Context: an optimization exercise on an open-source flow, tuned for small area and a short achievable clock period. The choices shown serve that exercise and are no tape-out recipe. RTL that was checked went through simulation tests only; none was proved equivalent to the original. Some runs may be left out. An edit can pass the tests and still lose a function that they never use. For runs 1, 2, 4, 5 and 8, only the layout was checked, not whether the RTL still works.

--- flow/design.v: outline only ---
// module mac_corner: 2496 lines
// module mac_edge: 2496 lines
// module mac_inner: 2328 lines
// module pe_os: 34 lines
// module systolic_array_os: 158 lines
module systolic_array_os #(
    DATA_WIDTH = 16,
    ACC_WIDTH = 64
    )(
    input logic clk,
    input logic rstn,
    input logic acc_en,
    input logic signed [DATA_WIDTH-1:0] data_0_i,
    input logic signed [DATA_WIDTH-1:0] data_1_i,
    input logic signed [DATA_WIDTH-1:0] data_2_i,
    input logic signed [DATA_WIDTH-1:0] data_3_i,
    input logic signed [DATA_WIDTH-1:0] weight_0_i,
    input logic signed [DATA_WIDTH-1:0] weight_1_i,
    input logic signed [DATA_WIDTH-1:0] weight_2_i,
    input logic signed [DATA_WIDTH-1:0] weight_3_i,
    output logic signed [ACC_WIDTH-1:0] acc_res_pe0_o,
    output logic signed [ACC_WIDTH-1:0] acc_res_pe1_o,
    output logic signed [ACC_WIDTH-1:0] acc_res_pe2_o,
    output logic signed [ACC_WIDTH-1:0] acc_res_pe3_o,
    output logic signed [ACC_WIDTH-1:0] acc_res_pe4_o,
    output logic signed [ACC_WIDTH-1:0] acc_res_pe5_o,
    output logic signed [ACC_WIDTH-1:0] acc_res_pe6_o,
    output logic signed [ACC_WIDTH-1:0] acc_res_pe7_o,
    output logic signed [ACC_WIDTH-1:0] acc_res_pe8_o,
    output logic signed [ACC_WIDTH-1:0] acc_res_pe9_o,
    output logic signed [ACC_WIDTH-1:0] acc_res_pe10_o,
    output logic signed [ACC_WIDTH-1:0] acc_res_pe11_o,
    output logic signed [ACC_WIDTH-1:0] acc_res_pe12_o,
    output logic signed [ACC_WIDTH-1:0] acc_res_pe13_o,
    output logic signed [ACC_WIDTH-1:0] acc_res_pe14_o,
    output logic signed [ACC_WIDTH-1:0] acc_res_pe15_o
    );
  // ...
==> flow/flow/run.sh <==
#!/bin/bash
set -euo pipefail
BUF_CELL=${BUF_CELL:-sky130_fd_sc_hd__buf_1}
sed 's/yosys synth -nofsm -noshare /yosys synth -nofsm -noshare -noabc /' synth_recipe.tcl > noabc_synth.tcl
grep -q -- '-noabc' noabc_synth.tcl
sed "s#SYNTH_SCRIPT=[^ ]*#SYNTH_SCRIPT=$PWD/noabc_synth.tcl#" standard.sh > noabc_standard.sh
grep -q 'noabc_synth.tcl' noabc_standard.sh
bash noabc_standard.sh synth > synth.log 2>&1
export BUFFER_PORTS_ARGS="-buffer_cell $BUF_CELL"
bash standard.sh > layout.log 2>&1
==> flow/standard.sh <==
#!/bin/bash
# synth_recipe.tcl (not shown) runs the flow's synth.tcl, then flattens the netlist and writes it again
# the make line also repeats each setting of config.mk as NAME=value (left out here)
make -C /OpenROAD-flow-scripts/flow DESIGN_CONFIG=/design/flow/config.mk WORK_HOME=/design/flow/orfs CLKGATE_MAP_FILE= SYNTH_SCRIPT=/design/flow/synth_recipe.tcl "${@:-finish}"
==> flow/config.mk <==
export PLATFORM = sky130hd
export DESIGN_NAME = systolic_array_os
export DESIGN_NICKNAME = systolic_array_os
export VERILOG_FILES = /design/flow/design.v
export SDC_FILE = /design/flow/constraint.sdc
export NUM_CORES = 8
export LEC_CHECK = 0
export CAP_MARGIN = 20
export CORE_MARGIN = 2
export CORE_UTILIZATION = 40
export SETUP_SLACK_MARGIN = 3.0
export SLEW_MARGIN = 20
==> flow/constraint.sdc <==
create_clock -name core_clock -period 10.0 [get_ports {clk}]
set_input_delay 2.0000 -clock core_clock [delete_from_list [all_inputs] [get_ports {clk}]]
set_output_delay 2.0000 -clock core_clock [all_outputs]
set_load 0.01 [all_outputs]
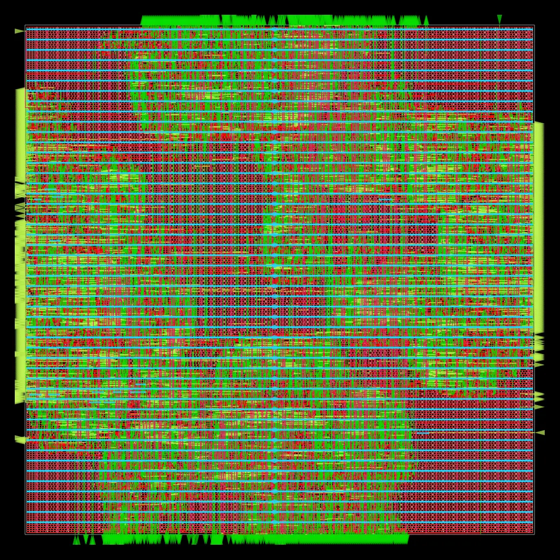
(run_1/layout.png)
detailed-route wire length: 587 mm
utilization of the core after routing: 44.6%
Cell Count, Final, Fillers Out: 24000
Die Height: 675 um

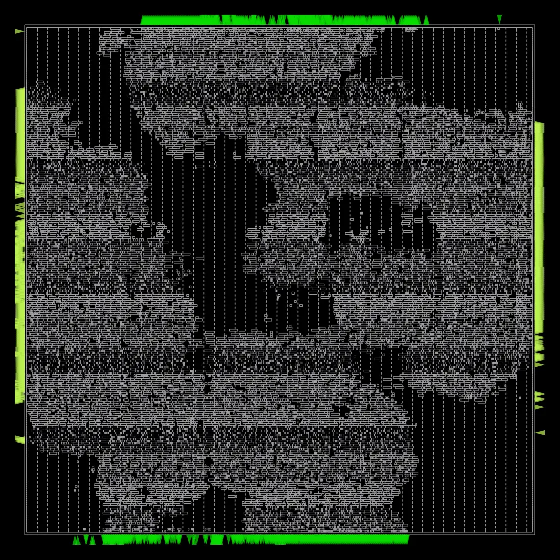
(run_1/placement.png)
CORE AREA: 448000 sq um
num sequential: 1386
fill cell total of the finished layout: 42100
number of cell rows: 246
well-tap cell count: 5952

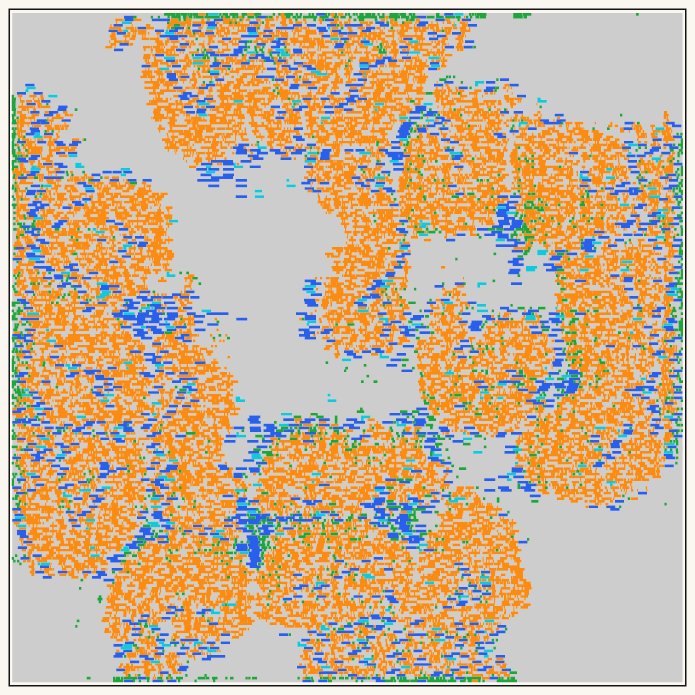
(run_1/placement_by_type.png)
Drawn at 1 px/um. Fill, decap, tap and diode cells in gray.
[orange] combinational and other logic | cells: 14307
[blue] flops | cells: 1386
[cyan] clock drivers and dummy loads | cells: 353
[green] other buffers and delay cells | cells: 1990

==> impl_table.tex, run 1 <==
\begin{tabular}{lr}
\hline
Metric & Value \\
\hline
\multicolumn{2}{l}{\textbf{Synthesis}} \\
Count of flip-flops with a built-in enable after synthesis & 384 \\
Area of the mapped netlist & approximately 180000 sq um \\
Cell types occupying the most area after synthesis & sky130\_fd\_sc\_hd\_\_fa\_1 (44\%), sky130\_fd\_sc\_hd\_\_dfrtp\_1 (14\%), sky130\_fd\_sc\_hd\_\_nand2\_1 (8.3\%) \\
Number of nets in the synthesized netlist & $\sim$22000 \\
Synth unique cells & 75 \\
Yosys warns & 8 \\
Cell taking the most area after synthesis & sky130\_fd\_sc\_hd\_\_fa\_1 \\
Asr flop ratio synth & between 70\% and 80\% \\
Synthesized instance count & between 15000 and 20000 \\
Leading register cell type out of synthesis & sky130\_fd\_sc\_hd\_\_dfrtp\_1 \\
Average size of a mapped cell & between 10 and 15 sq um \\
Part of the Yosys area used for sequential elements & about a fifth \\
Area share of the leading cell type in the synthesized netlist & between 40\% and 50\% \\
Flop and latch count out of synthesis & about 1400 \\
\multicolumn{2}{l}{\textbf{Floorplan}} \\
IO Pins & 1155 \\
Die area & $\sim$460000 sq um \\
Initial cell density of the core & 40.1\% \\
Chip Width & between 600 and 700 um \\
\multicolumn{2}{l}{\textbf{Finish}} \\
Layout cell share with drive strength beyond 1 & $\sim$7.9\% \\
Number of nets in the layout & between 20000 and 25000 \\
Most common cell after layout, fill and taps aside & sky130\_fd\_sc\_hd\_\_fa\_1 \\
Synth-to-layout area growth & 11.2\% \\
Summed area of non-filler cells in the final layout & 200000 sq um \\
Most frequent cells in the layout & sky130\_fd\_sc\_hd\_\_fa\_1 (3981), sky130\_fd\_sc\_hd\_\_nand2\_1 (3962), sky130\_fd\_sc\_hd\_\_inv\_1 (1924) \\
\multicolumn{2}{l}{\textbf{Clock tree}} \\
Clock Latency Late Sink & 0.91 ns \\
TritonCTS clock tree & built \\
Total of hold buffers inserted after clock tree synthesis & 0 \\
Number of buffers inserted during clock tree synthesis & around 190 \\
Clock Sinks & around 1400 \\
Buffer levels on the longest clock path & 4 \\
Number of levels in the clock H-tree & 4 \\
CTS clk-pin slew, worst paths & roughly 0.070 ns \\
CTS Root Buffer Type & sky130\_fd\_sc\_hd\_\_clkbuf\_16 \\
\multicolumn{2}{l}{\textbf{STA}} \\
Final critical delay including setup and external delays & 6.97 ns \\
Total count of hold-check failures in the final report & 0 \\
Worst max-slew margin expressed relative to the limit & about 16\% \\
Slew at the pin with the worst max-slew slack & approximately 1.3 ns \\
Setup Viol. Count Final & 0 \\
Fmax achieved & between 0.1 and 0.15 GHz \\
Sum of negative setup slack & 0 ns \\
Final clock skew & around 0.053 ns \\
Final count of pins violating max slew & 0 \\
Setup repair after global routing missed its margin & yes \\
Tcrit/Tclk final & roughly 70\% \\
\multicolumn{2}{l}{\textbf{Drt}} \\
First DRT Iteration DRCs & around 9900 \\
Per-cell via count in the routed design & between 5 and 6 \\
Via count & approximately 130k \\
Length of the first detailed-routing pass in iterations & 10 \\
Antenna violation net count after detailed routing & 0 \\
Detail-routed net length per standard cell & about 24 um \\
Number of DRC violations after detailed routing & 0 \\
\multicolumn{2}{l}{\textbf{GRT}} \\
Met3 Usage GRT & under 10\% \\
Number of antenna violations at the first check in global routing & 60 \\
Aggregate global-route resource usage & between 20 and 30\% \\
Global route total overflow & 0 \\
Busiest layer in global routing & met2 \\
Via count of the first global-routing pass & $\sim$140k \\
Met2 Usage GRT & 42.3\% \\
Pin count of the biggest net entering global routing & between 150 and 200 \\
First-pass GRT wire length & between 800 and 900 mm \\
Met1 Resource Use GR & 31.9\% \\
\multicolumn{2}{l}{\textbf{Setup path}} \\
Path depth of the worst reg2reg path & 21 \\
Kind of start point of the critical path & flip-flop \\
CP required & 8.00 ns \\
CP Capture Type & primary output \\
Max FO, Critical Path & 4 \\
Minimum setup slack among reg-to-reg paths & 3.10 ns \\
Kind of critical path & flip-flop to primary output \\
Crit path DAT & between 4 and 5 ns \\
\multicolumn{2}{l}{\textbf{Flow run}} \\
Maximum Capacitance Violations & 0 \\
\multicolumn{2}{l}{\textbf{Placed design}} \\
DP Area & approximately 190000 sq um \\
Global placer's final weighted congestion & between 0.9 and 1 \\
Sum of net half-perimeters after detailed placement & between 400 and 500 mm \\
Count of port buffers added during placement & between 1000 and 1500 \\
\multicolumn{2}{l}{\textbf{Worst hold path}} \\
Hold Path Depth & 0 \\
Class of the most critical hold timing path & flip-flop to flip-flop \\
\multicolumn{2}{l}{\textbf{Run status}} \\
Run status & timing/DRC/antenna clean \\
\hline
\end{tabular}
run 1: critical path, stage by stage (launching register included):
cell and delay, ns:
sky130_fd_sc_hd__dfrtp_1 0.43, sky130_fd_sc_hd__ha_2 0.20, sky130_fd_sc_hd__a311o_2 0.32, sky130_fd_sc_hd__a311o_2 0.43, sky130_fd_sc_hd__a311o_2 0.35, sky130_fd_sc_hd__a311o_2 0.44
sky130_fd_sc_hd__nand3_4 0.11, sky130_fd_sc_hd__nand3_4 0.10, sky130_fd_sc_hd__a311oi_4 0.38, sky130_fd_sc_hd__inv_2 0.10, sky130_fd_sc_hd__a21o_4 0.22, sky130_fd_sc_hd__a311o_2 0.40
sky130_fd_sc_hd__a21oi_2 0.20, sky130_fd_sc_hd__xnor2_2 0.16, sky130_fd_sc_hd__buf_4 0.17
run 1: what timing repair did:
action / 4_1_cts / 5_1_grt
buffers inserted: 437 / 140
resized for setup: 105 / 178
gates cloned: 2 / 1
endpoints found under the setup margin: 349 / 215
pin swaps: 37 / 52
run 1: stage by stage:
stage | std cells | hold WS, ns | setup slack (ns)
final | 24000 | 0.443 | 3.03
after global routing | 24000 | 0.462 | 2.82
after CTS | 23800 | 0.444 | 3.00
after detailed placement | 23100 | 0.428 | 1.74
after global placement | 23100 | 0.427 | 1.77
after floorplan | 17100 | 0.417 | 3.05
run 1: per-layer routing:
metal / part of all wire, % / vias up
li1: - / 53300
met1: 37 / 66000
met2: 48 / 5691
met3: 8.0 / 1358
met4: 6.9 / 30
met5: 0.031 / -
run 1: cell usage after synthesis (36+ instances only):
library cell	count
sky130_fd_sc_hd__xor2_1	178
sky130_fd_sc_hd__fa_1	4002
sky130_fd_sc_hd__edfxtp_1	384
sky130_fd_sc_hd__and3_1	175
sky130_fd_sc_hd__a21oi_1	216
sky130_fd_sc_hd__o21ai_0	450
sky130_fd_sc_hd__buf_4	592
sky130_fd_sc_hd__xnor2_1	404
sky130_fd_sc_hd__ha_1	895
sky130_fd_sc_hd__a31oi_1	40
sky130_fd_sc_hd__nor3_1	74
sky130_fd_sc_hd__o31ai_1	37
sky130_fd_sc_hd__nand4_1	36
sky130_fd_sc_hd__nor2_1	357
sky130_fd_sc_hd__dfrtp_1	1002
sky130_fd_sc_hd__buf_1	63
sky130_fd_sc_hd__nor2b_1	39
sky130_fd_sc_hd__nand3_1	100
sky130_fd_sc_hd__nand2b_1	38
sky130_fd_sc_hd__inv_1	1924
sky130_fd_sc_hd__clkbuf_1	736
sky130_fd_sc_hd__o21a_1	49
sky130_fd_sc_hd__a21o_1	121
sky130_fd_sc_hd__and2_1	781
sky130_fd_sc_hd__nand2_1	3967
run 1: cell type report:
cell class                      count  area [sq um]  share of cell area, %
Inverter                         1925          7230                   3.61
Clock inverter                    117          1780                  0.891
Tap cell                         5952          7450                   3.72
Clock buffer                      236          5260                   2.62
Timing Repair Buffer             1990         11900                   5.93
Sequential cell                  1386         36600                   18.3
Multi-Input combinational cell  12400        130000                   64.9
Antenna cell                       36          90.1                 0.0450
run 1: kinds of logic (layout without fill, tap and decap cells):
kind of cell,Yosys count,in the layout,synth area share [%]
other,0,36,0
AO/OA/AOI/OAI,1190,1190,4.17
flip-flops,1386,1386,20.3
AND/OR/NAND/NOR,5712,5712,13.8
XOR/XNOR,582,582,2.83
multiplexers,1,1,0.00556
adder cells (fa/ha/maj),4897,4897,50.7
buffers and inverters,3316,4268,8.15
==> run_1/cell_density.png <==
Drawn at 0.5 px/um. 34 x 34 tiles, from white (low) to dark blue (high), 0 to 100% covered.
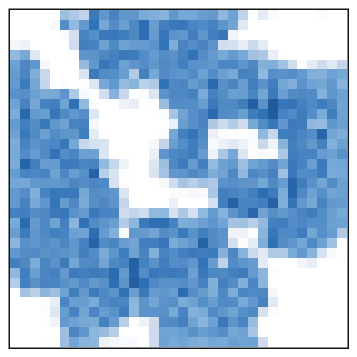

--- run 2 (diff from run 1) ---
--- a/flow/config.mk
+++ b/flow/config.mk
@@ -9,4 +9,4 @@
 export CORE_MARGIN = 2
 export CORE_UTILIZATION = 40
-export SETUP_SLACK_MARGIN = 3.0
+export SETUP_SLACK_MARGIN = 4.5
 export SLEW_MARGIN = 20
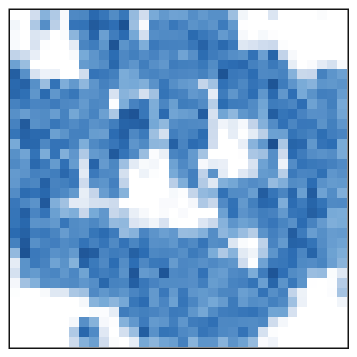
(run_2/cell_density.png)
Drawn at 0.5 px/um. 34 x 34 tiles, from white (low) to dark blue (high), 0 to 100% covered.
emptiest ninth of the die: center
tiles over 75% full: 8.5%
nearly empty tiles: 15%
mean over tiles: 47%
fullest tile: 87%

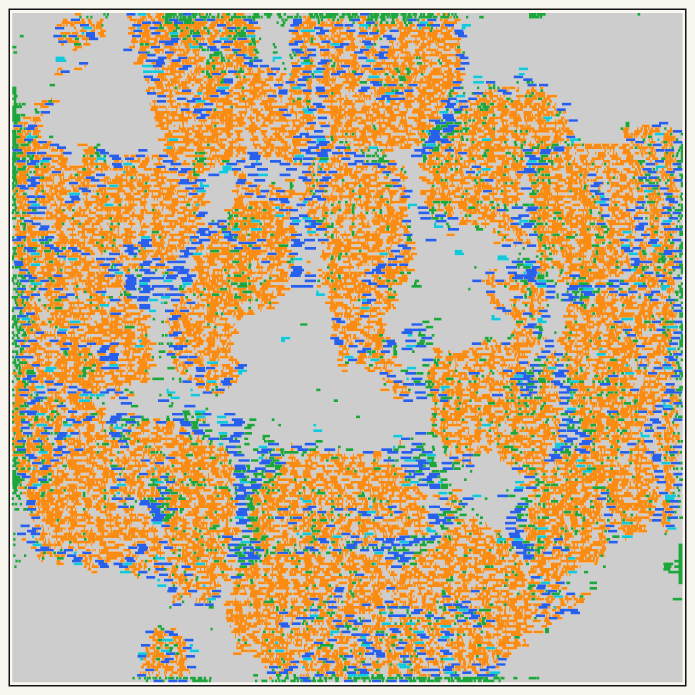
(run_2/placement_by_type.png)
Drawn at 1 px/um. Fill, decap, tap and diode cells in gray.
[orange] combinational and other logic | cells: 14315
[green] other buffers and delay cells | cells: 2885
[cyan] clock drivers and dummy loads | cells: 357
[blue] flops | cells: 1386

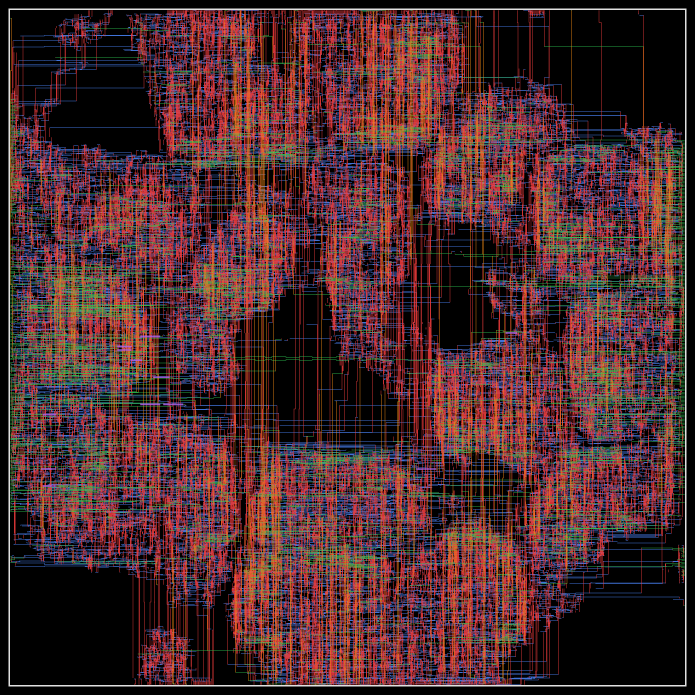
(run_2/wires.png)
Drawn at 1 px/um.
[blue] metal 1 | wire length: 231 mm
[red] metal 2 | wire length: 299 mm
[orange] metal 4 | wire length: 43.1 mm
[green] metal 3 | wire length: 52.0 mm
[purple] metal 5 | wire length: 172 um
aggregate global-route resource usage: 27.2%
via count: 132000
detail-routed net length per standard cell: 25.1 um

==> run 2 against run 1 <==
  * Synthesized cell count is the same
  * Utilization grew 4.9 points
  * Still clean
  * Critical endpoint is now acc_res_pe12_o[21]
  * Worst setup slack gained 0.15 ns
  * Global-route usage grew 1.3 points
  * Clock skew grew 0.029 ns
==> impl_table.tex, run 2 <==
\begin{tabular}{lr}
\hline
Metric & Value \\
\hline
\multicolumn{2}{l}{\textbf{Clock tree}} \\
Buffer levels on the longest clock path & 4 (unchanged) \\
Clock Latency Late Sink & 0.97 ns (+0.06 ns) \\
TritonCTS clock tree & built \\
Number of levels in the clock H-tree & 4 (unchanged) \\
CTS clk-pin slew, worst paths & 0.05 ns (-0.02 ns) \\
CTS Root Buffer Type & sky130\_fd\_sc\_hd\_\_clkbuf\_16 \\
Number of buffers inserted during clock tree synthesis & 193 (+0.52\%) \\
\multicolumn{2}{l}{\textbf{Synthesis}} \\
Count of flip-flops with a built-in enable after synthesis & 384 (unchanged) \\
Most frequent cells after synthesis & sky130\_fd\_sc\_hd\_\_fa\_1 (4002), sky130\_fd\_sc\_hd\_\_nand2\_1 (3967), sky130\_fd\_sc\_hd\_\_inv\_1 (1924) \\
Yosys warns & 8 (unchanged) \\
Area share of the leading cell type in the synthesized netlist & 44.5\% (unchanged) \\
Flop and latch count out of synthesis & 1386 (unchanged) \\
Synthesized instance count & 17100 (unchanged) \\
Average size of a mapped cell & 10.5 sq um (unchanged) \\
Synth unique cells & 75 (unchanged) \\
Leading register cell type out of synthesis & sky130\_fd\_sc\_hd\_\_dfrtp\_1 \\
\multicolumn{2}{l}{\textbf{STA}} \\
Setup repair after global routing missed its margin & yes \\
Sum of negative setup slack & 0 ns (unchanged) \\
Fmax achieved & 0.147 GHz (+2.2\%) \\
Worst max-slew margin expressed relative to the limit & 21.0\% (+5.4 points) \\
Final critical delay including setup and external delays & 6.82 ns (-0.153 ns) \\
Tcrit/Tclk final & 68.2\% (-1.5 points) \\
\multicolumn{2}{l}{\textbf{Run status}} \\
Run status & timing/DRC/antenna clean \\
\multicolumn{2}{l}{\textbf{Setup path}} \\
Crit path DAT & 4.82 ns (-0.15 ns) \\
Critical Path Slowest Stage Cell & sky130\_fd\_sc\_hd\_\_a311o\_2 \\
Kind of critical path & flip-flop to primary output \\
CP required & 8.00 ns (about the same) \\
Path depth of the worst reg2reg path & 23 (+9.5\%) \\
Crit path cell chain & ha\_2 > a311o\_2 > a311o\_2 > a311o\_2 > a311o\_2 > nand3\_4 > nand3\_4 > a311oi\_4 > inv\_2 > a21o\_4 > a311o\_2 > buf\_4 > xor2\_2 > buf\_2 \\
Max FO, Critical Path & 4 (unchanged) \\
Most frequent cell on the critical path & sky130\_fd\_sc\_hd\_\_a311o\_2 \\
\multicolumn{2}{l}{\textbf{GRT}} \\
Number of antenna violations at the first check in global routing & 49 (-18\%) \\
First-pass GRT wire length & 921 mm (+4.6\%) \\
Global route total overflow & 0 (unchanged) \\
Via count of the first global-routing pass & 143000 (+4.0\%) \\
\multicolumn{2}{l}{\textbf{Finish}} \\
Layout cell share with drive strength beyond 1 & 25.3\% (+17 points) \\
Number of nets in the layout & 23800 (+3.9\%) \\
\multicolumn{2}{l}{\textbf{Floorplan}} \\
Die area & 455000 sq um (unchanged) \\
Initial cell density of the core & 40.1\% (unchanged) \\
IO Pins & 1155 (unchanged) \\
\multicolumn{2}{l}{\textbf{Drt}} \\
Per-cell via count in the routed design & 5.28 (+0.26\%) \\
Detailed-route wire length & 625 mm (+6.4\%) \\
Number of DRC violations after detailed routing & 0 (unchanged) \\
\multicolumn{2}{l}{\textbf{Worst hold path}} \\
Hold Path Depth & 0 (unchanged) \\
\hline
\end{tabular}
==> run 2: cell counts after synthesis <==
No cell type changed its count.
==> run 2: critical path: cells and delay by family (launching register included) <==
family	cells	cell delay (ns)
buffers and inverters	3	0.46
AND/OR/NAND/NOR	2	0.22
AO/OA/AOI/OAI	7	2.41
XOR/XNOR	1	0.21
adder cells (fa/ha/maj)	1	0.18
flip-flops	1	0.41
==> run 2: timing repair <==
action,CTS,global route
cloned,19,15
hold endpoints to repair,0,0
pin swaps,643,639
setup endpoints to repair,971,753
resized for setup,1827,949
buffers inserted,1099,365
==> run 2: kinds of logic (layout without fill, tap and decap cells) <==
kind of cell	count (synthesis)	in the layout	synth area share, %
simple gates	5712	5717	13.8
compound gates	1190	1190	4.17
flops	1386	1386	20.3
fa+ha+maj	4897	4897	50.7
xor+xnor	582	585	2.83
mux	1	1	0.00556
buf+inv	3316	5167	8.15
other cells	0	34	0
==> run 2: layout make-up <==
| type | instances | area [sq um] | share of cell area [%] |
|---|---|---|---|
| Multi-Input combinational cell | 12400 | 140000 | 63.2 |
| Inverter | 1925 | 7230 | 3.26 |
| Clock inverter | 106 | 1380 | 0.622 |
| Sequential cell | 1386 | 36600 | 16.5 |
| Clock buffer | 251 | 5380 | 2.42 |
| Antenna cell | 34 | 85.1 | 0.0383 |
| Tap cell | 5952 | 7450 | 3.35 |
| Timing Repair Buffer | 2885 | 23500 | 10.6 |
==> run 2: per-layer routing <==
layer | track usage (%) | vias up | share of wire [%]
met5 | 0 | - | 0.028
met2 | 44.4 | 5955 | 48
met3 | 6.20 | 1430 | 8.3
met4 | 16.0 | 24 | 6.9
met1 | 33.0 | 69000 | 37
li1 | - | 55200 | -
==> run 2: through the flow <==
step | area [sq um] | worst slack [ns] | hold slack, ns | utilization [%] | std cells
after floorplan | 187000 | 3.78 | 0.417 | - | 17100
after CTS | 215000 | 3.06 | 0.474 | 48.0 | 24500
after global routing | 222000 | 3.10 | 0.487 | 49.5 | 24900
after detailed placement | 191000 | 2.66 | 0.460 | 42.5 | 23000
final | 222000 | 3.18 | 0.476 | 49.5 | 24900
after global placement | 191000 | 2.68 | 0.459 | 42.5 | 23000
==> run_2/layout.png <==
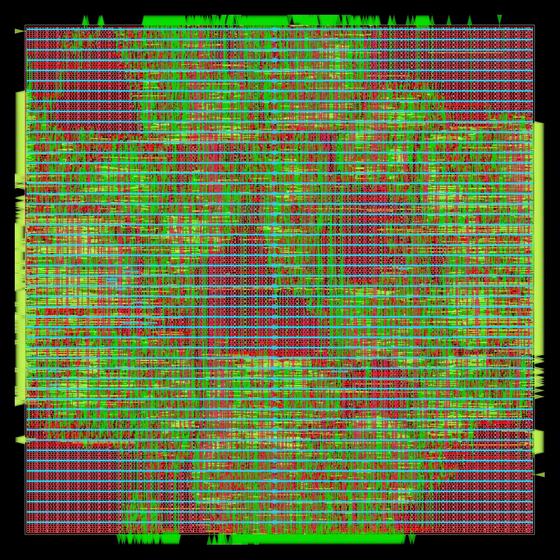

==> run 3: too many edits to list; what changed since run 2 <==
flow/design.v: 7512 -> 7512 lines; modules unchanged: 0
  mac_corner: edited, 2496 -> 2496 lines
  mac_edge: edited, 2496 -> 2496 lines
  mac_inner: edited, 2328 -> 2328 lines
  pe_os: edited, 34 -> 34 lines
  systolic_array_os: edited, 158 -> 158 lines
==> module pe_os as of run 3 <==
module pe_os #(
    parameter int KIND = 2,
    parameter int XA   = 1
) (
    input  logic        clk,
    input  logic        rstn,
    input  logic        en,       
    input  logic        g,        
    input  logic [15:0] dn_i,     
    input  logic [15:0] wn_i,     
    output logic [15:0] dn_o,     
    output logic [15:0] wn_o,     
    output logic [63:0] acc_o
);
    always_ff @(posedge clk)
        if (en) begin
            dn_o <= dn_i;
            wn_o <= wn_i;
        end
    logic [15:0] xn, yn;
    assign xn = XA ? dn_i : wn_i;
    assign yn = XA ? wn_i : dn_i;
    logic [47:0] acc;
    generate
        if (KIND == 0) begin : g_mac
            mac_corner u_mac (.clk(clk), .rstn(rstn), .g(g), .xn(xn), .yn(yn), .acc(acc));
        end else if (KIND == 1) begin : g_mac
            mac_edge   u_mac (.clk(clk), .rstn(rstn), .g(g), .xn(xn), .yn(yn), .acc(acc));
        end else begin : g_mac
            mac_inner  u_mac (.clk(clk), .rstn(rstn), .g(g), .xn(xn), .yn(yn), .acc(acc));
        end
    endgenerate
    assign acc_o = {{16{acc[47]}}, acc};
endmodule
==> module systolic_array_os as of run 3 <==
module systolic_array_os #(
    DATA_WIDTH = 16,
    ACC_WIDTH = 64
    )(
    input logic clk,
    input logic rstn,
    input logic acc_en,
    input logic signed [DATA_WIDTH-1:0] data_0_i,
    input logic signed [DATA_WIDTH-1:0] data_1_i,
    input logic signed [DATA_WIDTH-1:0] data_2_i,
    input logic signed [DATA_WIDTH-1:0] data_3_i,
    input logic signed [DATA_WIDTH-1:0] weight_0_i,
    input logic signed [DATA_WIDTH-1:0] weight_1_i,
    input logic signed [DATA_WIDTH-1:0] weight_2_i,
    input logic signed [DATA_WIDTH-1:0] weight_3_i,
    output logic signed [ACC_WIDTH-1:0] acc_res_pe0_o,
    output logic signed [ACC_WIDTH-1:0] acc_res_pe1_o,
    output logic signed [ACC_WIDTH-1:0] acc_res_pe2_o,
    output logic signed [ACC_WIDTH-1:0] acc_res_pe3_o,
    output logic signed [ACC_WIDTH-1:0] acc_res_pe4_o,
    output logic signed [ACC_WIDTH-1:0] acc_res_pe5_o,
    output logic signed [ACC_WIDTH-1:0] acc_res_pe6_o,
    output logic signed [ACC_WIDTH-1:0] acc_res_pe7_o,
    output logic signed [ACC_WIDTH-1:0] acc_res_pe8_o,
    output logic signed [ACC_WIDTH-1:0] acc_res_pe9_o,
    output logic signed [ACC_WIDTH-1:0] acc_res_pe10_o,
    output logic signed [ACC_WIDTH-1:0] acc_res_pe11_o,
    output logic signed [ACC_WIDTH-1:0] acc_res_pe12_o,
    output logic signed [ACC_WIDTH-1:0] acc_res_pe13_o,
    output logic signed [ACC_WIDTH-1:0] acc_res_pe14_o,
    output logic signed [ACC_WIDTH-1:0] acc_res_pe15_o
    );
    logic v1, v2, v3;
    always_ff @(posedge clk or negedge rstn)
        if (!rstn) begin
            v1 <= 1'b0;
            v2 <= 1'b0;
            v3 <= 1'b0;
        end else if (acc_en) begin
            v1 <= 1'b1;
            v2 <= v1;
            v3 <= v2;
        end
    logic [3:0] gate;
    assign gate = {acc_en & v3, acc_en & v2, acc_en & v1, acc_en};
    logic [15:0] dn_0_0, wn_0_0;
    logic [15:0] dn_0_1, wn_0_1;
    logic [15:0] dn_0_2, wn_0_2;
    logic [15:0] dn_0_3, wn_0_3;
    logic [15:0] dn_1_0, wn_1_0;
    logic [15:0] dn_1_1, wn_1_1;
    logic [15:0] dn_1_2, wn_1_2;
    logic [15:0] dn_1_3, wn_1_3;
    logic [15:0] dn_2_0, wn_2_0;
    logic [15:0] dn_2_1, wn_2_1;
    logic [15:0] dn_2_2, wn_2_2;
    logic [15:0] dn_2_3, wn_2_3;
    logic [15:0] dn_3_0, wn_3_0;
    logic [15:0] dn_3_1, wn_3_1;
    logic [15:0] dn_3_2, wn_3_2;
    logic [15:0] dn_3_3, wn_3_3;
    pe_os #(.KIND(0), .XA(1)) pe_0 (
        .clk(clk), .rstn(rstn), .en(acc_en), .g(gate[0]),
        .dn_i(~data_0_i), .wn_i(~weight_0_i),
        .dn_o(dn_0_0), .wn_o(wn_0_0),
        .acc_o(acc_res_pe0_o)
    );
    pe_os #(.KIND(1), .XA(0)) pe_1 (
        .clk(clk), .rstn(rstn), .en(acc_en), .g(gate[1]),
        .dn_i(dn_0_0), .wn_i(~weight_1_i),
        .dn_o(dn_0_1), .wn_o(wn_0_1),
        .acc_o(acc_res_pe1_o)
    );
    pe_os #(.KIND(1), .XA(0)) pe_2 (
        .clk(clk), .rstn(rstn), .en(acc_en), .g(gate[2]),
        .dn_i(dn_0_1), .wn_i(~weight_2_i),
        .dn_o(dn_0_2), .wn_o(wn_0_2),
        .acc_o(acc_res_pe2_o)
    );
    pe_os #(.KIND(1), .XA(0)) pe_3 (
        .clk(clk), .rstn(rstn), .en(acc_en), .g(gate[3]),
        .dn_i(dn_0_2), .wn_i(~weight_3_i),
        .dn_o(dn_0_3), .wn_o(wn_0_3),
        .acc_o(acc_res_pe3_o)
    );
    pe_os #(.KIND(1), .XA(1)) pe_4 (
        .clk(clk), .rstn(rstn), .en(acc_en), .g(gate[1]),
        .dn_i(~data_1_i), .wn_i(wn_0_0),
        .dn_o(dn_1_0), .wn_o(wn_1_0),
        .acc_o(acc_res_pe4_o)
    );
    pe_os #(.KIND(2), .XA(1)) pe_5 (
        .clk(clk), .rstn(rstn), .en(acc_en), .g(gate[1]),
        .dn_i(dn_1_0), .wn_i(wn_0_1),
        .dn_o(dn_1_1), .wn_o(wn_1_1),
        .acc_o(acc_res_pe5_o)
    );
    pe_os #(.KIND(2), .XA(1)) pe_6 (
        .clk(clk), .rstn(rstn), .en(acc_en), .g(gate[2]),
        .dn_i(dn_1_1), .wn_i(wn_0_2),
        .dn_o(dn_1_2), .wn_o(wn_1_2),
        .acc_o(acc_res_pe6_o)
    );
    pe_os #(.KIND(2), .XA(1)) pe_7 (
        .clk(clk), .rstn(rstn), .en(acc_en), .g(gate[3]),
        .dn_i(dn_1_2), .wn_i(wn_0_3),
        .dn_o(dn_1_3), .wn_o(wn_1_3),
        .acc_o(acc_res_pe7_o)
    );
    pe_os #(.KIND(1), .XA(1)) pe_8 (
        .clk(clk), .rstn(rstn), .en(acc_en), .g(gate[2]),
        .dn_i(~data_2_i), .wn_i(wn_1_0),
        .dn_o(dn_2_0), .wn_o(wn_2_0),
        .acc_o(acc_res_pe8_o)
    );
    pe_os #(.KIND(2), .XA(1)) pe_9 (
        .clk(clk), .rstn(rstn), .en(acc_en), .g(gate[2]),
        .dn_i(dn_2_0), .wn_i(wn_1_1),
        .dn_o(dn_2_1), .wn_o(wn_2_1),
        .acc_o(acc_res_pe9_o)
    );
    pe_os #(.KIND(2), .XA(1)) pe_10 (
        .clk(clk), .rstn(rstn), .en(acc_en), .g(gate[2]),
        .dn_i(dn_2_1), .wn_i(wn_1_2),
        .dn_o(dn_2_2), .wn_o(wn_2_2),
        .acc_o(acc_res_pe10_o)
    );
    pe_os #(.KIND(2), .XA(1)) pe_11 (
        .clk(clk), .rstn(rstn), .en(acc_en), .g(gate[3]),
        .dn_i(dn_2_2), .wn_i(wn_1_3),
        .dn_o(dn_2_3), .wn_o(wn_2_3),
        .acc_o(acc_res_pe11_o)
    );
    pe_os #(.KIND(1), .XA(1)) pe_12 (
        .clk(clk), .rstn(rstn), .en(acc_en), .g(gate[3]),
        .dn_i(~data_3_i), .wn_i(wn_2_0),
        .dn_o(dn_3_0), .wn_o(wn_3_0),
        .acc_o(acc_res_pe12_o)
    );
    pe_os #(.KIND(2), .XA(1)) pe_13 (
        .clk(clk), .rstn(rstn), .en(acc_en), .g(gate[3]),
        .dn_i(dn_3_0), .wn_i(wn_2_1),
        .dn_o(dn_3_1), .wn_o(wn_3_1),
        .acc_o(acc_res_pe13_o)
    );
    pe_os #(.KIND(2), .XA(1)) pe_14 (
        .clk(clk), .rstn(rstn), .en(acc_en), .g(gate[3]),
        .dn_i(dn_3_1), .wn_i(wn_2_2),
        .dn_o(dn_3_2), .wn_o(wn_3_2),
        .acc_o(acc_res_pe14_o)
    );
    pe_os #(.KIND(2), .XA(1)) pe_15 (
        .clk(clk), .rstn(rstn), .en(acc_en), .g(gate[3]),
        .dn_i(dn_3_2), .wn_i(wn_2_3),
        .dn_o(dn_3_3), .wn_o(wn_3_3),
        .acc_o(acc_res_pe15_o)
    );
endmodule
==> flow/flow/run.sh (replaced) <==
#!/bin/bash
# Layout flow: the standard flow (standard.sh) with these changes.
#  1. Synthesis skips the quick ABC pass inside Yosys's "synth" command
#     (synth -noabc). That pass remaps the full adders the RTL spells out gate
#     by gate; without it extract_fa finds them as written.
#  3. Every input and output port still gets its own buffer, but a plain
#     buffer cell (BUF_CELL) rather than the delay buffer buffer_ports picks
#     by itself; timing repair resizes them as needed.
# Each tool's output goes to synth.log and layout.log here (and ORFS's own
# logs under orfs/logs).
set -euo pipefail
BUF_CELL=sky130_fd_sc_hd__buf_1
HERE=$PWD
cp flow/abc.script abc.script
{
  echo 'proc synth {args} { yosys synth -nofsm -noshare -noabc {*}$args }'
  echo 'proc abc {args} {'
  echo '  set i [lsearch -exact $args -script]'
  echo "  if {\$i >= 0} { set args [lreplace \$args \$i [expr {\$i+1}] -script $HERE/abc.script] }"
  echo '  yosys abc {*}$args'
  echo '}'
  tail -n +2 synth_recipe.tcl
} > my_synth.tcl
head -1 synth_recipe.tcl | grep -q 'proc synth'
sed "s#SYNTH_SCRIPT=[^ ]*#SYNTH_SCRIPT=$HERE/my_synth.tcl#" standard.sh > my_standard.sh
grep -q 'my_synth.tcl' my_standard.sh
bash my_standard.sh synth > synth.log 2>&1
export BUFFER_PORTS_ARGS="-buffer_cell $BUF_CELL"
bash standard.sh > layout.log 2>&1
==> flow/flow/abc.script (new file) <==
strash
dch
map -D 1500
topo
stime -c
buffer -c
upsize -c
dnsize -c
--- a/flow/config.mk
+++ b/flow/config.mk
@@ -9,4 +9,4 @@
 export CORE_MARGIN = 2
 export CORE_UTILIZATION = 40
-export SETUP_SLACK_MARGIN = 4.5
+export SETUP_SLACK_MARGIN = 4.0
 export SLEW_MARGIN = 20
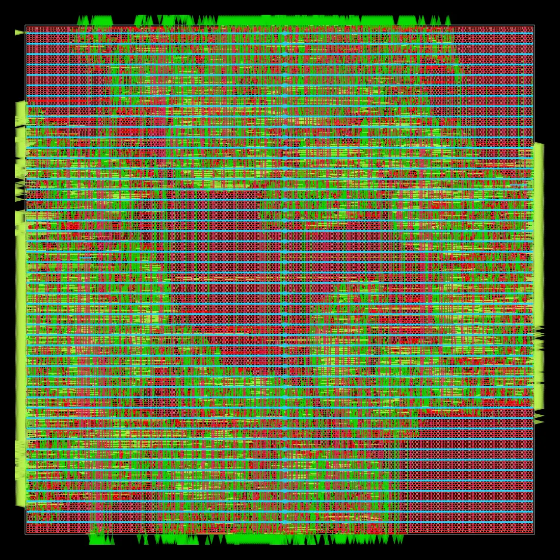
(run_3/layout.png)
Chip Width: 666 um
Die Height: 666 um
die area: 444000 sq um

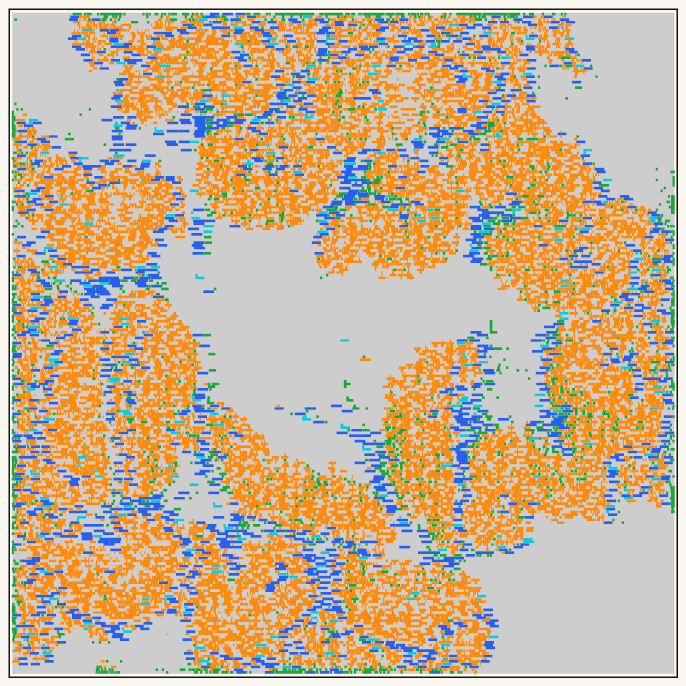
(run_3/placement_by_type.png)
Drawn at 1 px/um. Fill, decap, tap and diode cells in gray.
[orange] combinational and other logic | cells: 13834
[cyan] clock drivers and dummy loads | cells: 341
[blue] flops | cells: 1386
[green] other buffers and delay cells | cells: 2212
utilization of the core after routing: 46.1%
sequential cell area share: 18.2%

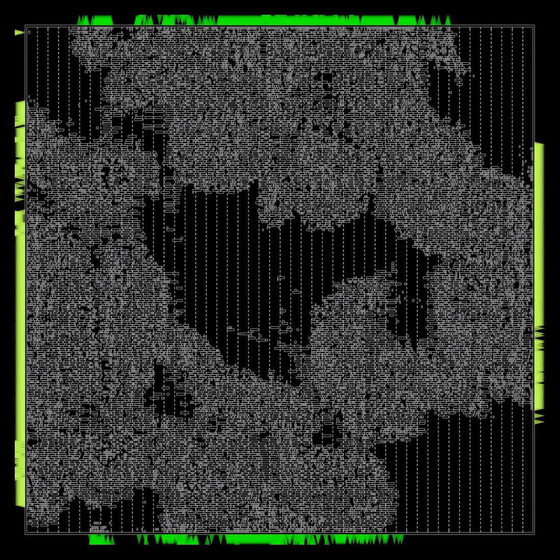
(run_3/placement.png)
fill cell total of the finished layout: 40200
CORE AREA: 438000 sq um

==> run 3 against run 2 <==
  * Global-route usage decreased by 0.79 points
  * Count of clock-buffer cells in the layout decreased by 31
  * Clock skew fell by 0.0051 ns
  * Largest cell class unchanged
==> impl_table.tex, run 3 <==
\begin{tabular}{lr}
\hline
Metric & Value \\
\hline
\multicolumn{2}{l}{\textbf{Synthesis}} \\
Most frequent cells after synthesis & sky130\_fd\_sc\_hd\_\_nor2\_1 (4376), sky130\_fd\_sc\_hd\_\_fa\_1 (4002), sky130\_fd\_sc\_hd\_\_nand2\_1 (1081) \\
Yosys warns & 8 (unchanged) \\
Cell types occupying the most area after synthesis & sky130\_fd\_sc\_hd\_\_fa\_1 (46\%), sky130\_fd\_sc\_hd\_\_dfrtp\_1 (14\%), sky130\_fd\_sc\_hd\_\_nor2\_1 (9.4\%) \\
Part of the Yosys area used for sequential elements & between 20\% and 30\% \\
Leading register cell type out of synthesis & sky130\_fd\_sc\_hd\_\_dfrtp\_1 \\
Synthesized instance count & 16400 (-3.7\%) \\
Area share of the leading cell type in the synthesized netlist & 45.6\% (+1.1 points) \\
Flop and latch count out of synthesis & 1386 (unchanged) \\
Count of flip-flops with a built-in enable after synthesis & 384 (unchanged) \\
Synth unique cells & 90 (+20\%) \\
Cell taking the most area after synthesis & sky130\_fd\_sc\_hd\_\_fa\_1 \\
Area of the mapped netlist & 176000 sq um \\
Most instantiated library cell after synthesis & sky130\_fd\_sc\_hd\_\_nor2\_1 \\
Number of nets in the synthesized netlist & $\sim$21000 \\
Average size of a mapped cell & 10.7 sq um (+1.3\%) \\
Asr flop ratio synth & 72.3\% \\
\multicolumn{2}{l}{\textbf{Placed design}} \\
Post-Place Worst Slack & 1.68 ns (-0.979 ns) \\
Global placer's final weighted congestion & slightly above 0.9 \\
Sum of net half-perimeters after detailed placement & 432 mm \\
Number of cells in the design after placement & 22300 (-3.2\%) \\
Count of port buffers added during placement & roughly 1200 \\
\multicolumn{2}{l}{\textbf{GRT}} \\
Via count of the first global-routing pass & 137000 (-4.3\%) \\
Pin count of the biggest net entering global routing & 149 \\
Aggregate global-route resource usage & 26.4\% (-0.79 points) \\
Number of antenna violations at the first check in global routing & 19 (-61\%) \\
First-pass GRT wire length & 877 mm (-4.8\%) \\
Global route total overflow & 0 (unchanged) \\
\multicolumn{2}{l}{\textbf{Finish}} \\
Most frequent cells in the layout & sky130\_fd\_sc\_hd\_\_nor2\_1 (4089), sky130\_fd\_sc\_hd\_\_fa\_1 (3576), sky130\_fd\_sc\_hd\_\_buf\_1 (1137) \\
Synth-to-layout area growth & 14.9\% \\
Most common cell after layout, fill and taps aside & sky130\_fd\_sc\_hd\_\_nor2\_1 \\
Layout cell share with drive strength beyond 1 & 16.1\% (-9.3 points) \\
Number of nets in the layout & 22600 (-5.0\%) \\
Cell Count, Final, Fillers Out & 23500 (-5.6\%) \\
\multicolumn{2}{l}{\textbf{STA}} \\
Worst Setup Slack, final & 4.04 ns (+0.859 ns) \\
Slew at the pin with the worst max-slew slack & between 1 and 1.5 ns \\
Total count of hold-check failures in the final report & 0 \\
Sum of negative setup slack & 0 ns (unchanged) \\
Setup repair after global routing missed its margin & yes \\
Setup Viol. Count Final & 0 \\
Final clock skew & slightly below 0.08 ns \\
Fmax achieved & 0.168 GHz (+14\%) \\
Worst max-slew margin expressed relative to the limit & 13.9\% (-7.1 points) \\
Tcrit/Tclk final & 59.6\% (-8.6 points) \\
Final critical delay including setup and external delays & 5.96 ns (-0.859 ns) \\
Final count of pins violating max slew & 0 \\
\multicolumn{2}{l}{\textbf{Floorplan}} \\
Initial cell density of the core & 40.1\% (about the same) \\
Number of cell rows & between 200 and 250 \\
IO Pins & 1155 (unchanged) \\
\multicolumn{2}{l}{\textbf{Drt}} \\
Number of DRC violations after detailed routing & 0 (unchanged) \\
Detail-routed net length per standard cell & 24.9 um (-0.47\%) \\
Length of the first detailed-routing pass in iterations & 8 \\
Antenna violation net count after detailed routing & 0 \\
First DRT Iteration DRCs & between 9000 and 10000 \\
Per-cell via count in the routed design & 5.33 (+1.1\%) \\
Detailed-route wire length & 587 mm (-6.0\%) \\
Via count & 126000 (-4.6\%) \\
\multicolumn{2}{l}{\textbf{Setup path}} \\
CP required & 10.82 ns (+2.82 ns) \\
Kind of critical path & flip-flop to flip-flop \\
Kind of start point of the critical path & flip-flop \\
Crit path DAT & 6.78 ns (+1.96 ns) \\
Path depth of the worst reg2reg path & 19 (-17\%) \\
CP Capture Type & flip-flop \\
Max FO, Critical Path & 8 (+4) \\
Minimum setup slack among reg-to-reg paths & 4.04 ns \\
\multicolumn{2}{l}{\textbf{Clock tree}} \\
CTS Root Buffer Type & sky130\_fd\_sc\_hd\_\_clkbuf\_16 \\
TritonCTS clock tree & built \\
Number of buffers inserted during clock tree synthesis & 183 (-5.2\%) \\
Number of levels in the clock H-tree & 4 (unchanged) \\
Total of hold buffers inserted after clock tree synthesis & 0 \\
CTS clk-pin slew, worst paths & 0.06 ns (about the same) \\
Clock Latency Late Sink & 0.96 ns (about the same) \\
Clock Sinks & $\sim$1400 \\
Buffer levels on the longest clock path & 4 (unchanged) \\
\multicolumn{2}{l}{\textbf{Worst hold path}} \\
Class of the most critical hold timing path & flip-flop to flip-flop \\
Hold Path Depth & 1 (+1) \\
\multicolumn{2}{l}{\textbf{Run status}} \\
Run status & timing/DRC/antenna clean \\
\multicolumn{2}{l}{\textbf{Flow run}} \\
Maximum Capacitance Violations & 0 \\
\hline
\end{tabular}
## run 3: kinds of logic (layout without fill, tap and decap cells)
| family | count (synthesis) | in the layout | share of synthesized area (%) |
|---|---|---|---|
| compound gates | 1162 | 1162 | 4.17 |
| xor+xnor | 609 | 613 | 3.05 |
| fa+ha+maj | 4860 | 4860 | 51.8 |
| buf+inv | 2331 | 3651 | 6.30 |
| flops | 1386 | 1386 | 20.9 |
| other cells | 0 | 7 | 0 |
| simple gates | 6099 | 6101 | 13.9 |
## run 3: what timing repair did
action,CTS,global route
gates resized for setup,391,788
endpoints found under the setup margin,738,484
cloned,11,9
pin swaps,91,300
buffers inserted,657,211
## run 3: routing by layer
| layer | global-route usage [%] | part of all wire, % |
|---|---|---|
| met5 | 0 | 0.0058 |
| met1 | 33.1 | 38 |
| met4 | 14.9 | 6.7 |
| met3 | 6.15 | 8.6 |
| met2 | 42.0 | 47 |
## run 3: layout make-up
class / instances / area, sq um
Fill cell: 40200 / 236000
Multi-Input combinational cell: 12700 / 133000
Antenna cell: 7 / 17.5
Inverter: 1093 / 4350
Clock inverter: 121 / 1520
Tap cell: 5757 / 7200
Timing Repair Buffer: 2212 / 14500
Sequential cell: 1386 / 36600
Clock buffer: 220 / 4890
Timing Repair inverter: 5 / 52.6
## run 3: through the flow
stage	hold WS, ns	area [sq um]
2_1_floorplan	0.424	177000
5_1_grt	0.506	202000
3_5_place_dp	0.482	182000
4_1_cts	0.493	197000
6_report	0.488	202000
3_3_place_gp	0.475	182000
## run 3: worst max-delay path: stages (launching register included)
cell and delay (ns):
sky130_fd_sc_hd__edfxtp_1 0.41, sky130_fd_sc_hd__buf_12 0.17, sky130_fd_sc_hd__buf_8 0.14, sky130_fd_sc_hd__or2_4 0.23, sky130_fd_sc_hd__fa_2 0.53, sky130_fd_sc_hd__fa_2 0.44
sky130_fd_sc_hd__fa_2 0.49, sky130_fd_sc_hd__fa_1 0.53, sky130_fd_sc_hd__fa_2 0.38, sky130_fd_sc_hd__fa_2 0.59, sky130_fd_sc_hd__ha_4 0.21, sky130_fd_sc_hd__a21o_1 0.20
sky130_fd_sc_hd__a221oi_4 0.33, sky130_fd_sc_hd__o221ai_4 0.19, sky130_fd_sc_hd__nand2_2 0.12, sky130_fd_sc_hd__nand3_4 0.07, sky130_fd_sc_hd__buf_12 0.17, sky130_fd_sc_hd__a2111oi_4 0.32
sky130_fd_sc_hd__xor2_1 0.20, sky130_fd_sc_hd__o21ai_1 0.07
==> run_3/cell_density.png <==
Drawn at 0.5 px/um. 33 x 33 tiles, from white (low) to dark blue (high), 0 to 100% covered.
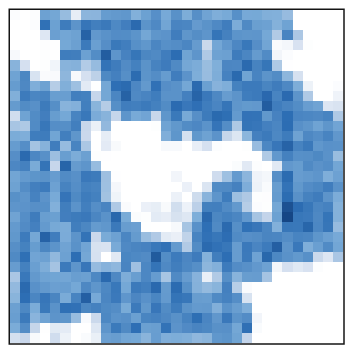

==> run 4: too many edits to list; what changed since run 3 <==
flow/design.v: 7512 -> 7680 lines; modules unchanged: 4
  mac_inner: edited, 2328 -> 2496 lines
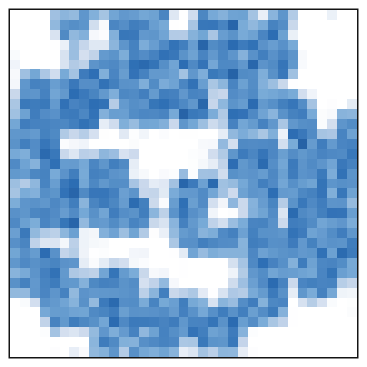
(run_4/cell_density.png)
Drawn at 0.5 px/um. 35 x 35 tiles, from white (low) to dark blue (high), 0 to 100% covered.
tiles over 75% full: 2.4%
mean over tiles: 42%
fullest tile: 80%
initial cell density of the core: 40.1%
utilization of the core after routing: 44.2%

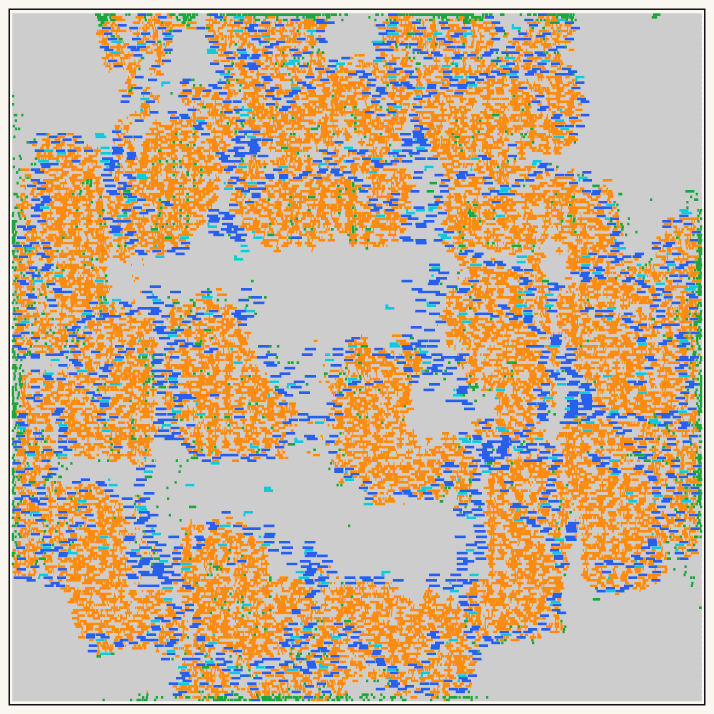
(run_4/placement_by_type.png)
Drawn at 1 px/um. Fill, decap, tap and diode cells in gray.
[green] other buffers and delay cells | cells: 1627
[orange] combinational and other logic | cells: 13815
[blue] flops | cells: 1683
[cyan] clock drivers and dummy loads | cells: 411
number of cell rows: 253
CORE AREA: 475000 sq um
sequential cell area share: 21.0%
summed area of non-filler cells in the final layout: 210000 sq um

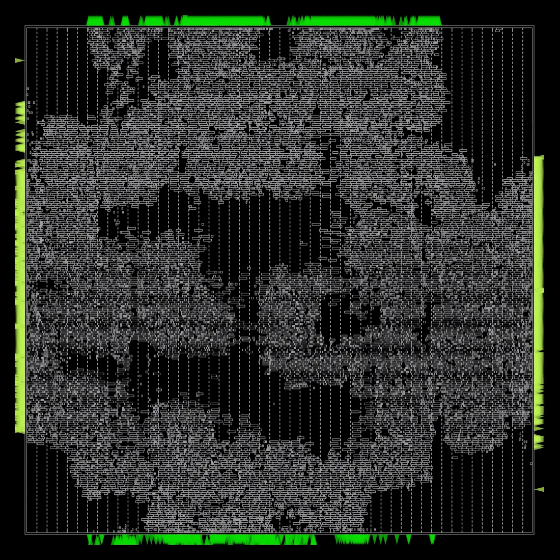
(run_4/placement.png)
Cell Count, Final, Fillers Out: 23800
well-tap cell count: 6247

==> run 4 against run 3 <==
  * Non-clock buffer count decreased by 585
  * Critical endpoint is now acc_res_pe12_o[56]
  * Count of clock-buffer cells in the layout increased by 49
  * Synthesized cell count rose by 3.7%
  * Largest cell class unchanged
  * Critical path depth decreased by 4
  * Clock skew down 0.029 ns
  * Area after synthesis increased by 8.5%
  * Still clean
  * Global-route usage fell by 1.6 points
  * Highest routed layer unchanged
  * Die area up 8.5%
  * Critical path type is now flip-flop to primary output
==> impl_table.tex, run 4 <==
\begin{tabular}{lr}
\hline
Metric & Value \\
\hline
\multicolumn{2}{l}{\textbf{Run status}} \\
Run status & timing/DRC/antenna clean \\
\multicolumn{2}{l}{\textbf{Floorplan}} \\
Die Height & 694 um (+4.2\%) \\
Chip Width & 694 um (+4.2\%) \\
Die area & 482000 sq um (+8.5\%) \\
IO Pins & 1155 (unchanged) \\
\multicolumn{2}{l}{\textbf{Synthesis}} \\
Cell taking the most area after synthesis & sky130\_fd\_sc\_hd\_\_fa\_1 \\
Asr flop ratio synth & 77.2\% (+4.9 points) \\
Most frequent cells after synthesis & sky130\_fd\_sc\_hd\_\_nor2\_1 (4546), sky130\_fd\_sc\_hd\_\_fa\_1 (4272), sky130\_fd\_sc\_hd\_\_inv\_1 (1413) \\
Cell types occupying the most area after synthesis & sky130\_fd\_sc\_hd\_\_fa\_1 (45\%), sky130\_fd\_sc\_hd\_\_dfrtp\_1 (17\%), sky130\_fd\_sc\_hd\_\_nor2\_1 (9.0\%) \\
Area of the mapped netlist & 190000 sq um (+8.5\%) \\
Yosys warns & 8 (unchanged) \\
Average size of a mapped cell & 11.2 sq um (+4.7\%) \\
Area share of the leading cell type in the synthesized netlist & 44.9\% (-0.75 points) \\
Leading register cell type out of synthesis & sky130\_fd\_sc\_hd\_\_dfrtp\_1 \\
Synthesized instance count & 17100 (+3.7\%) \\
Flop and latch count out of synthesis & 1683 (+21\%) \\
Most instantiated library cell after synthesis & sky130\_fd\_sc\_hd\_\_nor2\_1 \\
Synth unique cells & 68 (-24\%) \\
Number of nets in the synthesized netlist & 22500 (+5.0\%) \\
Count of flip-flops with a built-in enable after synthesis & 384 (unchanged) \\
Part of the Yosys area used for sequential elements & 23.1\% (+2.3 points) \\
\multicolumn{2}{l}{\textbf{Setup path}} \\
Minimum setup slack among reg-to-reg paths & 4.21 ns (+0.17 ns) \\
Max FO, Critical Path & 5 (-3) \\
CP Capture Type & primary output \\
Path depth of the worst reg2reg path & 16 (-3) \\
Kind of critical path & flip-flop to primary output \\
CP required & 8.00 ns (-2.82 ns) \\
Kind of start point of the critical path & flip-flop \\
Crit path DAT & 4.07 ns (-2.71 ns) \\
\multicolumn{2}{l}{\textbf{Clock tree}} \\
TritonCTS clock tree & built \\
Buffer levels on the longest clock path & 4 (unchanged) \\
CTS clk-pin slew, worst paths & 0.06 ns (about the same) \\
Number of buffers inserted during clock tree synthesis & 219 (+20\%) \\
Total of hold buffers inserted after clock tree synthesis & 0 (unchanged) \\
Clock Latency Late Sink & 0.96 ns (about the same) \\
CTS Root Buffer Type & sky130\_fd\_sc\_hd\_\_clkbuf\_16 \\
Number of levels in the clock H-tree & 4 (unchanged) \\
Clock Sinks & 1683 (+21\%) \\
\multicolumn{2}{l}{\textbf{STA}} \\
Final clock skew & 0.0486 ns (-0.0287 ns) \\
Final critical delay including setup and external delays & 6.07 ns (+0.107 ns) \\
Tcrit/Tclk final & 60.7\% (+1.1 points) \\
Sum of negative setup slack & 0 ns (unchanged) \\
Total count of hold-check failures in the final report & 0 (unchanged) \\
Fmax achieved & 0.165 GHz (-1.8\%) \\
Slew at the pin with the worst max-slew slack & 1.13 ns (-0.152 ns) \\
Worst Setup Slack, final & 3.93 ns (-0.107 ns) \\
Setup repair after global routing missed its margin & yes \\
Setup Viol. Count Final & 0 (unchanged) \\
Worst max-slew margin expressed relative to the limit & 23.9\% (+9.9 points) \\
Final count of pins violating max slew & 0 (unchanged) \\
\multicolumn{2}{l}{\textbf{Placed design}} \\
Sum of net half-perimeters after detailed placement & 458 mm (+6.0\%) \\
Global placer's final weighted congestion & 0.933 (+1.1\%) \\
Number of cells in the design after placement & 22900 (+2.9\%) \\
Post-Place Worst Slack & 2.07 ns (+0.389 ns) \\
Count of port buffers added during placement & 1154 (unchanged) \\
\multicolumn{2}{l}{\textbf{Finish}} \\
Most frequent cells in the layout & sky130\_fd\_sc\_hd\_\_nor2\_1 (4236), sky130\_fd\_sc\_hd\_\_fa\_1 (3970), sky130\_fd\_sc\_hd\_\_dfrtp\_1 (1268) \\
Most common cell after layout, fill and taps aside & sky130\_fd\_sc\_hd\_\_nor2\_1 \\
Synth-to-layout area growth & 10.2\% \\
Layout cell share with drive strength beyond 1 & 13.1\% (-3.0 points) \\
Number of nets in the layout & 22800 (+0.87\%) \\
\multicolumn{2}{l}{\textbf{Drt}} \\
Via count & 125000 (-0.82\%) \\
Number of DRC violations after detailed routing & 0 (unchanged) \\
Detailed-route wire length & 596 mm (+1.5\%) \\
Length of the first detailed-routing pass in iterations & 7 (-1) \\
Detail-routed net length per standard cell & 25.0 um (+0.31\%) \\
Antenna violation net count after detailed routing & 0 (unchanged) \\
First DRT Iteration DRCs & 10000 (+6.6\%) \\
Per-cell via count in the routed design & 5.23 (-2.0\%) \\
\multicolumn{2}{l}{\textbf{Flow run}} \\
Maximum Capacitance Violations & 0 (unchanged) \\
\multicolumn{2}{l}{\textbf{GRT}} \\
First-pass GRT wire length & 888 mm (+1.3\%) \\
Number of antenna violations at the first check in global routing & 101 (+82) \\
Global route total overflow & 0 (unchanged) \\
Via count of the first global-routing pass & 137000 (+0.38\%) \\
Aggregate global-route resource usage & 24.8\% (-1.6 points) \\
Pin count of the biggest net entering global routing & 151 (+1.3\%) \\
\multicolumn{2}{l}{\textbf{Worst hold path}} \\
Hold Path Depth & 2 (+1) \\
Class of the most critical hold timing path & flip-flop to flip-flop \\
\hline
\end{tabular}
[run 4: cell types whose count changed after synthesis, moves of 128 or more]
cell,delta
sky130_fd_sc_hd__o21ai_0,-244
sky130_fd_sc_hd__fa_1,+270
sky130_fd_sc_hd__dfrtp_1,+297
sky130_fd_sc_hd__inv_1,+354
sky130_fd_sc_hd__or2_2,-128
sky130_fd_sc_hd__nor2_1,+170
sky130_fd_sc_hd__buf_4,+426
sky130_fd_sc_hd__clkbuf_1,-162
sky130_fd_sc_hd__a21oi_1,-154
sky130_fd_sc_hd__ha_1,+198
sky130_fd_sc_hd__nand2_1,-396
[run 4: metrics by stage]
| step | hold WS [ns] | instance area [sq um] |
|---|---|---|
| 6_report | 0.455 | 210000 |
| 5_1_grt | 0.481 | 210000 |
| 4_1_cts | 0.457 | 206000 |
| 3_5_place_dp | 0.441 | 195000 |
| 3_3_place_gp | 0.435 | 195000 |
| 2_1_floorplan | 0.422 | 193000 |
[run 4: cells by family after synthesis]
logic type | Yosys count | synth area share [%]
adders and majority gates | 5328 | 51.8
xor gates and xnor gates | 651 | 2.99
buffers and inverters | 3034 | 8.02
AOI/OAI and AO/OA | 569 | 2.05
and+or+nand+nor | 5785 | 12.0
DFF | 1683 | 23.1
[run 4: critical path, cell delays in order (launching register included)]
cell and delay [ns]:
sky130_fd_sc_hd__dfrtp_2 0.43, sky130_fd_sc_hd__ha_4 0.16, sky130_fd_sc_hd__or2_4 0.23, sky130_fd_sc_hd__a311o_1 0.35
sky130_fd_sc_hd__a2111oi_4 0.38, sky130_fd_sc_hd__nand2_4 0.17, sky130_fd_sc_hd__inv_4 0.11, sky130_fd_sc_hd__nor2_4 0.04
sky130_fd_sc_hd__nor2_4 0.09, sky130_fd_sc_hd__buf_12 0.16, sky130_fd_sc_hd__buf_8 0.11, sky130_fd_sc_hd__nor2_4 0.03
sky130_fd_sc_hd__a311oi_4 0.24, sky130_fd_sc_hd__buf_6 0.19, sky130_fd_sc_hd__xnor2_4 0.18, sky130_fd_sc_hd__buf_2 0.20
[run 4: layout make-up]
cell class,instances,area (sq um)
fill,43900,265000
multi-input combinational,12300,135000
sequential,1683,44100
timing repair buffer,1627,8960
tap,6247,7820
inverter,1446,5960
clock buffer,269,5890
clock inverter,142,1750
timing repair inverter,24,171
antenna,38,95.1
[run 4: metal layers]
layer | track usage [%] | routed length [um] | up-vias | part of all wire (%)
met1 | 31.2 | 225000 | 65800 | 38
met3 | 7.34 | 58400 | 1271 | 9.8
met5 | 0 | 329 | - | 0.055
li1 | - | - | 51600 | -
met2 | 38.6 | 274000 | 5859 | 46
met4 | 13.6 | 37900 | 48 | 6.4
[run 4: what timing repair did]
| action | in CTS | in global routing |
|---|---|---|
| cloned | 19 | 18 |
| buffers inserted | 160 | 231 |
| pin swaps | 82 | 92 |
| resized for setup | 413 | 535 |
| setup endpoints to repair | 908 | 702 |
==> run_4/wires.png <==
Drawn at 1 px/um.
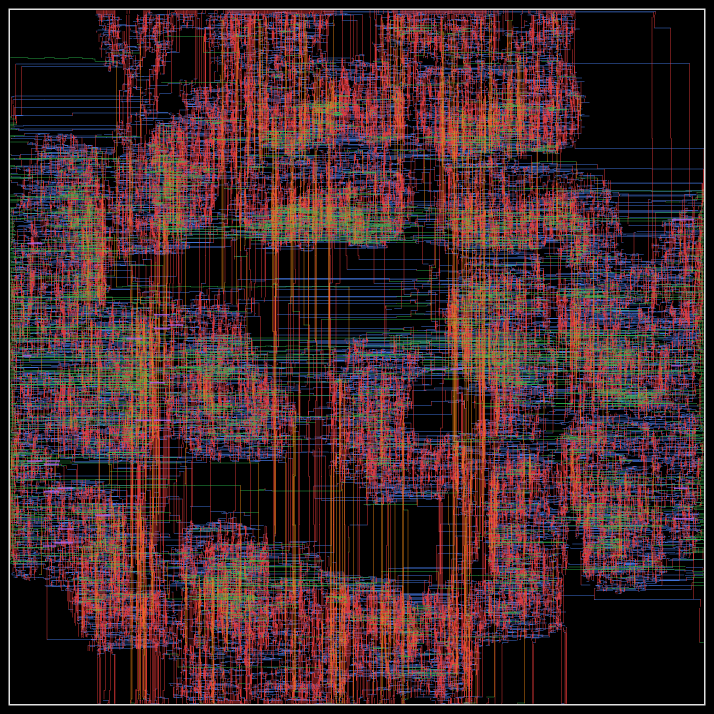

--- run 5: outline of the changes from run 4 ---
flow/design.v: 7680 -> 7508 lines; modules unchanged: 2
  mac_corner: edited, 2496 -> 2494 lines
  mac_edge: edited, 2496 -> 2494 lines
  mac_inner: edited, 2496 -> 2328 lines
--- a/flow/config.mk
+++ b/flow/config.mk
@@ -9,4 +9,4 @@
 export CORE_MARGIN = 2
 export CORE_UTILIZATION = 40
-export SETUP_SLACK_MARGIN = 4.0
+export SETUP_SLACK_MARGIN = 4.5
 export SLEW_MARGIN = 20
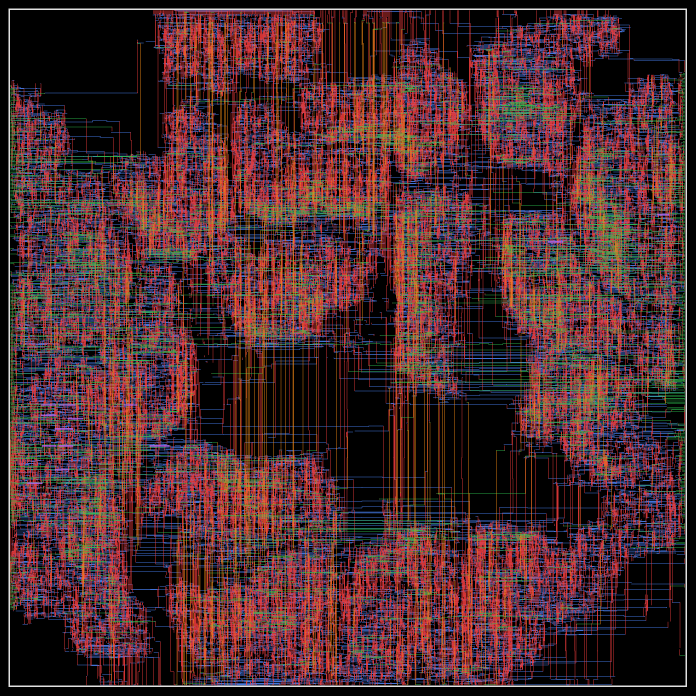
(run_5/wires.png)
Drawn at 1 px/um.
[purple] metal 5 | wire length: 180 um
[green] metal 3 | wire length: 53.4 mm
[orange] metal 4 | wire length: 41.0 mm
[blue] metal 1 | wire length: 236 mm
[red] metal 2 | wire length: 296 mm

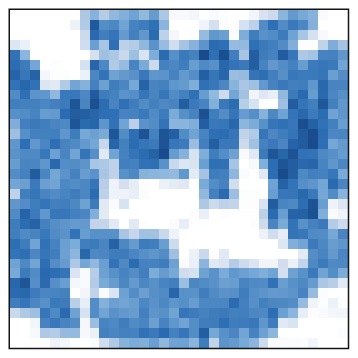
(run_5/cell_density.png)
Drawn at 0.5 px/um. 34 x 34 tiles, from white (low) to dark blue (high), 0 to 100% covered.
fullest tile: 89%
mean over tiles: 47%
densest ninth of the die: middle left
nearly empty tiles: 15%
tiles over 75% full: 9.3%

==> run 5 against run 4 <==
  * Maximum frequency is 2.2% higher
  * Highest routed layer unchanged
  * Sequential cell count fell by 297
  * Critical path depth up 8
  * Clock skew rose by 0.021 ns
  * Critical endpoint is now pe_11.genblk1.g_mac.u_mac.acc_r[32]
  * Count of clock-buffer cells in the layout down 19
  * Worst setup slack improved by 0.13 ns
  * Still clean
==> impl_table.tex, run 5 <==
\begin{tabular}{lr}
\hline
Metric & Value \\
\hline
\multicolumn{2}{l}{\textbf{Finish}} \\
Area taken by multi-input logic gates & 143000 sq um (+6.1\%) \\
Area taken by flip-flops and latches & 36700 sq um (-17\%) \\
Layout cell share with drive strength beyond 1 & 24.5\% (+11 points) \\
\multicolumn{2}{l}{\textbf{Synthesis}} \\
Leading register cell type out of synthesis & sky130\_fd\_sc\_hd\_\_dfrtp\_1 \\
Count of flip-flops with a built-in enable after synthesis & 384 (unchanged) \\
Synthesized instance count & 17700 (+3.8\%) \\
Most instantiated library cell after synthesis & sky130\_fd\_sc\_hd\_\_nor2\_1 \\
Number of nets in the synthesized netlist & 22700 (+0.84\%) \\
Average size of a mapped cell & 10.2 sq um (-8.8\%) \\
Cell taking the most area after synthesis & sky130\_fd\_sc\_hd\_\_fa\_1 \\
Most frequent cells after synthesis & sky130\_fd\_sc\_hd\_\_nor2\_1 (4343), sky130\_fd\_sc\_hd\_\_fa\_1 (4002), sky130\_fd\_sc\_hd\_\_nand2\_1 (1995) \\
\multicolumn{2}{l}{\textbf{Floorplan}} \\
Number of cell rows & 246 (-2.8\%) \\
Initial cell density of the core & 40.2\% (about the same) \\
Chip Width & 676 um (-2.7\%) \\
IO Pins & 1155 (unchanged) \\
\multicolumn{2}{l}{\textbf{Drt}} \\
First DRT Iteration DRCs & 10700 (+7.3\%) \\
Detail-routed net length per standard cell & 24.5 um (-2.2\%) \\
Antenna violation net count after detailed routing & 0 (unchanged) \\
Via count & 138000 (+11\%) \\
Length of the first detailed-routing pass in iterations & 6 (-1) \\
Number of DRC violations after detailed routing & 0 (unchanged) \\
\multicolumn{2}{l}{\textbf{Setup path}} \\
Worst Path Buf+Inv & 7 (+2) \\
Crit path DAT & 6.78 ns (+2.71 ns) \\
Max FO, Critical Path & 6 (+1) \\
Maximum cell stage delay along the critical path & 0.59 ns (+0.16 ns) \\
CP Capture Type & flip-flop \\
Critical Path Slowest Stage Cell & sky130\_fd\_sc\_hd\_\_fa\_2 \\
Crit path max-delay family & adder cells \\
Most frequent cell on the critical path & sky130\_fd\_sc\_hd\_\_fa\_2 \\
\multicolumn{2}{l}{\textbf{Clock tree}} \\
Clock Latency Late Sink & 0.95 ns (about the same) \\
Number of levels in the clock H-tree & 4 (unchanged) \\
Number of buffers inserted during clock tree synthesis & 197 (-10\%) \\
Buffer levels on the longest clock path & 4 (unchanged) \\
Total of hold buffers inserted after clock tree synthesis & 0 (unchanged) \\
CTS clk-pin slew, worst paths & 0.06 ns (about the same) \\
\multicolumn{2}{l}{\textbf{Worst hold path}} \\
Hold Path Depth & 0 (-2) \\
\multicolumn{2}{l}{\textbf{STA}} \\
Sum of negative setup slack & 0 ns (unchanged) \\
Slew at the pin with the worst max-slew slack & 1.33 ns (+0.193 ns) \\
Total count of hold-check failures in the final report & 0 (unchanged) \\
Tcrit/Tclk final & 59.3\% (-1.3 points) \\
\multicolumn{2}{l}{\textbf{Placed design}} \\
Count of port buffers added during placement & 1154 (unchanged) \\
\multicolumn{2}{l}{\textbf{GRT}} \\
Pin count of the biggest net entering global routing & 202 (+34\%) \\
\multicolumn{2}{l}{\textbf{Run status}} \\
Run status & timing/DRC/antenna clean \\
\hline
\end{tabular}
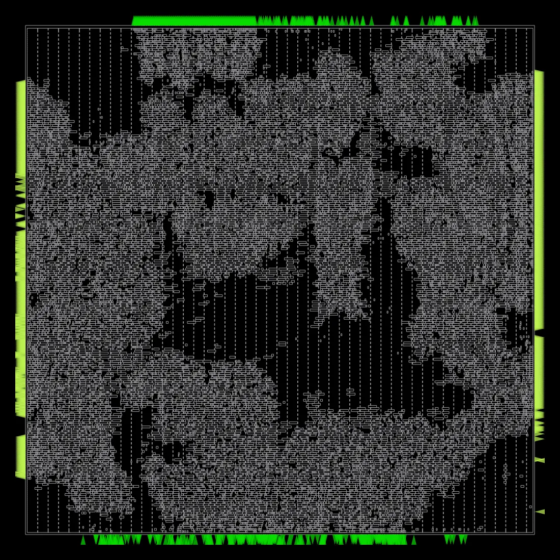
(run_5/placement.png)
well-tap cell count: 5952
fill cell total of the finished layout: 40000
Cell Count, Final, Fillers Out: 25600
utilization of the core after routing: 49.3%

run 5: metal layers:
layer  vias to the layer above  track usage (%)  wire [um]
li1                      58300                -          -
met2                      6292             44.1     296000
met3                      1426             6.30      53400
met4                        26             14.8      41000
met5                         -                0        180
met1                     71900             33.8     236000
run 5: layout make-up:
type                       count  area share [%]
multi-input combinational  14000            64.7
sequential                  1386            16.6
timing repair buffer        2932            10.4
tap                         5952            3.36
clock buffer                 250            2.44
inverter                     977            1.89
clock inverter               115           0.596
antenna                       12          0.0136
timing repair inverter         1         0.00226
run 5: repair_timing:
| item | CTS | global route |
|---|---|---|
| gates resized for setup | 2212 | 1209 |
| pin swaps | 683 | 750 |
| setup buffers | 1127 | 450 |
| cloned | 16 | 9 |
| setup endpoints to repair | 680 | 698 |
| endpoints found under the hold margin | 0 | 0 |
run 5: logic make-up (layout without fill, tap and decap cells):
| kind of cell | after synthesis | count (layout) | share of synthesized area [%] |
|---|---|---|---|
| XOR/XNOR | 603 | 603 | 2.93 |
| buffers and inverters | 2319 | 4275 | 6.08 |
| adder cells (fa/ha/maj) | 4867 | 4867 | 50.4 |
| flip-flops | 1386 | 1386 | 20.3 |
| other | 0 | 12 | 0 |
| AO/OA/AOI/OAI | 1484 | 1484 | 4.81 |
| AND/OR/NAND/NOR | 7041 | 7043 | 15.5 |
run 5: metrics by stage:
step                worst slack [ns]  instances  hold WS [ns]  instance area [sq um]
floorplan                       4.41      17700         0.423                 183000
global placement                3.26      23600         0.450                 188000
detailed placement              3.29      23600         0.451                 188000
CTS                             3.96      25200         0.465                 213000
global route                    3.85      25600         0.483                 221000
finish                          4.07      25600         0.466                 221000
==> run_5/layout.png <==
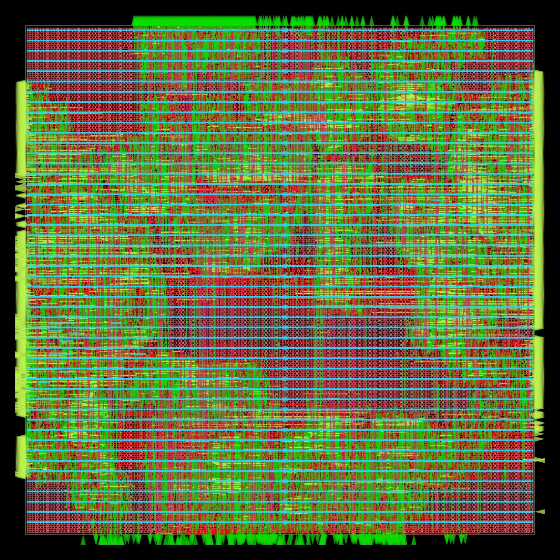

## Run 6: large edit since run 5, in outline
flow/design.v: 7508 -> 6380 lines; modules unchanged: 1
  mac_edge: edited, 2494 -> 1866 lines
  mac_inner: edited, 2328 -> 1700 lines
  pe_os: edited, 34 -> 17 lines
  systolic_array_os: edited, 158 -> 303 lines
==> module pe_os as of run 6 <==
module pe_os #(
    parameter int WD = 16,
    parameter int WW = 16
) (
    input  logic          clk,
    input  logic          en,
    input  logic [WD-1:0] d_i,
    input  logic [WW-1:0] w_i,
    output logic [WD-1:0] d_o,
    output logic [WW-1:0] w_o
);
    always_ff @(posedge clk)
        if (en) begin
            d_o <= d_i;
            w_o <= w_i;
        end
endmodule
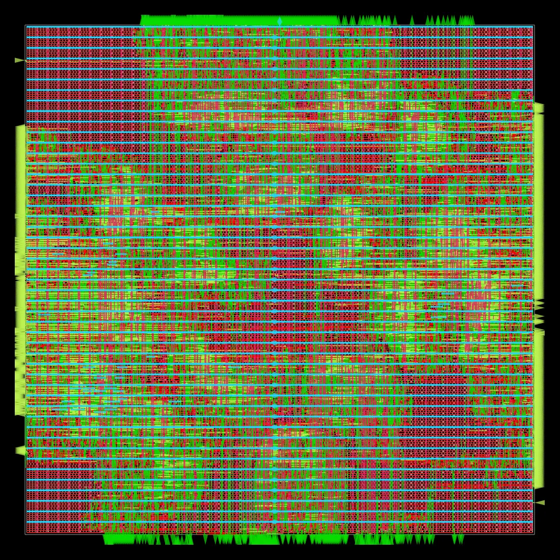
(run_6/layout.png)
Cell Count, Final, Fillers Out: 25100
die area: 433000 sq um
summed area of non-filler cells in the final layout: 206000 sq um
detailed-route wire length: 619 mm

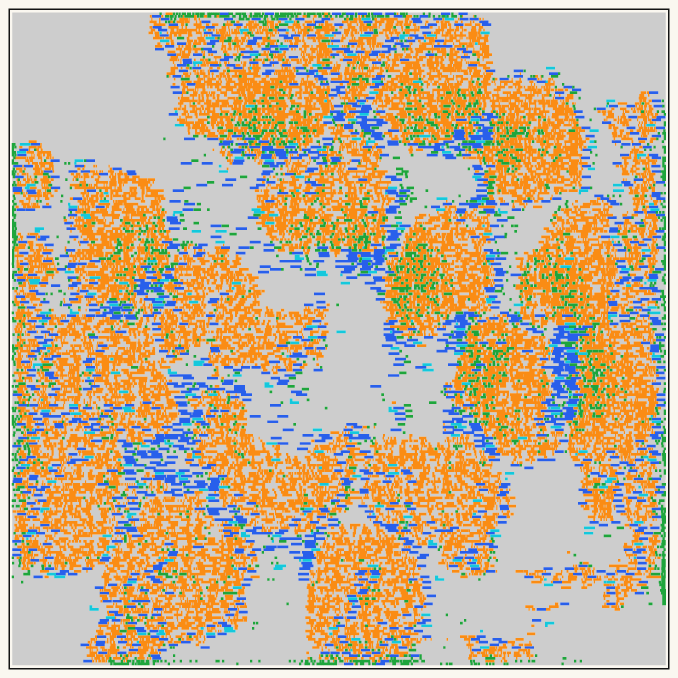
(run_6/placement_by_type.png)
Drawn at 1 px/um. Fill, decap, tap and diode cells in gray.
[green] other buffers and delay cells | cells: 2809
[cyan] clock drivers and dummy loads | cells: 370
[orange] combinational and other logic | cells: 14684
[blue] flops | cells: 1476
CORE AREA: 426000 sq um
sequential cell area share: 19.2%

==> run 6 against run 5 <==
  * Non-clock buffer count decreased by 123
  * Synthesized cell count increased by 0.71%
  * Count of clock-buffer cells in the layout increased by 5
  * Cell area decreased by 7.0%
  * Utilization decreased by 1.0 points
  * Global-route usage increased by 0.39 points
  * First-iteration DRC count increased by 36%
  * Sequential share of layout area increased by 2.6 points
  * Still clean
  * Area after synthesis decreased by 5.2%
  * Die area decreased by 5.2%
  * Register-to-register slack improved by 0.21 ns
==> impl_table.tex, run 6 <==
\begin{tabular}{lr}
\hline
Metric & Value \\
\hline
\multicolumn{2}{l}{\textbf{Run status}} \\
Run status & timing/DRC/antenna clean \\
\multicolumn{2}{l}{\textbf{GRT}} \\
Pin count of the biggest net entering global routing & 215 (+6.4\%) \\
Aggregate global-route resource usage & between 20\% and 30\% \\
Global route total overflow & 0 \\
Via count of the first global-routing pass & roughly 140k \\
Number of antenna violations at the first check in global routing & about 90 \\
\multicolumn{2}{l}{\textbf{Synthesis}} \\
Most frequent cells after synthesis & sky130\_fd\_sc\_hd\_\_xor2\_1 (2425), sky130\_fd\_sc\_hd\_\_fa\_1 (2337), sky130\_fd\_sc\_hd\_\_nand2\_1 (1922) \\
Synth unique cells & 80 \\
Cell types occupying the most area after synthesis & sky130\_fd\_sc\_hd\_\_fa\_1 (27\%), sky130\_fd\_sc\_hd\_\_dfrtp\_1 (14\%), sky130\_fd\_sc\_hd\_\_xor2\_1 (12\%) \\
Average size of a mapped cell & 9.60 sq um (-5.9\%) \\
Count of flip-flops with a built-in enable after synthesis & 504 (+31\%) \\
Asr flop ratio synth & roughly two thirds \\
Area of the mapped netlist & approximately 170000 sq um \\
Number of nets in the synthesized netlist & 21300 (-6.3\%) \\
Area share of the leading cell type in the synthesized netlist & between 20\% and 30\% \\
Most instantiated library cell after synthesis & sky130\_fd\_sc\_hd\_\_xor2\_1 \\
Cell taking the most area after synthesis & sky130\_fd\_sc\_hd\_\_fa\_1 \\
Flop and latch count out of synthesis & 1476 \\
Synthesized instance count & 17800 (+0.71\%) \\
Part of the Yosys area used for sequential elements & around 23\% \\
Leading register cell type out of synthesis & sky130\_fd\_sc\_hd\_\_dfrtp\_1 \\
\multicolumn{2}{l}{\textbf{STA}} \\
Total count of hold-check failures in the final report & 0 (unchanged) \\
Sum of negative setup slack & 0 ns (unchanged) \\
Tcrit/Tclk final & 57.2\% (-2.1 points) \\
Setup repair after global routing missed its margin & yes \\
Slew at the pin with the worst max-slew slack & 1.15 ns (-0.178 ns) \\
Worst Setup Slack, final & 4.28 ns (+0.214 ns) \\
Worst max-slew margin expressed relative to the limit & about a quarter \\
Final clock skew & about 0.13 ns \\
Final count of pins violating max slew & 0 \\
Worst Hold Slack & 0.485 ns (+0.0195 ns) \\
Setup Viol. Count Final & 0 \\
\multicolumn{2}{l}{\textbf{Drt}} \\
Number of DRC violations after detailed routing & 0 (unchanged) \\
Via count & 139000 (+0.54\%) \\
Detail-routed net length per standard cell & 24.7 um (+0.85\%) \\
First DRT Iteration DRCs & 14600 (+36\%) \\
Antenna violation net count after detailed routing & 0 (unchanged) \\
Length of the first detailed-routing pass in iterations & 7 (+1) \\
\multicolumn{2}{l}{\textbf{Placed design}} \\
Global placer's final weighted congestion & approximately 0.94 \\
Post-Place Worst Slack & 3.22 ns (-0.0676 ns) \\
DP Area & 176000 sq um (-6.3\%) \\
Sum of net half-perimeters after detailed placement & about 440 mm \\
Number of cells in the design after placement & 23200 (-2.0\%) \\
Count of port buffers added during placement & 1154 (unchanged) \\
\multicolumn{2}{l}{\textbf{Floorplan}} \\
Chip Width & 658 um (-2.6\%) \\
IO Pins & 1155 (unchanged) \\
Initial cell density of the core & 40.1\% (-0.059 points) \\
Number of cell rows & 240 (-2.4\%) \\
\multicolumn{2}{l}{\textbf{Setup path}} \\
Maximum cell stage delay along the critical path & 0.66 ns (+0.07 ns) \\
Minimum setup slack among reg-to-reg paths & around 4.3 ns \\
Max FO, Critical Path & 5 (-1) \\
Critical Path Slowest Stage Cell & sky130\_fd\_sc\_hd\_\_edfxtp\_1 \\
Worst Path Buf+Inv & 4 (-3) \\
Crit path cell chain & clkinvlp\_4 > buf\_4 > o22ai\_1 > xor2\_1 > fa\_2 > fa\_1 > fa\_2 > fa\_2 > fa\_2 > ha\_4 > a21o\_1 > a221oi\_4 > o22ai\_2 > nand2\_2 > nand3\_4 > buf\_6 > buf\_4 > a31oi\_2 > xor2\_1 > o21ai\_0 \\
Most frequent cell on the critical path & sky130\_fd\_sc\_hd\_\_fa\_2 \\
Kind of start point of the critical path & flip-flop \\
CP required & between 10 and 15 ns \\
WP depth & 20 \\
Crit path max-delay family & adder cells \\
Crit path DAT & 6.49 ns (-0.29 ns) \\
CP Capture Type & flip-flop \\
Path depth of the worst reg2reg path & 20 \\
\multicolumn{2}{l}{\textbf{Clock tree}} \\
Total of hold buffers inserted after clock tree synthesis & 0 (unchanged) \\
CTS clk-pin slew, worst paths & 0.06 ns (about the same) \\
Buffer levels on the longest clock path & 4 (unchanged) \\
CTS Root Buffer Type & sky130\_fd\_sc\_hd\_\_clkbuf\_16 \\
Clock Latency Late Sink & 1.02 ns (+0.07 ns) \\
Number of buffers inserted during clock tree synthesis & 198 (+0.51\%) \\
Number of levels in the clock H-tree & 4 (unchanged) \\
\multicolumn{2}{l}{\textbf{Finish}} \\
Synth-to-layout area growth & 20.4\% \\
Fill cell total of the finished layout & 38900 (-2.8\%) \\
Most common cell after layout, fill and taps aside & sky130\_fd\_sc\_hd\_\_xor2\_1 \\
Utilization of the core after routing & 48.3\% (-1.0 points) \\
Layout cell share with drive strength beyond 1 & 20.8\% (-3.8 points) \\
Most frequent cells in the layout & sky130\_fd\_sc\_hd\_\_xor2\_1 (2318), sky130\_fd\_sc\_hd\_\_fa\_1 (1983), sky130\_fd\_sc\_hd\_\_nand2\_1 (1866) \\
Number of nets in the layout & 22600 \\
\multicolumn{2}{l}{\textbf{Worst hold path}} \\
Hold Path Depth & 2 (+2) \\
\hline
\end{tabular}
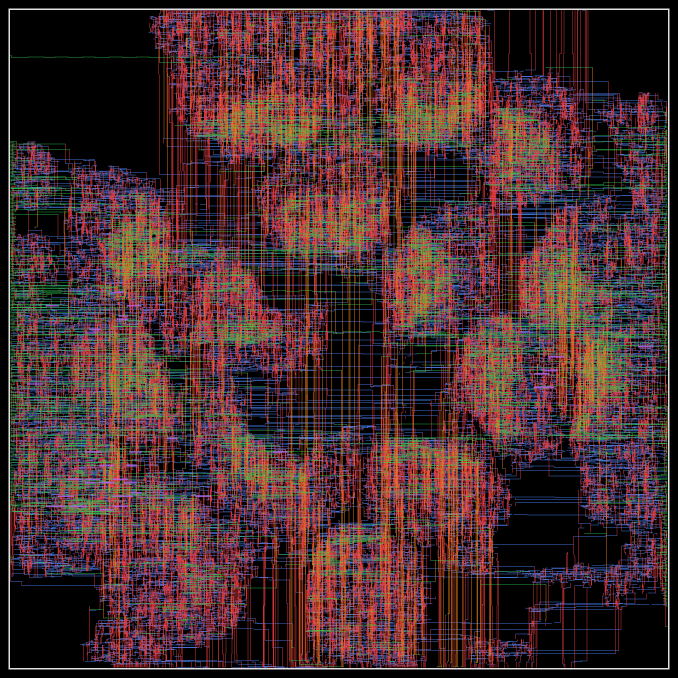
(run_6/wires.png)
Drawn at 1 px/um.
[purple] metal 5 | wire length: 443 um
[green] metal 3 | wire length: 66.1 mm
[blue] metal 1 | wire length: 236 mm
[orange] metal 4 | wire length: 44.9 mm
[red] metal 2 | wire length: 271 mm

-- run 6: cell count changes after synthesis, sizes merged, moves of 120 or more --
cell / previous run / this run
fa: 4002 / 2337
edfxtp: 384 / 504
o21ai: 651 / 826
nor2: 4343 / 1082
o22ai: 3 / 1816
inv: 970 / 1925
buf: 724 / 1000
or2: 372 / 32
xor2: 474 / 2426
-- run 6: per-layer routing --
layer  share of wire (%)  GRT usage (%)
met1                  38           34.9
met2                  44           41.7
met3                  11           8.15
met4                 7.3           16.8
met5               0.072              0
-- run 6: cell type report --
cell class / count / area (sq um) / share of cell area (%)
Antenna cell: 43 / 108 / 0.0522
Clock buffer: 255 / 5470 / 2.65
Clock inverter: 115 / 1580 / 0.769
Inverter: 2041 / 8670 / 4.21
Multi-Input combinational cell: 12600 / 124000 / 60.0
Sequential cell: 1476 / 39500 / 19.2
Tap cell: 5687 / 7120 / 3.45
Timing Repair Buffer: 2809 / 19800 / 9.63
Timing Repair inverter: 8 / 57.6 / 0.0279
-- run 6: what timing repair did --
item	CTS	global route
buffers inserted	1117	341
gates resized for setup	1109	1435
gates cloned	13	4
pin swaps	287	709
setup endpoints to repair	651	636
-- run 6: worst register-to-register path, cell delays in order, from the launching register on --
cell                         delay [ns]
sky130_fd_sc_hd__edfxtp_1          0.66
sky130_fd_sc_hd__clkinvlp_4        0.24
sky130_fd_sc_hd__buf_4             0.19
sky130_fd_sc_hd__o22ai_1           0.20
sky130_fd_sc_hd__xor2_1            0.14
sky130_fd_sc_hd__fa_2              0.40
sky130_fd_sc_hd__fa_1              0.57
sky130_fd_sc_hd__fa_2              0.45
sky130_fd_sc_hd__fa_2              0.40
sky130_fd_sc_hd__fa_2              0.57
sky130_fd_sc_hd__ha_4              0.21
sky130_fd_sc_hd__a21o_1            0.19
sky130_fd_sc_hd__a221oi_4          0.31
sky130_fd_sc_hd__o22ai_2           0.14
sky130_fd_sc_hd__nand2_2           0.10
sky130_fd_sc_hd__nand3_4           0.12
sky130_fd_sc_hd__buf_6             0.17
sky130_fd_sc_hd__buf_4             0.14
sky130_fd_sc_hd__a31oi_2           0.14
sky130_fd_sc_hd__xor2_1            0.16
sky130_fd_sc_hd__o21ai_0           0.08
-- run 6: logic make-up after synthesis --
logic type | count (synthesis) | synth area share (%)
buffers and inverters | 3715 | 9.47
adder cells (fa/ha/maj) | 3319 | 34.5
XOR/XNOR | 2585 | 13.2
AO/OA/AOI/OAI | 3375 | 11.9
flip-flops | 1476 | 23.1
AND/OR/NAND/NOR | 3355 | 7.81
==> run_6/placement.png <==
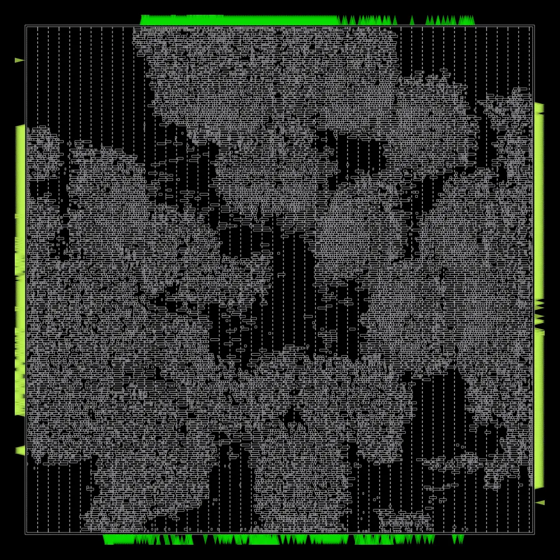

--- run 7 (diff from run 6) ---
--- a/flow/config.mk
+++ b/flow/config.mk
@@ -9,4 +9,4 @@
 export CORE_MARGIN = 2
 export CORE_UTILIZATION = 40
-export SETUP_SLACK_MARGIN = 4.5
+export SETUP_SLACK_MARGIN = 4.0
 export SLEW_MARGIN = 20
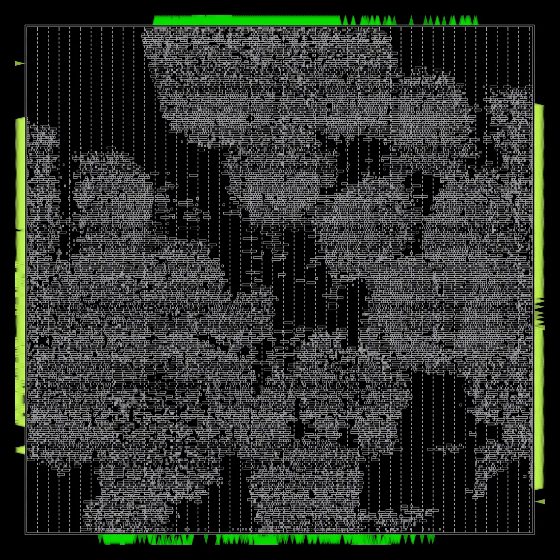
(run_7/placement.png)
number of cell rows: 240
Cell Count, Final, Fillers Out: 24700
num sequential: 1476
sequential cell area share: 20.4%
well-tap cell count: 5687

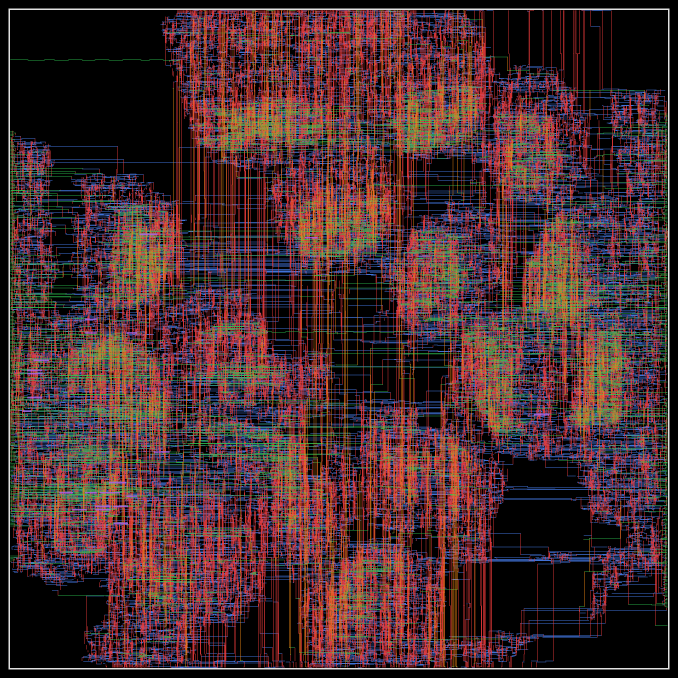
(run_7/wires.png)
Drawn at 1 px/um.
[orange] metal 4 | wire length: 40.9 mm
[purple] metal 5 | wire length: 279 um
[red] metal 2 | wire length: 267 mm
[blue] metal 1 | wire length: 234 mm
[green] metal 3 | wire length: 61.9 mm

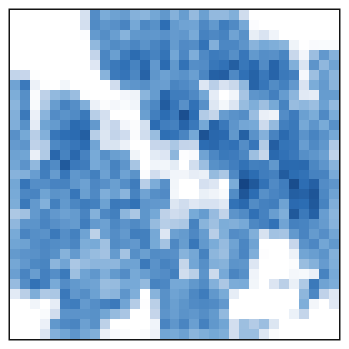
(run_7/cell_density.png)
Drawn at 0.5 px/um. 33 x 33 tiles, from white (low) to dark blue (high), 0 to 100% covered.
tiles over 75% full: 5.4%
mean over tiles: 43%
nearly empty tiles: 16%
fullest tile: 92%

==> run 7 against run 6 <==
  * Count of clock-buffer cells in the layout down 1
  * Area after synthesis is the same
  * Wire length is 2.3% lower
  * Worst setup slack lost 0.15 ns
  * Utilization is 2.9 points lower
  * Critical endpoint is now u_mac_8.p_r[34]
  * Largest cell class unchanged
==> impl_table.tex, run 7 <==
\begin{tabular}{lr}
\hline
Metric & Value \\
\hline
\multicolumn{2}{l}{\textbf{Setup path}} \\
CP required & 10.78 ns (about the same) \\
Maximum cell stage delay along the critical path & 0.80 ns (+0.14 ns) \\
CP Capture Type & flip-flop \\
Crit path cell chain & buf\_1 > clkinv\_1 > o22ai\_1 > xor2\_1 > fa\_1 > fa\_1 > fa\_1 > fa\_1 > fa\_1 > inv\_1 > ha\_1 > nand2\_1 > o21ai\_0 \\
WP depth & 13 (-35\%) \\
Minimum setup slack among reg-to-reg paths & 4.15 ns (-0.13 ns) \\
Worst Path Buf+Inv & 3 (-1) \\
Crit path max-delay family & adder cells \\
Max FO, Critical Path & 9 (+4) \\
Crit path DAT & 6.64 ns (+0.15 ns) \\
\multicolumn{2}{l}{\textbf{Floorplan}} \\
IO Pins & 1155 (unchanged) \\
Chip Width & 658 um (unchanged) \\
Die area & 433000 sq um (unchanged) \\
Initial cell density of the core & 40.1\% (unchanged) \\
CORE AREA & 426000 sq um (unchanged) \\
\multicolumn{2}{l}{\textbf{Finish}} \\
Most common cell after layout, fill and taps aside & sky130\_fd\_sc\_hd\_\_xor2\_1 \\
Number of nets in the layout & 22200 (-1.8\%) \\
Synth-to-layout area growth & 13.3\% \\
Fill cell total of the finished layout & 40300 (+3.7\%) \\
Summed area of non-filler cells in the final layout & 194000 sq um (-5.9\%) \\
Most frequent cells in the layout & sky130\_fd\_sc\_hd\_\_xor2\_1 (2403), sky130\_fd\_sc\_hd\_\_fa\_1 (2330), sky130\_fd\_sc\_hd\_\_nand2\_1 (1915) \\
Layout cell share with drive strength beyond 1 & 10.7\% (-10 points) \\
\multicolumn{2}{l}{\textbf{Clock tree}} \\
Total of hold buffers inserted after clock tree synthesis & 0 (unchanged) \\
CTS Root Buffer Type & sky130\_fd\_sc\_hd\_\_clkbuf\_16 \\
Number of buffers inserted during clock tree synthesis & 203 (+2.5\%) \\
CTS clk-pin slew, worst paths & 0.06 ns (about the same) \\
Clock Latency Late Sink & 0.95 ns (-0.07 ns) \\
Buffer levels on the longest clock path & 4 (unchanged) \\
\multicolumn{2}{l}{\textbf{Drt}} \\
First DRT Iteration DRCs & 14000 (-3.7\%) \\
Detail-routed net length per standard cell & 24.5 um (-0.71\%) \\
Number of DRC violations after detailed routing & 0 (unchanged) \\
Detailed-route wire length & 604 mm (-2.3\%) \\
Antenna violation net count after detailed routing & 0 (unchanged) \\
Length of the first detailed-routing pass in iterations & 9 (+2) \\
Via count & 136000 (-1.8\%) \\
\multicolumn{2}{l}{\textbf{GRT}} \\
Aggregate global-route resource usage & 27.1\% (-0.49 points) \\
Number of antenna violations at the first check in global routing & 70 (-23\%) \\
Global route total overflow & 0 (unchanged) \\
Via count of the first global-routing pass & 135000 (-2.7\%) \\
\multicolumn{2}{l}{\textbf{Synthesis}} \\
Most frequent cells after synthesis & sky130\_fd\_sc\_hd\_\_xor2\_1 (2425), sky130\_fd\_sc\_hd\_\_fa\_1 (2337), sky130\_fd\_sc\_hd\_\_nand2\_1 (1922) \\
Cell types occupying the most area after synthesis & sky130\_fd\_sc\_hd\_\_fa\_1 (27\%), sky130\_fd\_sc\_hd\_\_dfrtp\_1 (14\%), sky130\_fd\_sc\_hd\_\_xor2\_1 (12\%) \\
Cell taking the most area after synthesis & sky130\_fd\_sc\_hd\_\_fa\_1 \\
Area share of the leading cell type in the synthesized netlist & 27.4\% (unchanged) \\
Area of the mapped netlist & 171000 sq um (unchanged) \\
Count of flip-flops with a built-in enable after synthesis & 504 (unchanged) \\
Leading register cell type out of synthesis & sky130\_fd\_sc\_hd\_\_dfrtp\_1 \\
Average size of a mapped cell & 9.60 sq um (unchanged) \\
Number of nets in the synthesized netlist & 21300 (unchanged) \\
Most instantiated library cell after synthesis & sky130\_fd\_sc\_hd\_\_xor2\_1 \\
Synthesized instance count & 17800 (unchanged) \\
\multicolumn{2}{l}{\textbf{STA}} \\
Worst Setup Slack, final & 4.13 ns (-0.147 ns) \\
Total count of hold-check failures in the final report & 0 (unchanged) \\
Worst Hold Slack & 0.492 ns (+0.00712 ns) \\
Final count of pins violating max slew & 0 (unchanged) \\
Final clock skew & 0.0685 ns (-0.0620 ns) \\
Slew at the pin with the worst max-slew slack & 1.11 ns (-0.0358 ns) \\
Sum of negative setup slack & 0 ns (unchanged) \\
Worst max-slew margin expressed relative to the limit & 25.8\% (+2.4 points) \\
\multicolumn{2}{l}{\textbf{Placed design}} \\
Sum of net half-perimeters after detailed placement & 441 mm (+0.88\%) \\
Count of port buffers added during placement & 1154 (unchanged) \\
Post-Place Worst Slack & 3.08 ns (-0.134 ns) \\
Global placer's final weighted congestion & 0.960 (+1.6\%) \\
\multicolumn{2}{l}{\textbf{Worst hold path}} \\
Hold Path Depth & 2 (unchanged) \\
\multicolumn{2}{l}{\textbf{Run status}} \\
Run status & timing/DRC/antenna clean \\
\hline
\end{tabular}
run 7: cell counts after synthesis:
No cell type changed its count.
run 7: per-layer routing:
metal	part of all wire, %	track usage [%]	vias to the layer above
met4	6.8	14.9	44
li1	-	-	59600
met1	39	34.4	67300
met3	10	7.63	1714
met5	0.046	0	-
met2	44	41.9	7521
run 7: metrics by stage:
stage | std cells | util (%)
3_3_place_gp | 23200 | 41.2
3_5_place_dp | 23200 | 41.2
5_1_grt | 24600 | 45.4
4_1_cts | 24200 | 44.5
6_report | 24700 | 45.4
2_1_floorplan | 17800 | -
run 7: logic make-up (layout without fill, tap and decap cells):
family / Yosys count / after routing / share of synthesized area [%]
buffers and inverters: 3715 / 4821 / 9.47
AO/OA/AOI/OAI: 3375 / 3375 / 11.9
AND/OR/NAND/NOR: 3355 / 3358 / 7.81
adder cells (fa/ha/maj): 3319 / 3319 / 34.5
XOR/XNOR: 2585 / 2585 / 13.2
flip-flops: 1476 / 1476 / 23.1
other: 0 / 39 / 0
run 7: final cells by class:
| cell class | instances | area (sq um) | share of cell area (%) |
|---|---|---|---|
| timing repair inverter | 9 | 50.0 | 0.0258 |
| clock buffer | 254 | 5480 | 2.83 |
| inverter | 2041 | 8270 | 4.27 |
| tap | 5687 | 7120 | 3.67 |
| timing repair buffer | 2395 | 15500 | 7.98 |
| sequential | 1476 | 39500 | 20.4 |
| antenna | 39 | 97.6 | 0.0504 |
| multi-input combinational | 12600 | 116000 | 60.0 |
| clock inverter | 122 | 1480 | 0.766 |
run 7: worst min-delay path: stages, from the launching register on:
cell and delay [ns]:
sky130_fd_sc_hd__dfrtp_1 0.32, sky130_fd_sc_hd__inv_1 0.07, sky130_fd_sc_hd__nand2_1 0.07
run 7: repair_timing:
| item | 4_1_cts | 5_1_grt |
|---|---|---|
| cloned | 1 | 11 |
| buffers inserted | 680 | 373 |
| resized for setup | 156 | 194 |
| pin swaps | 13 | 48 |
| endpoints found under the setup margin | 335 | 330 |
==> run_7/layout.png <==
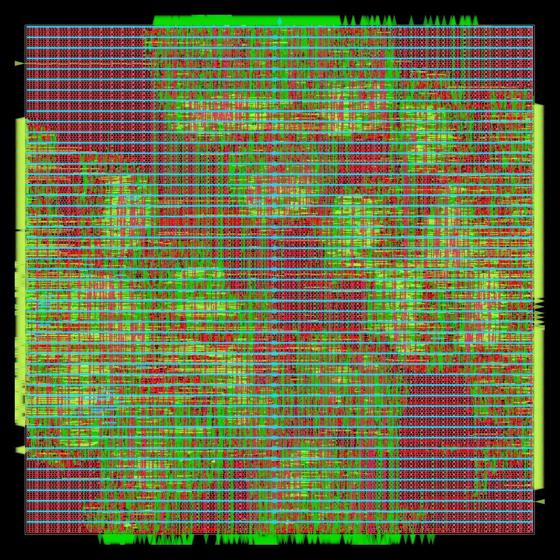

## Run 8: large edit since run 7, in outline
flow/design.v: 6380 -> 6380 lines; modules unchanged: 3
  mac_inner: edited, 1700 -> 1700 lines
  systolic_array_os: edited, 303 -> 303 lines
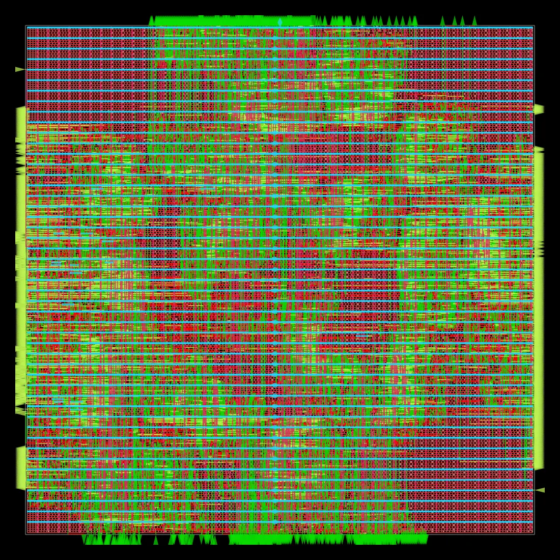
(run_8/layout.png)
utilization of the core after routing: 44.8%
Die Height: 658 um

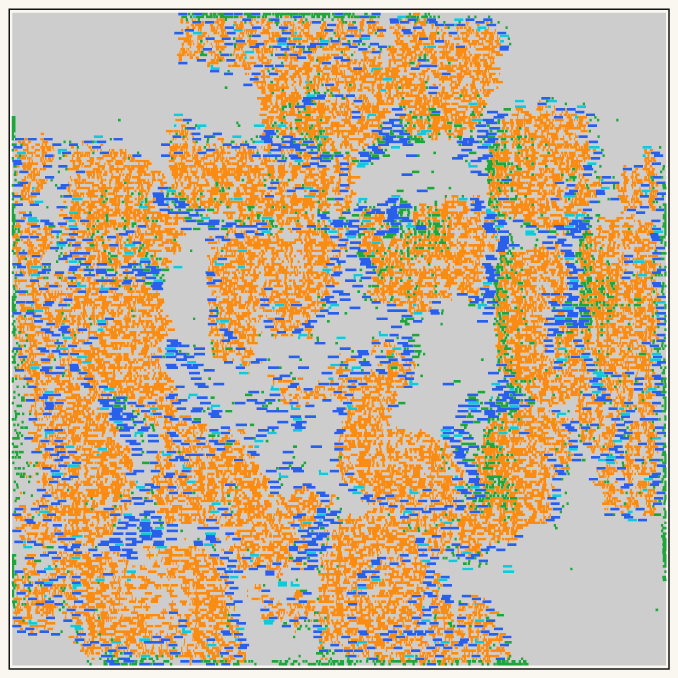
(run_8/placement_by_type.png)
Drawn at 1 px/um. Fill, decap, tap and diode cells in gray.
[cyan] clock drivers and dummy loads | cells: 375
[green] other buffers and delay cells | cells: 2211
[blue] flops | cells: 1476
[orange] combinational and other logic | cells: 14445

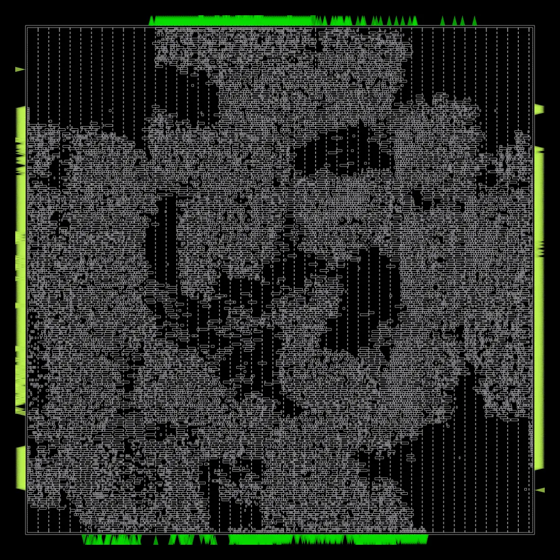
(run_8/placement.png)
sequential cell area share: 20.6%
Cell Count, Final, Fillers Out: 24200
fill cell total of the finished layout: 40800

==> run 8 against run 7 <==
  * Synthesized cell count fell by 0.35%
  * Hold slack got worse by 0.0071 ns
  * Via count fell by 2.4%
  * First-iteration DRC count fell by 10%
  * Cell area fell by 1.3%
  * Sequential share of layout area rose by 0.27 points
  * Maximum frequency rose by 0.12%
==> impl_table.tex, run 8 <==
\begin{tabular}{lr}
\hline
Metric & Value \\
\hline
\multicolumn{2}{l}{\textbf{GRT}} \\
Via count of the first global-routing pass & 135000 (-0.64\%) \\
Number of antenna violations at the first check in global routing & 62 (-11\%) \\
Aggregate global-route resource usage & 26.5\% (-0.59 points) \\
Global route total overflow & 0 (unchanged) \\
Pin count of the biggest net entering global routing & between 200 and 250 \\
First-pass GRT wire length & 872 mm \\
\multicolumn{2}{l}{\textbf{Synthesis}} \\
Yosys warns & 8 \\
Leading register cell type out of synthesis & sky130\_fd\_sc\_hd\_\_dfrtp\_1 \\
Asr flop ratio synth & 65.9\% \\
Count of flip-flops with a built-in enable after synthesis & 504 (unchanged) \\
Synthesized instance count & 17800 (-0.35\%) \\
Synth unique cells & just over 80 \\
Cell types occupying the most area after synthesis & sky130\_fd\_sc\_hd\_\_fa\_1 (27\%), sky130\_fd\_sc\_hd\_\_dfrtp\_1 (14\%), sky130\_fd\_sc\_hd\_\_xor2\_1 (12\%) \\
Part of the Yosys area used for sequential elements & between 20 and 25\% \\
Cell taking the most area after synthesis & sky130\_fd\_sc\_hd\_\_fa\_1 \\
Most instantiated library cell after synthesis & sky130\_fd\_sc\_hd\_\_xor2\_1 \\
Area of the mapped netlist & 171000 sq um (+0.12\%) \\
Average size of a mapped cell & 9.64 sq um (+0.47\%) \\
Most frequent cells after synthesis & sky130\_fd\_sc\_hd\_\_xor2\_1 (2430), sky130\_fd\_sc\_hd\_\_fa\_1 (2337), sky130\_fd\_sc\_hd\_\_nand2\_1 (1823) \\
Area share of the leading cell type in the synthesized netlist & 27.3\% (-0.032 points) \\
Flop and latch count out of synthesis & 1476 \\
Number of nets in the synthesized netlist & 21200 (-0.29\%) \\
\multicolumn{2}{l}{\textbf{Worst hold path}} \\
Class of the most critical hold timing path & flip-flop to flip-flop \\
Hold Path Depth & 2 (unchanged) \\
\multicolumn{2}{l}{\textbf{Setup path}} \\
Minimum setup slack among reg-to-reg paths & 4.16 ns (about the same) \\
Kind of start point of the critical path & flip-flop \\
CP required & 8.00 ns (-2.78 ns) \\
Path depth of the worst reg2reg path & 19 \\
Crit path DAT & 3.86 ns (-2.78 ns) \\
CP Capture Type & primary output \\
Max FO, Critical Path & 6 (-3) \\
Kind of critical path & flip-flop to primary output \\
\multicolumn{2}{l}{\textbf{STA}} \\
Fmax achieved & between 0.15 and 0.2 GHz \\
Sum of negative setup slack & 0 ns (unchanged) \\
Setup repair after global routing missed its margin & yes \\
Tcrit/Tclk final & approximately three fifths \\
Final count of pins violating max slew & 0 (unchanged) \\
Slew at the pin with the worst max-slew slack & 1.16 ns (+0.0429 ns) \\
Worst max-slew margin expressed relative to the limit & 22.7\% (-3.1 points) \\
Final critical delay including setup and external delays & $\sim$5.9 ns \\
Final clock skew & 0.0634 ns (-0.00505 ns) \\
Setup Viol. Count Final & 0 \\
Total count of hold-check failures in the final report & 0 (unchanged) \\
\multicolumn{2}{l}{\textbf{Floorplan}} \\
Chip Width & 658 um (about the same) \\
IO Pins & 1155 (unchanged) \\
Number of cell rows & 240 (unchanged) \\
Die area & 433000 sq um (+0.12\%) \\
Initial cell density of the core & 40.1\% (about the same) \\
CORE AREA & 427000 sq um (about the same) \\
\multicolumn{2}{l}{\textbf{Placed design}} \\
Sum of net half-perimeters after detailed placement & 428 mm (-3.0\%) \\
Global placer's final weighted congestion & 0.936 (-2.5\%) \\
DP Area & 175000 sq um \\
Count of port buffers added during placement & 1154 (unchanged) \\
\multicolumn{2}{l}{\textbf{Finish}} \\
Layout cell share with drive strength beyond 1 & 9.22\% (-1.5 points) \\
Number of nets in the layout & 21800 (-1.9\%) \\
Most common cell after layout, fill and taps aside & sky130\_fd\_sc\_hd\_\_xor2\_1 \\
Synth-to-layout area growth & 11.7\% \\
Most frequent cells in the layout & sky130\_fd\_sc\_hd\_\_xor2\_1 (2399), sky130\_fd\_sc\_hd\_\_fa\_1 (2336), sky130\_fd\_sc\_hd\_\_nand2\_1 (1816) \\
Summed area of non-filler cells in the final layout & 191000 sq um (-1.3\%) \\
\multicolumn{2}{l}{\textbf{Drt}} \\
Number of DRC violations after detailed routing & 0 (unchanged) \\
Detailed-route wire length & 587 mm (-2.9\%) \\
Via count & 133000 (-2.4\%) \\
First DRT Iteration DRCs & 12600 (-10\%) \\
Antenna violation net count after detailed routing & 0 (unchanged) \\
Detail-routed net length per standard cell & 24.2 um (-1.2\%) \\
Per-cell via count in the routed design & 5.48 \\
Length of the first detailed-routing pass in iterations & 8 (-1) \\
\multicolumn{2}{l}{\textbf{Clock tree}} \\
Total of hold buffers inserted after clock tree synthesis & 0 (unchanged) \\
CTS Root Buffer Type & sky130\_fd\_sc\_hd\_\_clkbuf\_16 \\
Buffer levels on the longest clock path & 4 (unchanged) \\
TritonCTS clock tree & built \\
Clock Sinks & between 1000 and 1500 \\
Clock Latency Late Sink & 0.94 ns (about the same) \\
Number of buffers inserted during clock tree synthesis & 202 (-0.49\%) \\
CTS clk-pin slew, worst paths & 0.06 ns (about the same) \\
Number of levels in the clock H-tree & 4 \\
\multicolumn{2}{l}{\textbf{Run status}} \\
Run status & timing/DRC/antenna clean \\
\multicolumn{2}{l}{\textbf{Flow run}} \\
Maximum Capacitance Violations & 0 \\
\hline
\end{tabular}
## run 8: logic make-up (layout without fill, tap and decap cells)
logic type,after synthesis,in the layout,share of synthesized area [%]
DFF,1476,1476,23.0
xor gates and xnor gates,2607,2607,13.3
adders and majority gates,3319,3319,34.5
and+or+nand+nor,3206,3209,7.56
other,0,31,0
buffers and inverters,3723,4464,9.48
AOI/OAI and AO/OA,3432,3432,12.1
## run 8: final cells by class
cell class	instances	area [sq um]	share of cell area, %
Multi-Input combinational cell	12600	116000	60.8
Sequential cell	1476	39500	20.6
Timing Repair Buffer	2211	14000	7.32
Tap cell	5687	7120	3.72
Inverter	1878	7090	3.71
Clock buffer	237	5330	2.79
Clock inverter	138	1810	0.947
Antenna cell	31	77.6	0.0406
## run 8: timing repair
action | 4_1_cts | 5_1_grt
setup buffers | 534 | 285
endpoints found under the setup margin | 323 | 303
gates resized for setup | 64 | 115
gates cloned | 0 | 4
pin swaps | 12 | 24
## run 8: layer usage
metal	global-route usage (%)	routed length [um]	vias up
met5	0	204	-
met4	15.1	39300	32
met3	6.64	55200	1368
met2	41.1	263000	6696
met1	33.8	229000	66100
li1	-	-	58700
## run 8: metrics by stage
stage / setup slack (ns) / hold slack, ns / std cells / utilization (%)
after floorplan: 4.03 / 0.423 / 17800 / -
after global placement: 3.21 / 0.466 / 23000 / 41.1
after detailed placement: 3.18 / 0.477 / 23000 / 41.1
after CTS: 3.94 / 0.493 / 23900 / 44.1
after global routing: 3.95 / 0.511 / 24200 / 44.8
final: 4.14 / 0.485 / 24200 / 44.8
## run 8: worst max-delay path: stages (launching register included)
cell and delay [ns]:
sky130_fd_sc_hd__dfrtp_1 0.38, sky130_fd_sc_hd__ha_1 0.16, sky130_fd_sc_hd__nor2_1 0.06, sky130_fd_sc_hd__o21ai_2 0.19
sky130_fd_sc_hd__nand3_1 0.11, sky130_fd_sc_hd__nand2_2 0.18, sky130_fd_sc_hd__nand3_2 0.11, sky130_fd_sc_hd__nand2_4 0.15
sky130_fd_sc_hd__inv_2 0.08, sky130_fd_sc_hd__nor4_4 0.18, sky130_fd_sc_hd__nor2_4 0.07, sky130_fd_sc_hd__buf_12 0.15
sky130_fd_sc_hd__nor3_2 0.20, sky130_fd_sc_hd__nand2_1 0.13, sky130_fd_sc_hd__xor2_2 0.53, sky130_fd_sc_hd__buf_1 0.21

==> screenshots <==
Metal layers overlaid.
Drawn at 1 px/um.
(a)
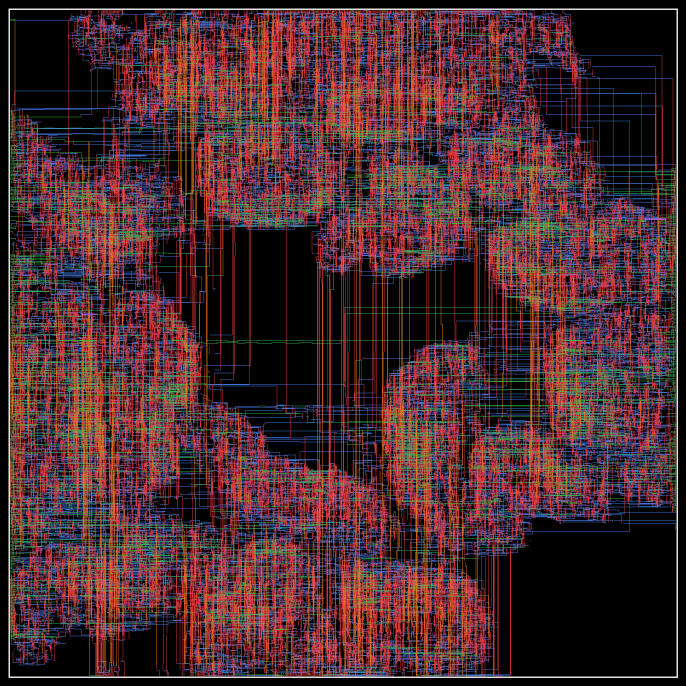
(b)
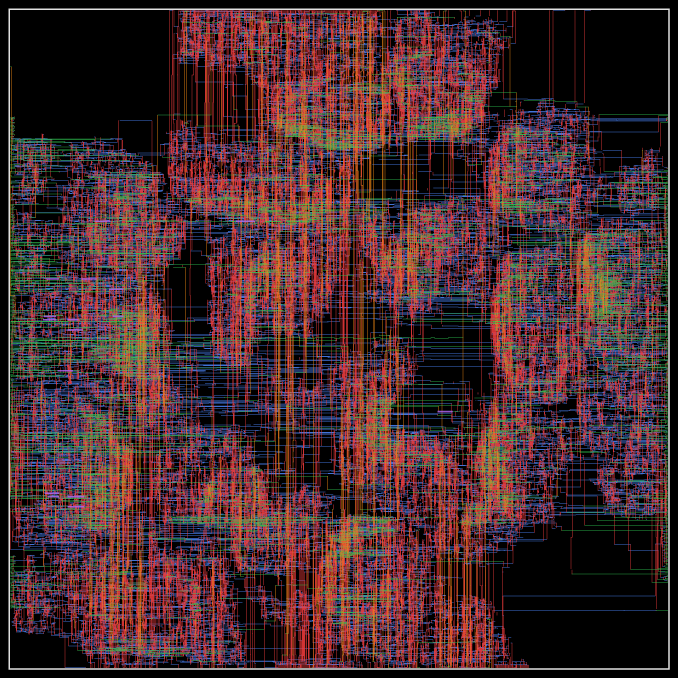
(b) is run 8.
(a) is run 3.

Key to (b):
[blue] metal 1 | wire length: 229 mm
[orange] metal 4 | wire length: 39.3 mm
[red] metal 2 | wire length: 263 mm
[green] metal 3 | wire length: 55.2 mm
[purple] metal 5 | wire length: 205 um

separate check: timing with driven ports:
In the flow no input, the clock included, has a driving cell. The finished layouts below were timed again as built, in two steps. Step 1 assumes that a clkbuf_16 drives the clock port and a buf_2 every other input. Step 2 adds t to the input delays and takes it off the output delays; t is the mean of the earliest and latest rising clock arrival at the registers after step 1. Input paths then give back, and output paths get back, about the clock's delay inside the block. Slacks: ideal ports / drivers / drivers and shift; pairs: ideal ports / drivers.
run	shift t [ns]	setup WS [ns]	hold WS [ns]	worst setup path at the end	latest minus earliest clock arrival (ns)
run 1	1.011	3.029 / 2.913 / 2.105	0.443 / 0.443 / 0.443	input to register	0.067 / 0.067
run 2	1.044	3.183 / 3.055 / 3.458	0.476 / 0.476 / 0.476	register to register	0.105 / 0.105
run 3	1.025	4.042 / 3.906 / 2.881	0.488 / 0.488 / 0.488	input to register	0.084 / 0.084
run 4	1.042	3.935 / 3.824 / 3.076	0.455 / 0.455 / 0.455	input to register	0.050 / 0.049
run 5	1.020	4.067 / 3.972 / 3.565	0.466 / 0.466 / 0.466	input to register	0.077 / 0.077
run 6	1.066	4.281 / 4.227 / 3.474	0.485 / 0.485 / 0.485	input to register	0.140 / 0.139
run 7	1.026	4.134 / 4.050 / 3.110	0.492 / 0.492 / 0.492	input to register	0.075 / 0.075
run 8	1.020	4.141 / 4.029 / 3.210	0.485 / 0.485 / 0.485	input to register	0.068 / 0.069
After both steps setup and hold are still met in every run listed. For run 3, which loses most, drivers alone change the setup slack by -0.136 ns; drivers and shift together by -1.161 ns.
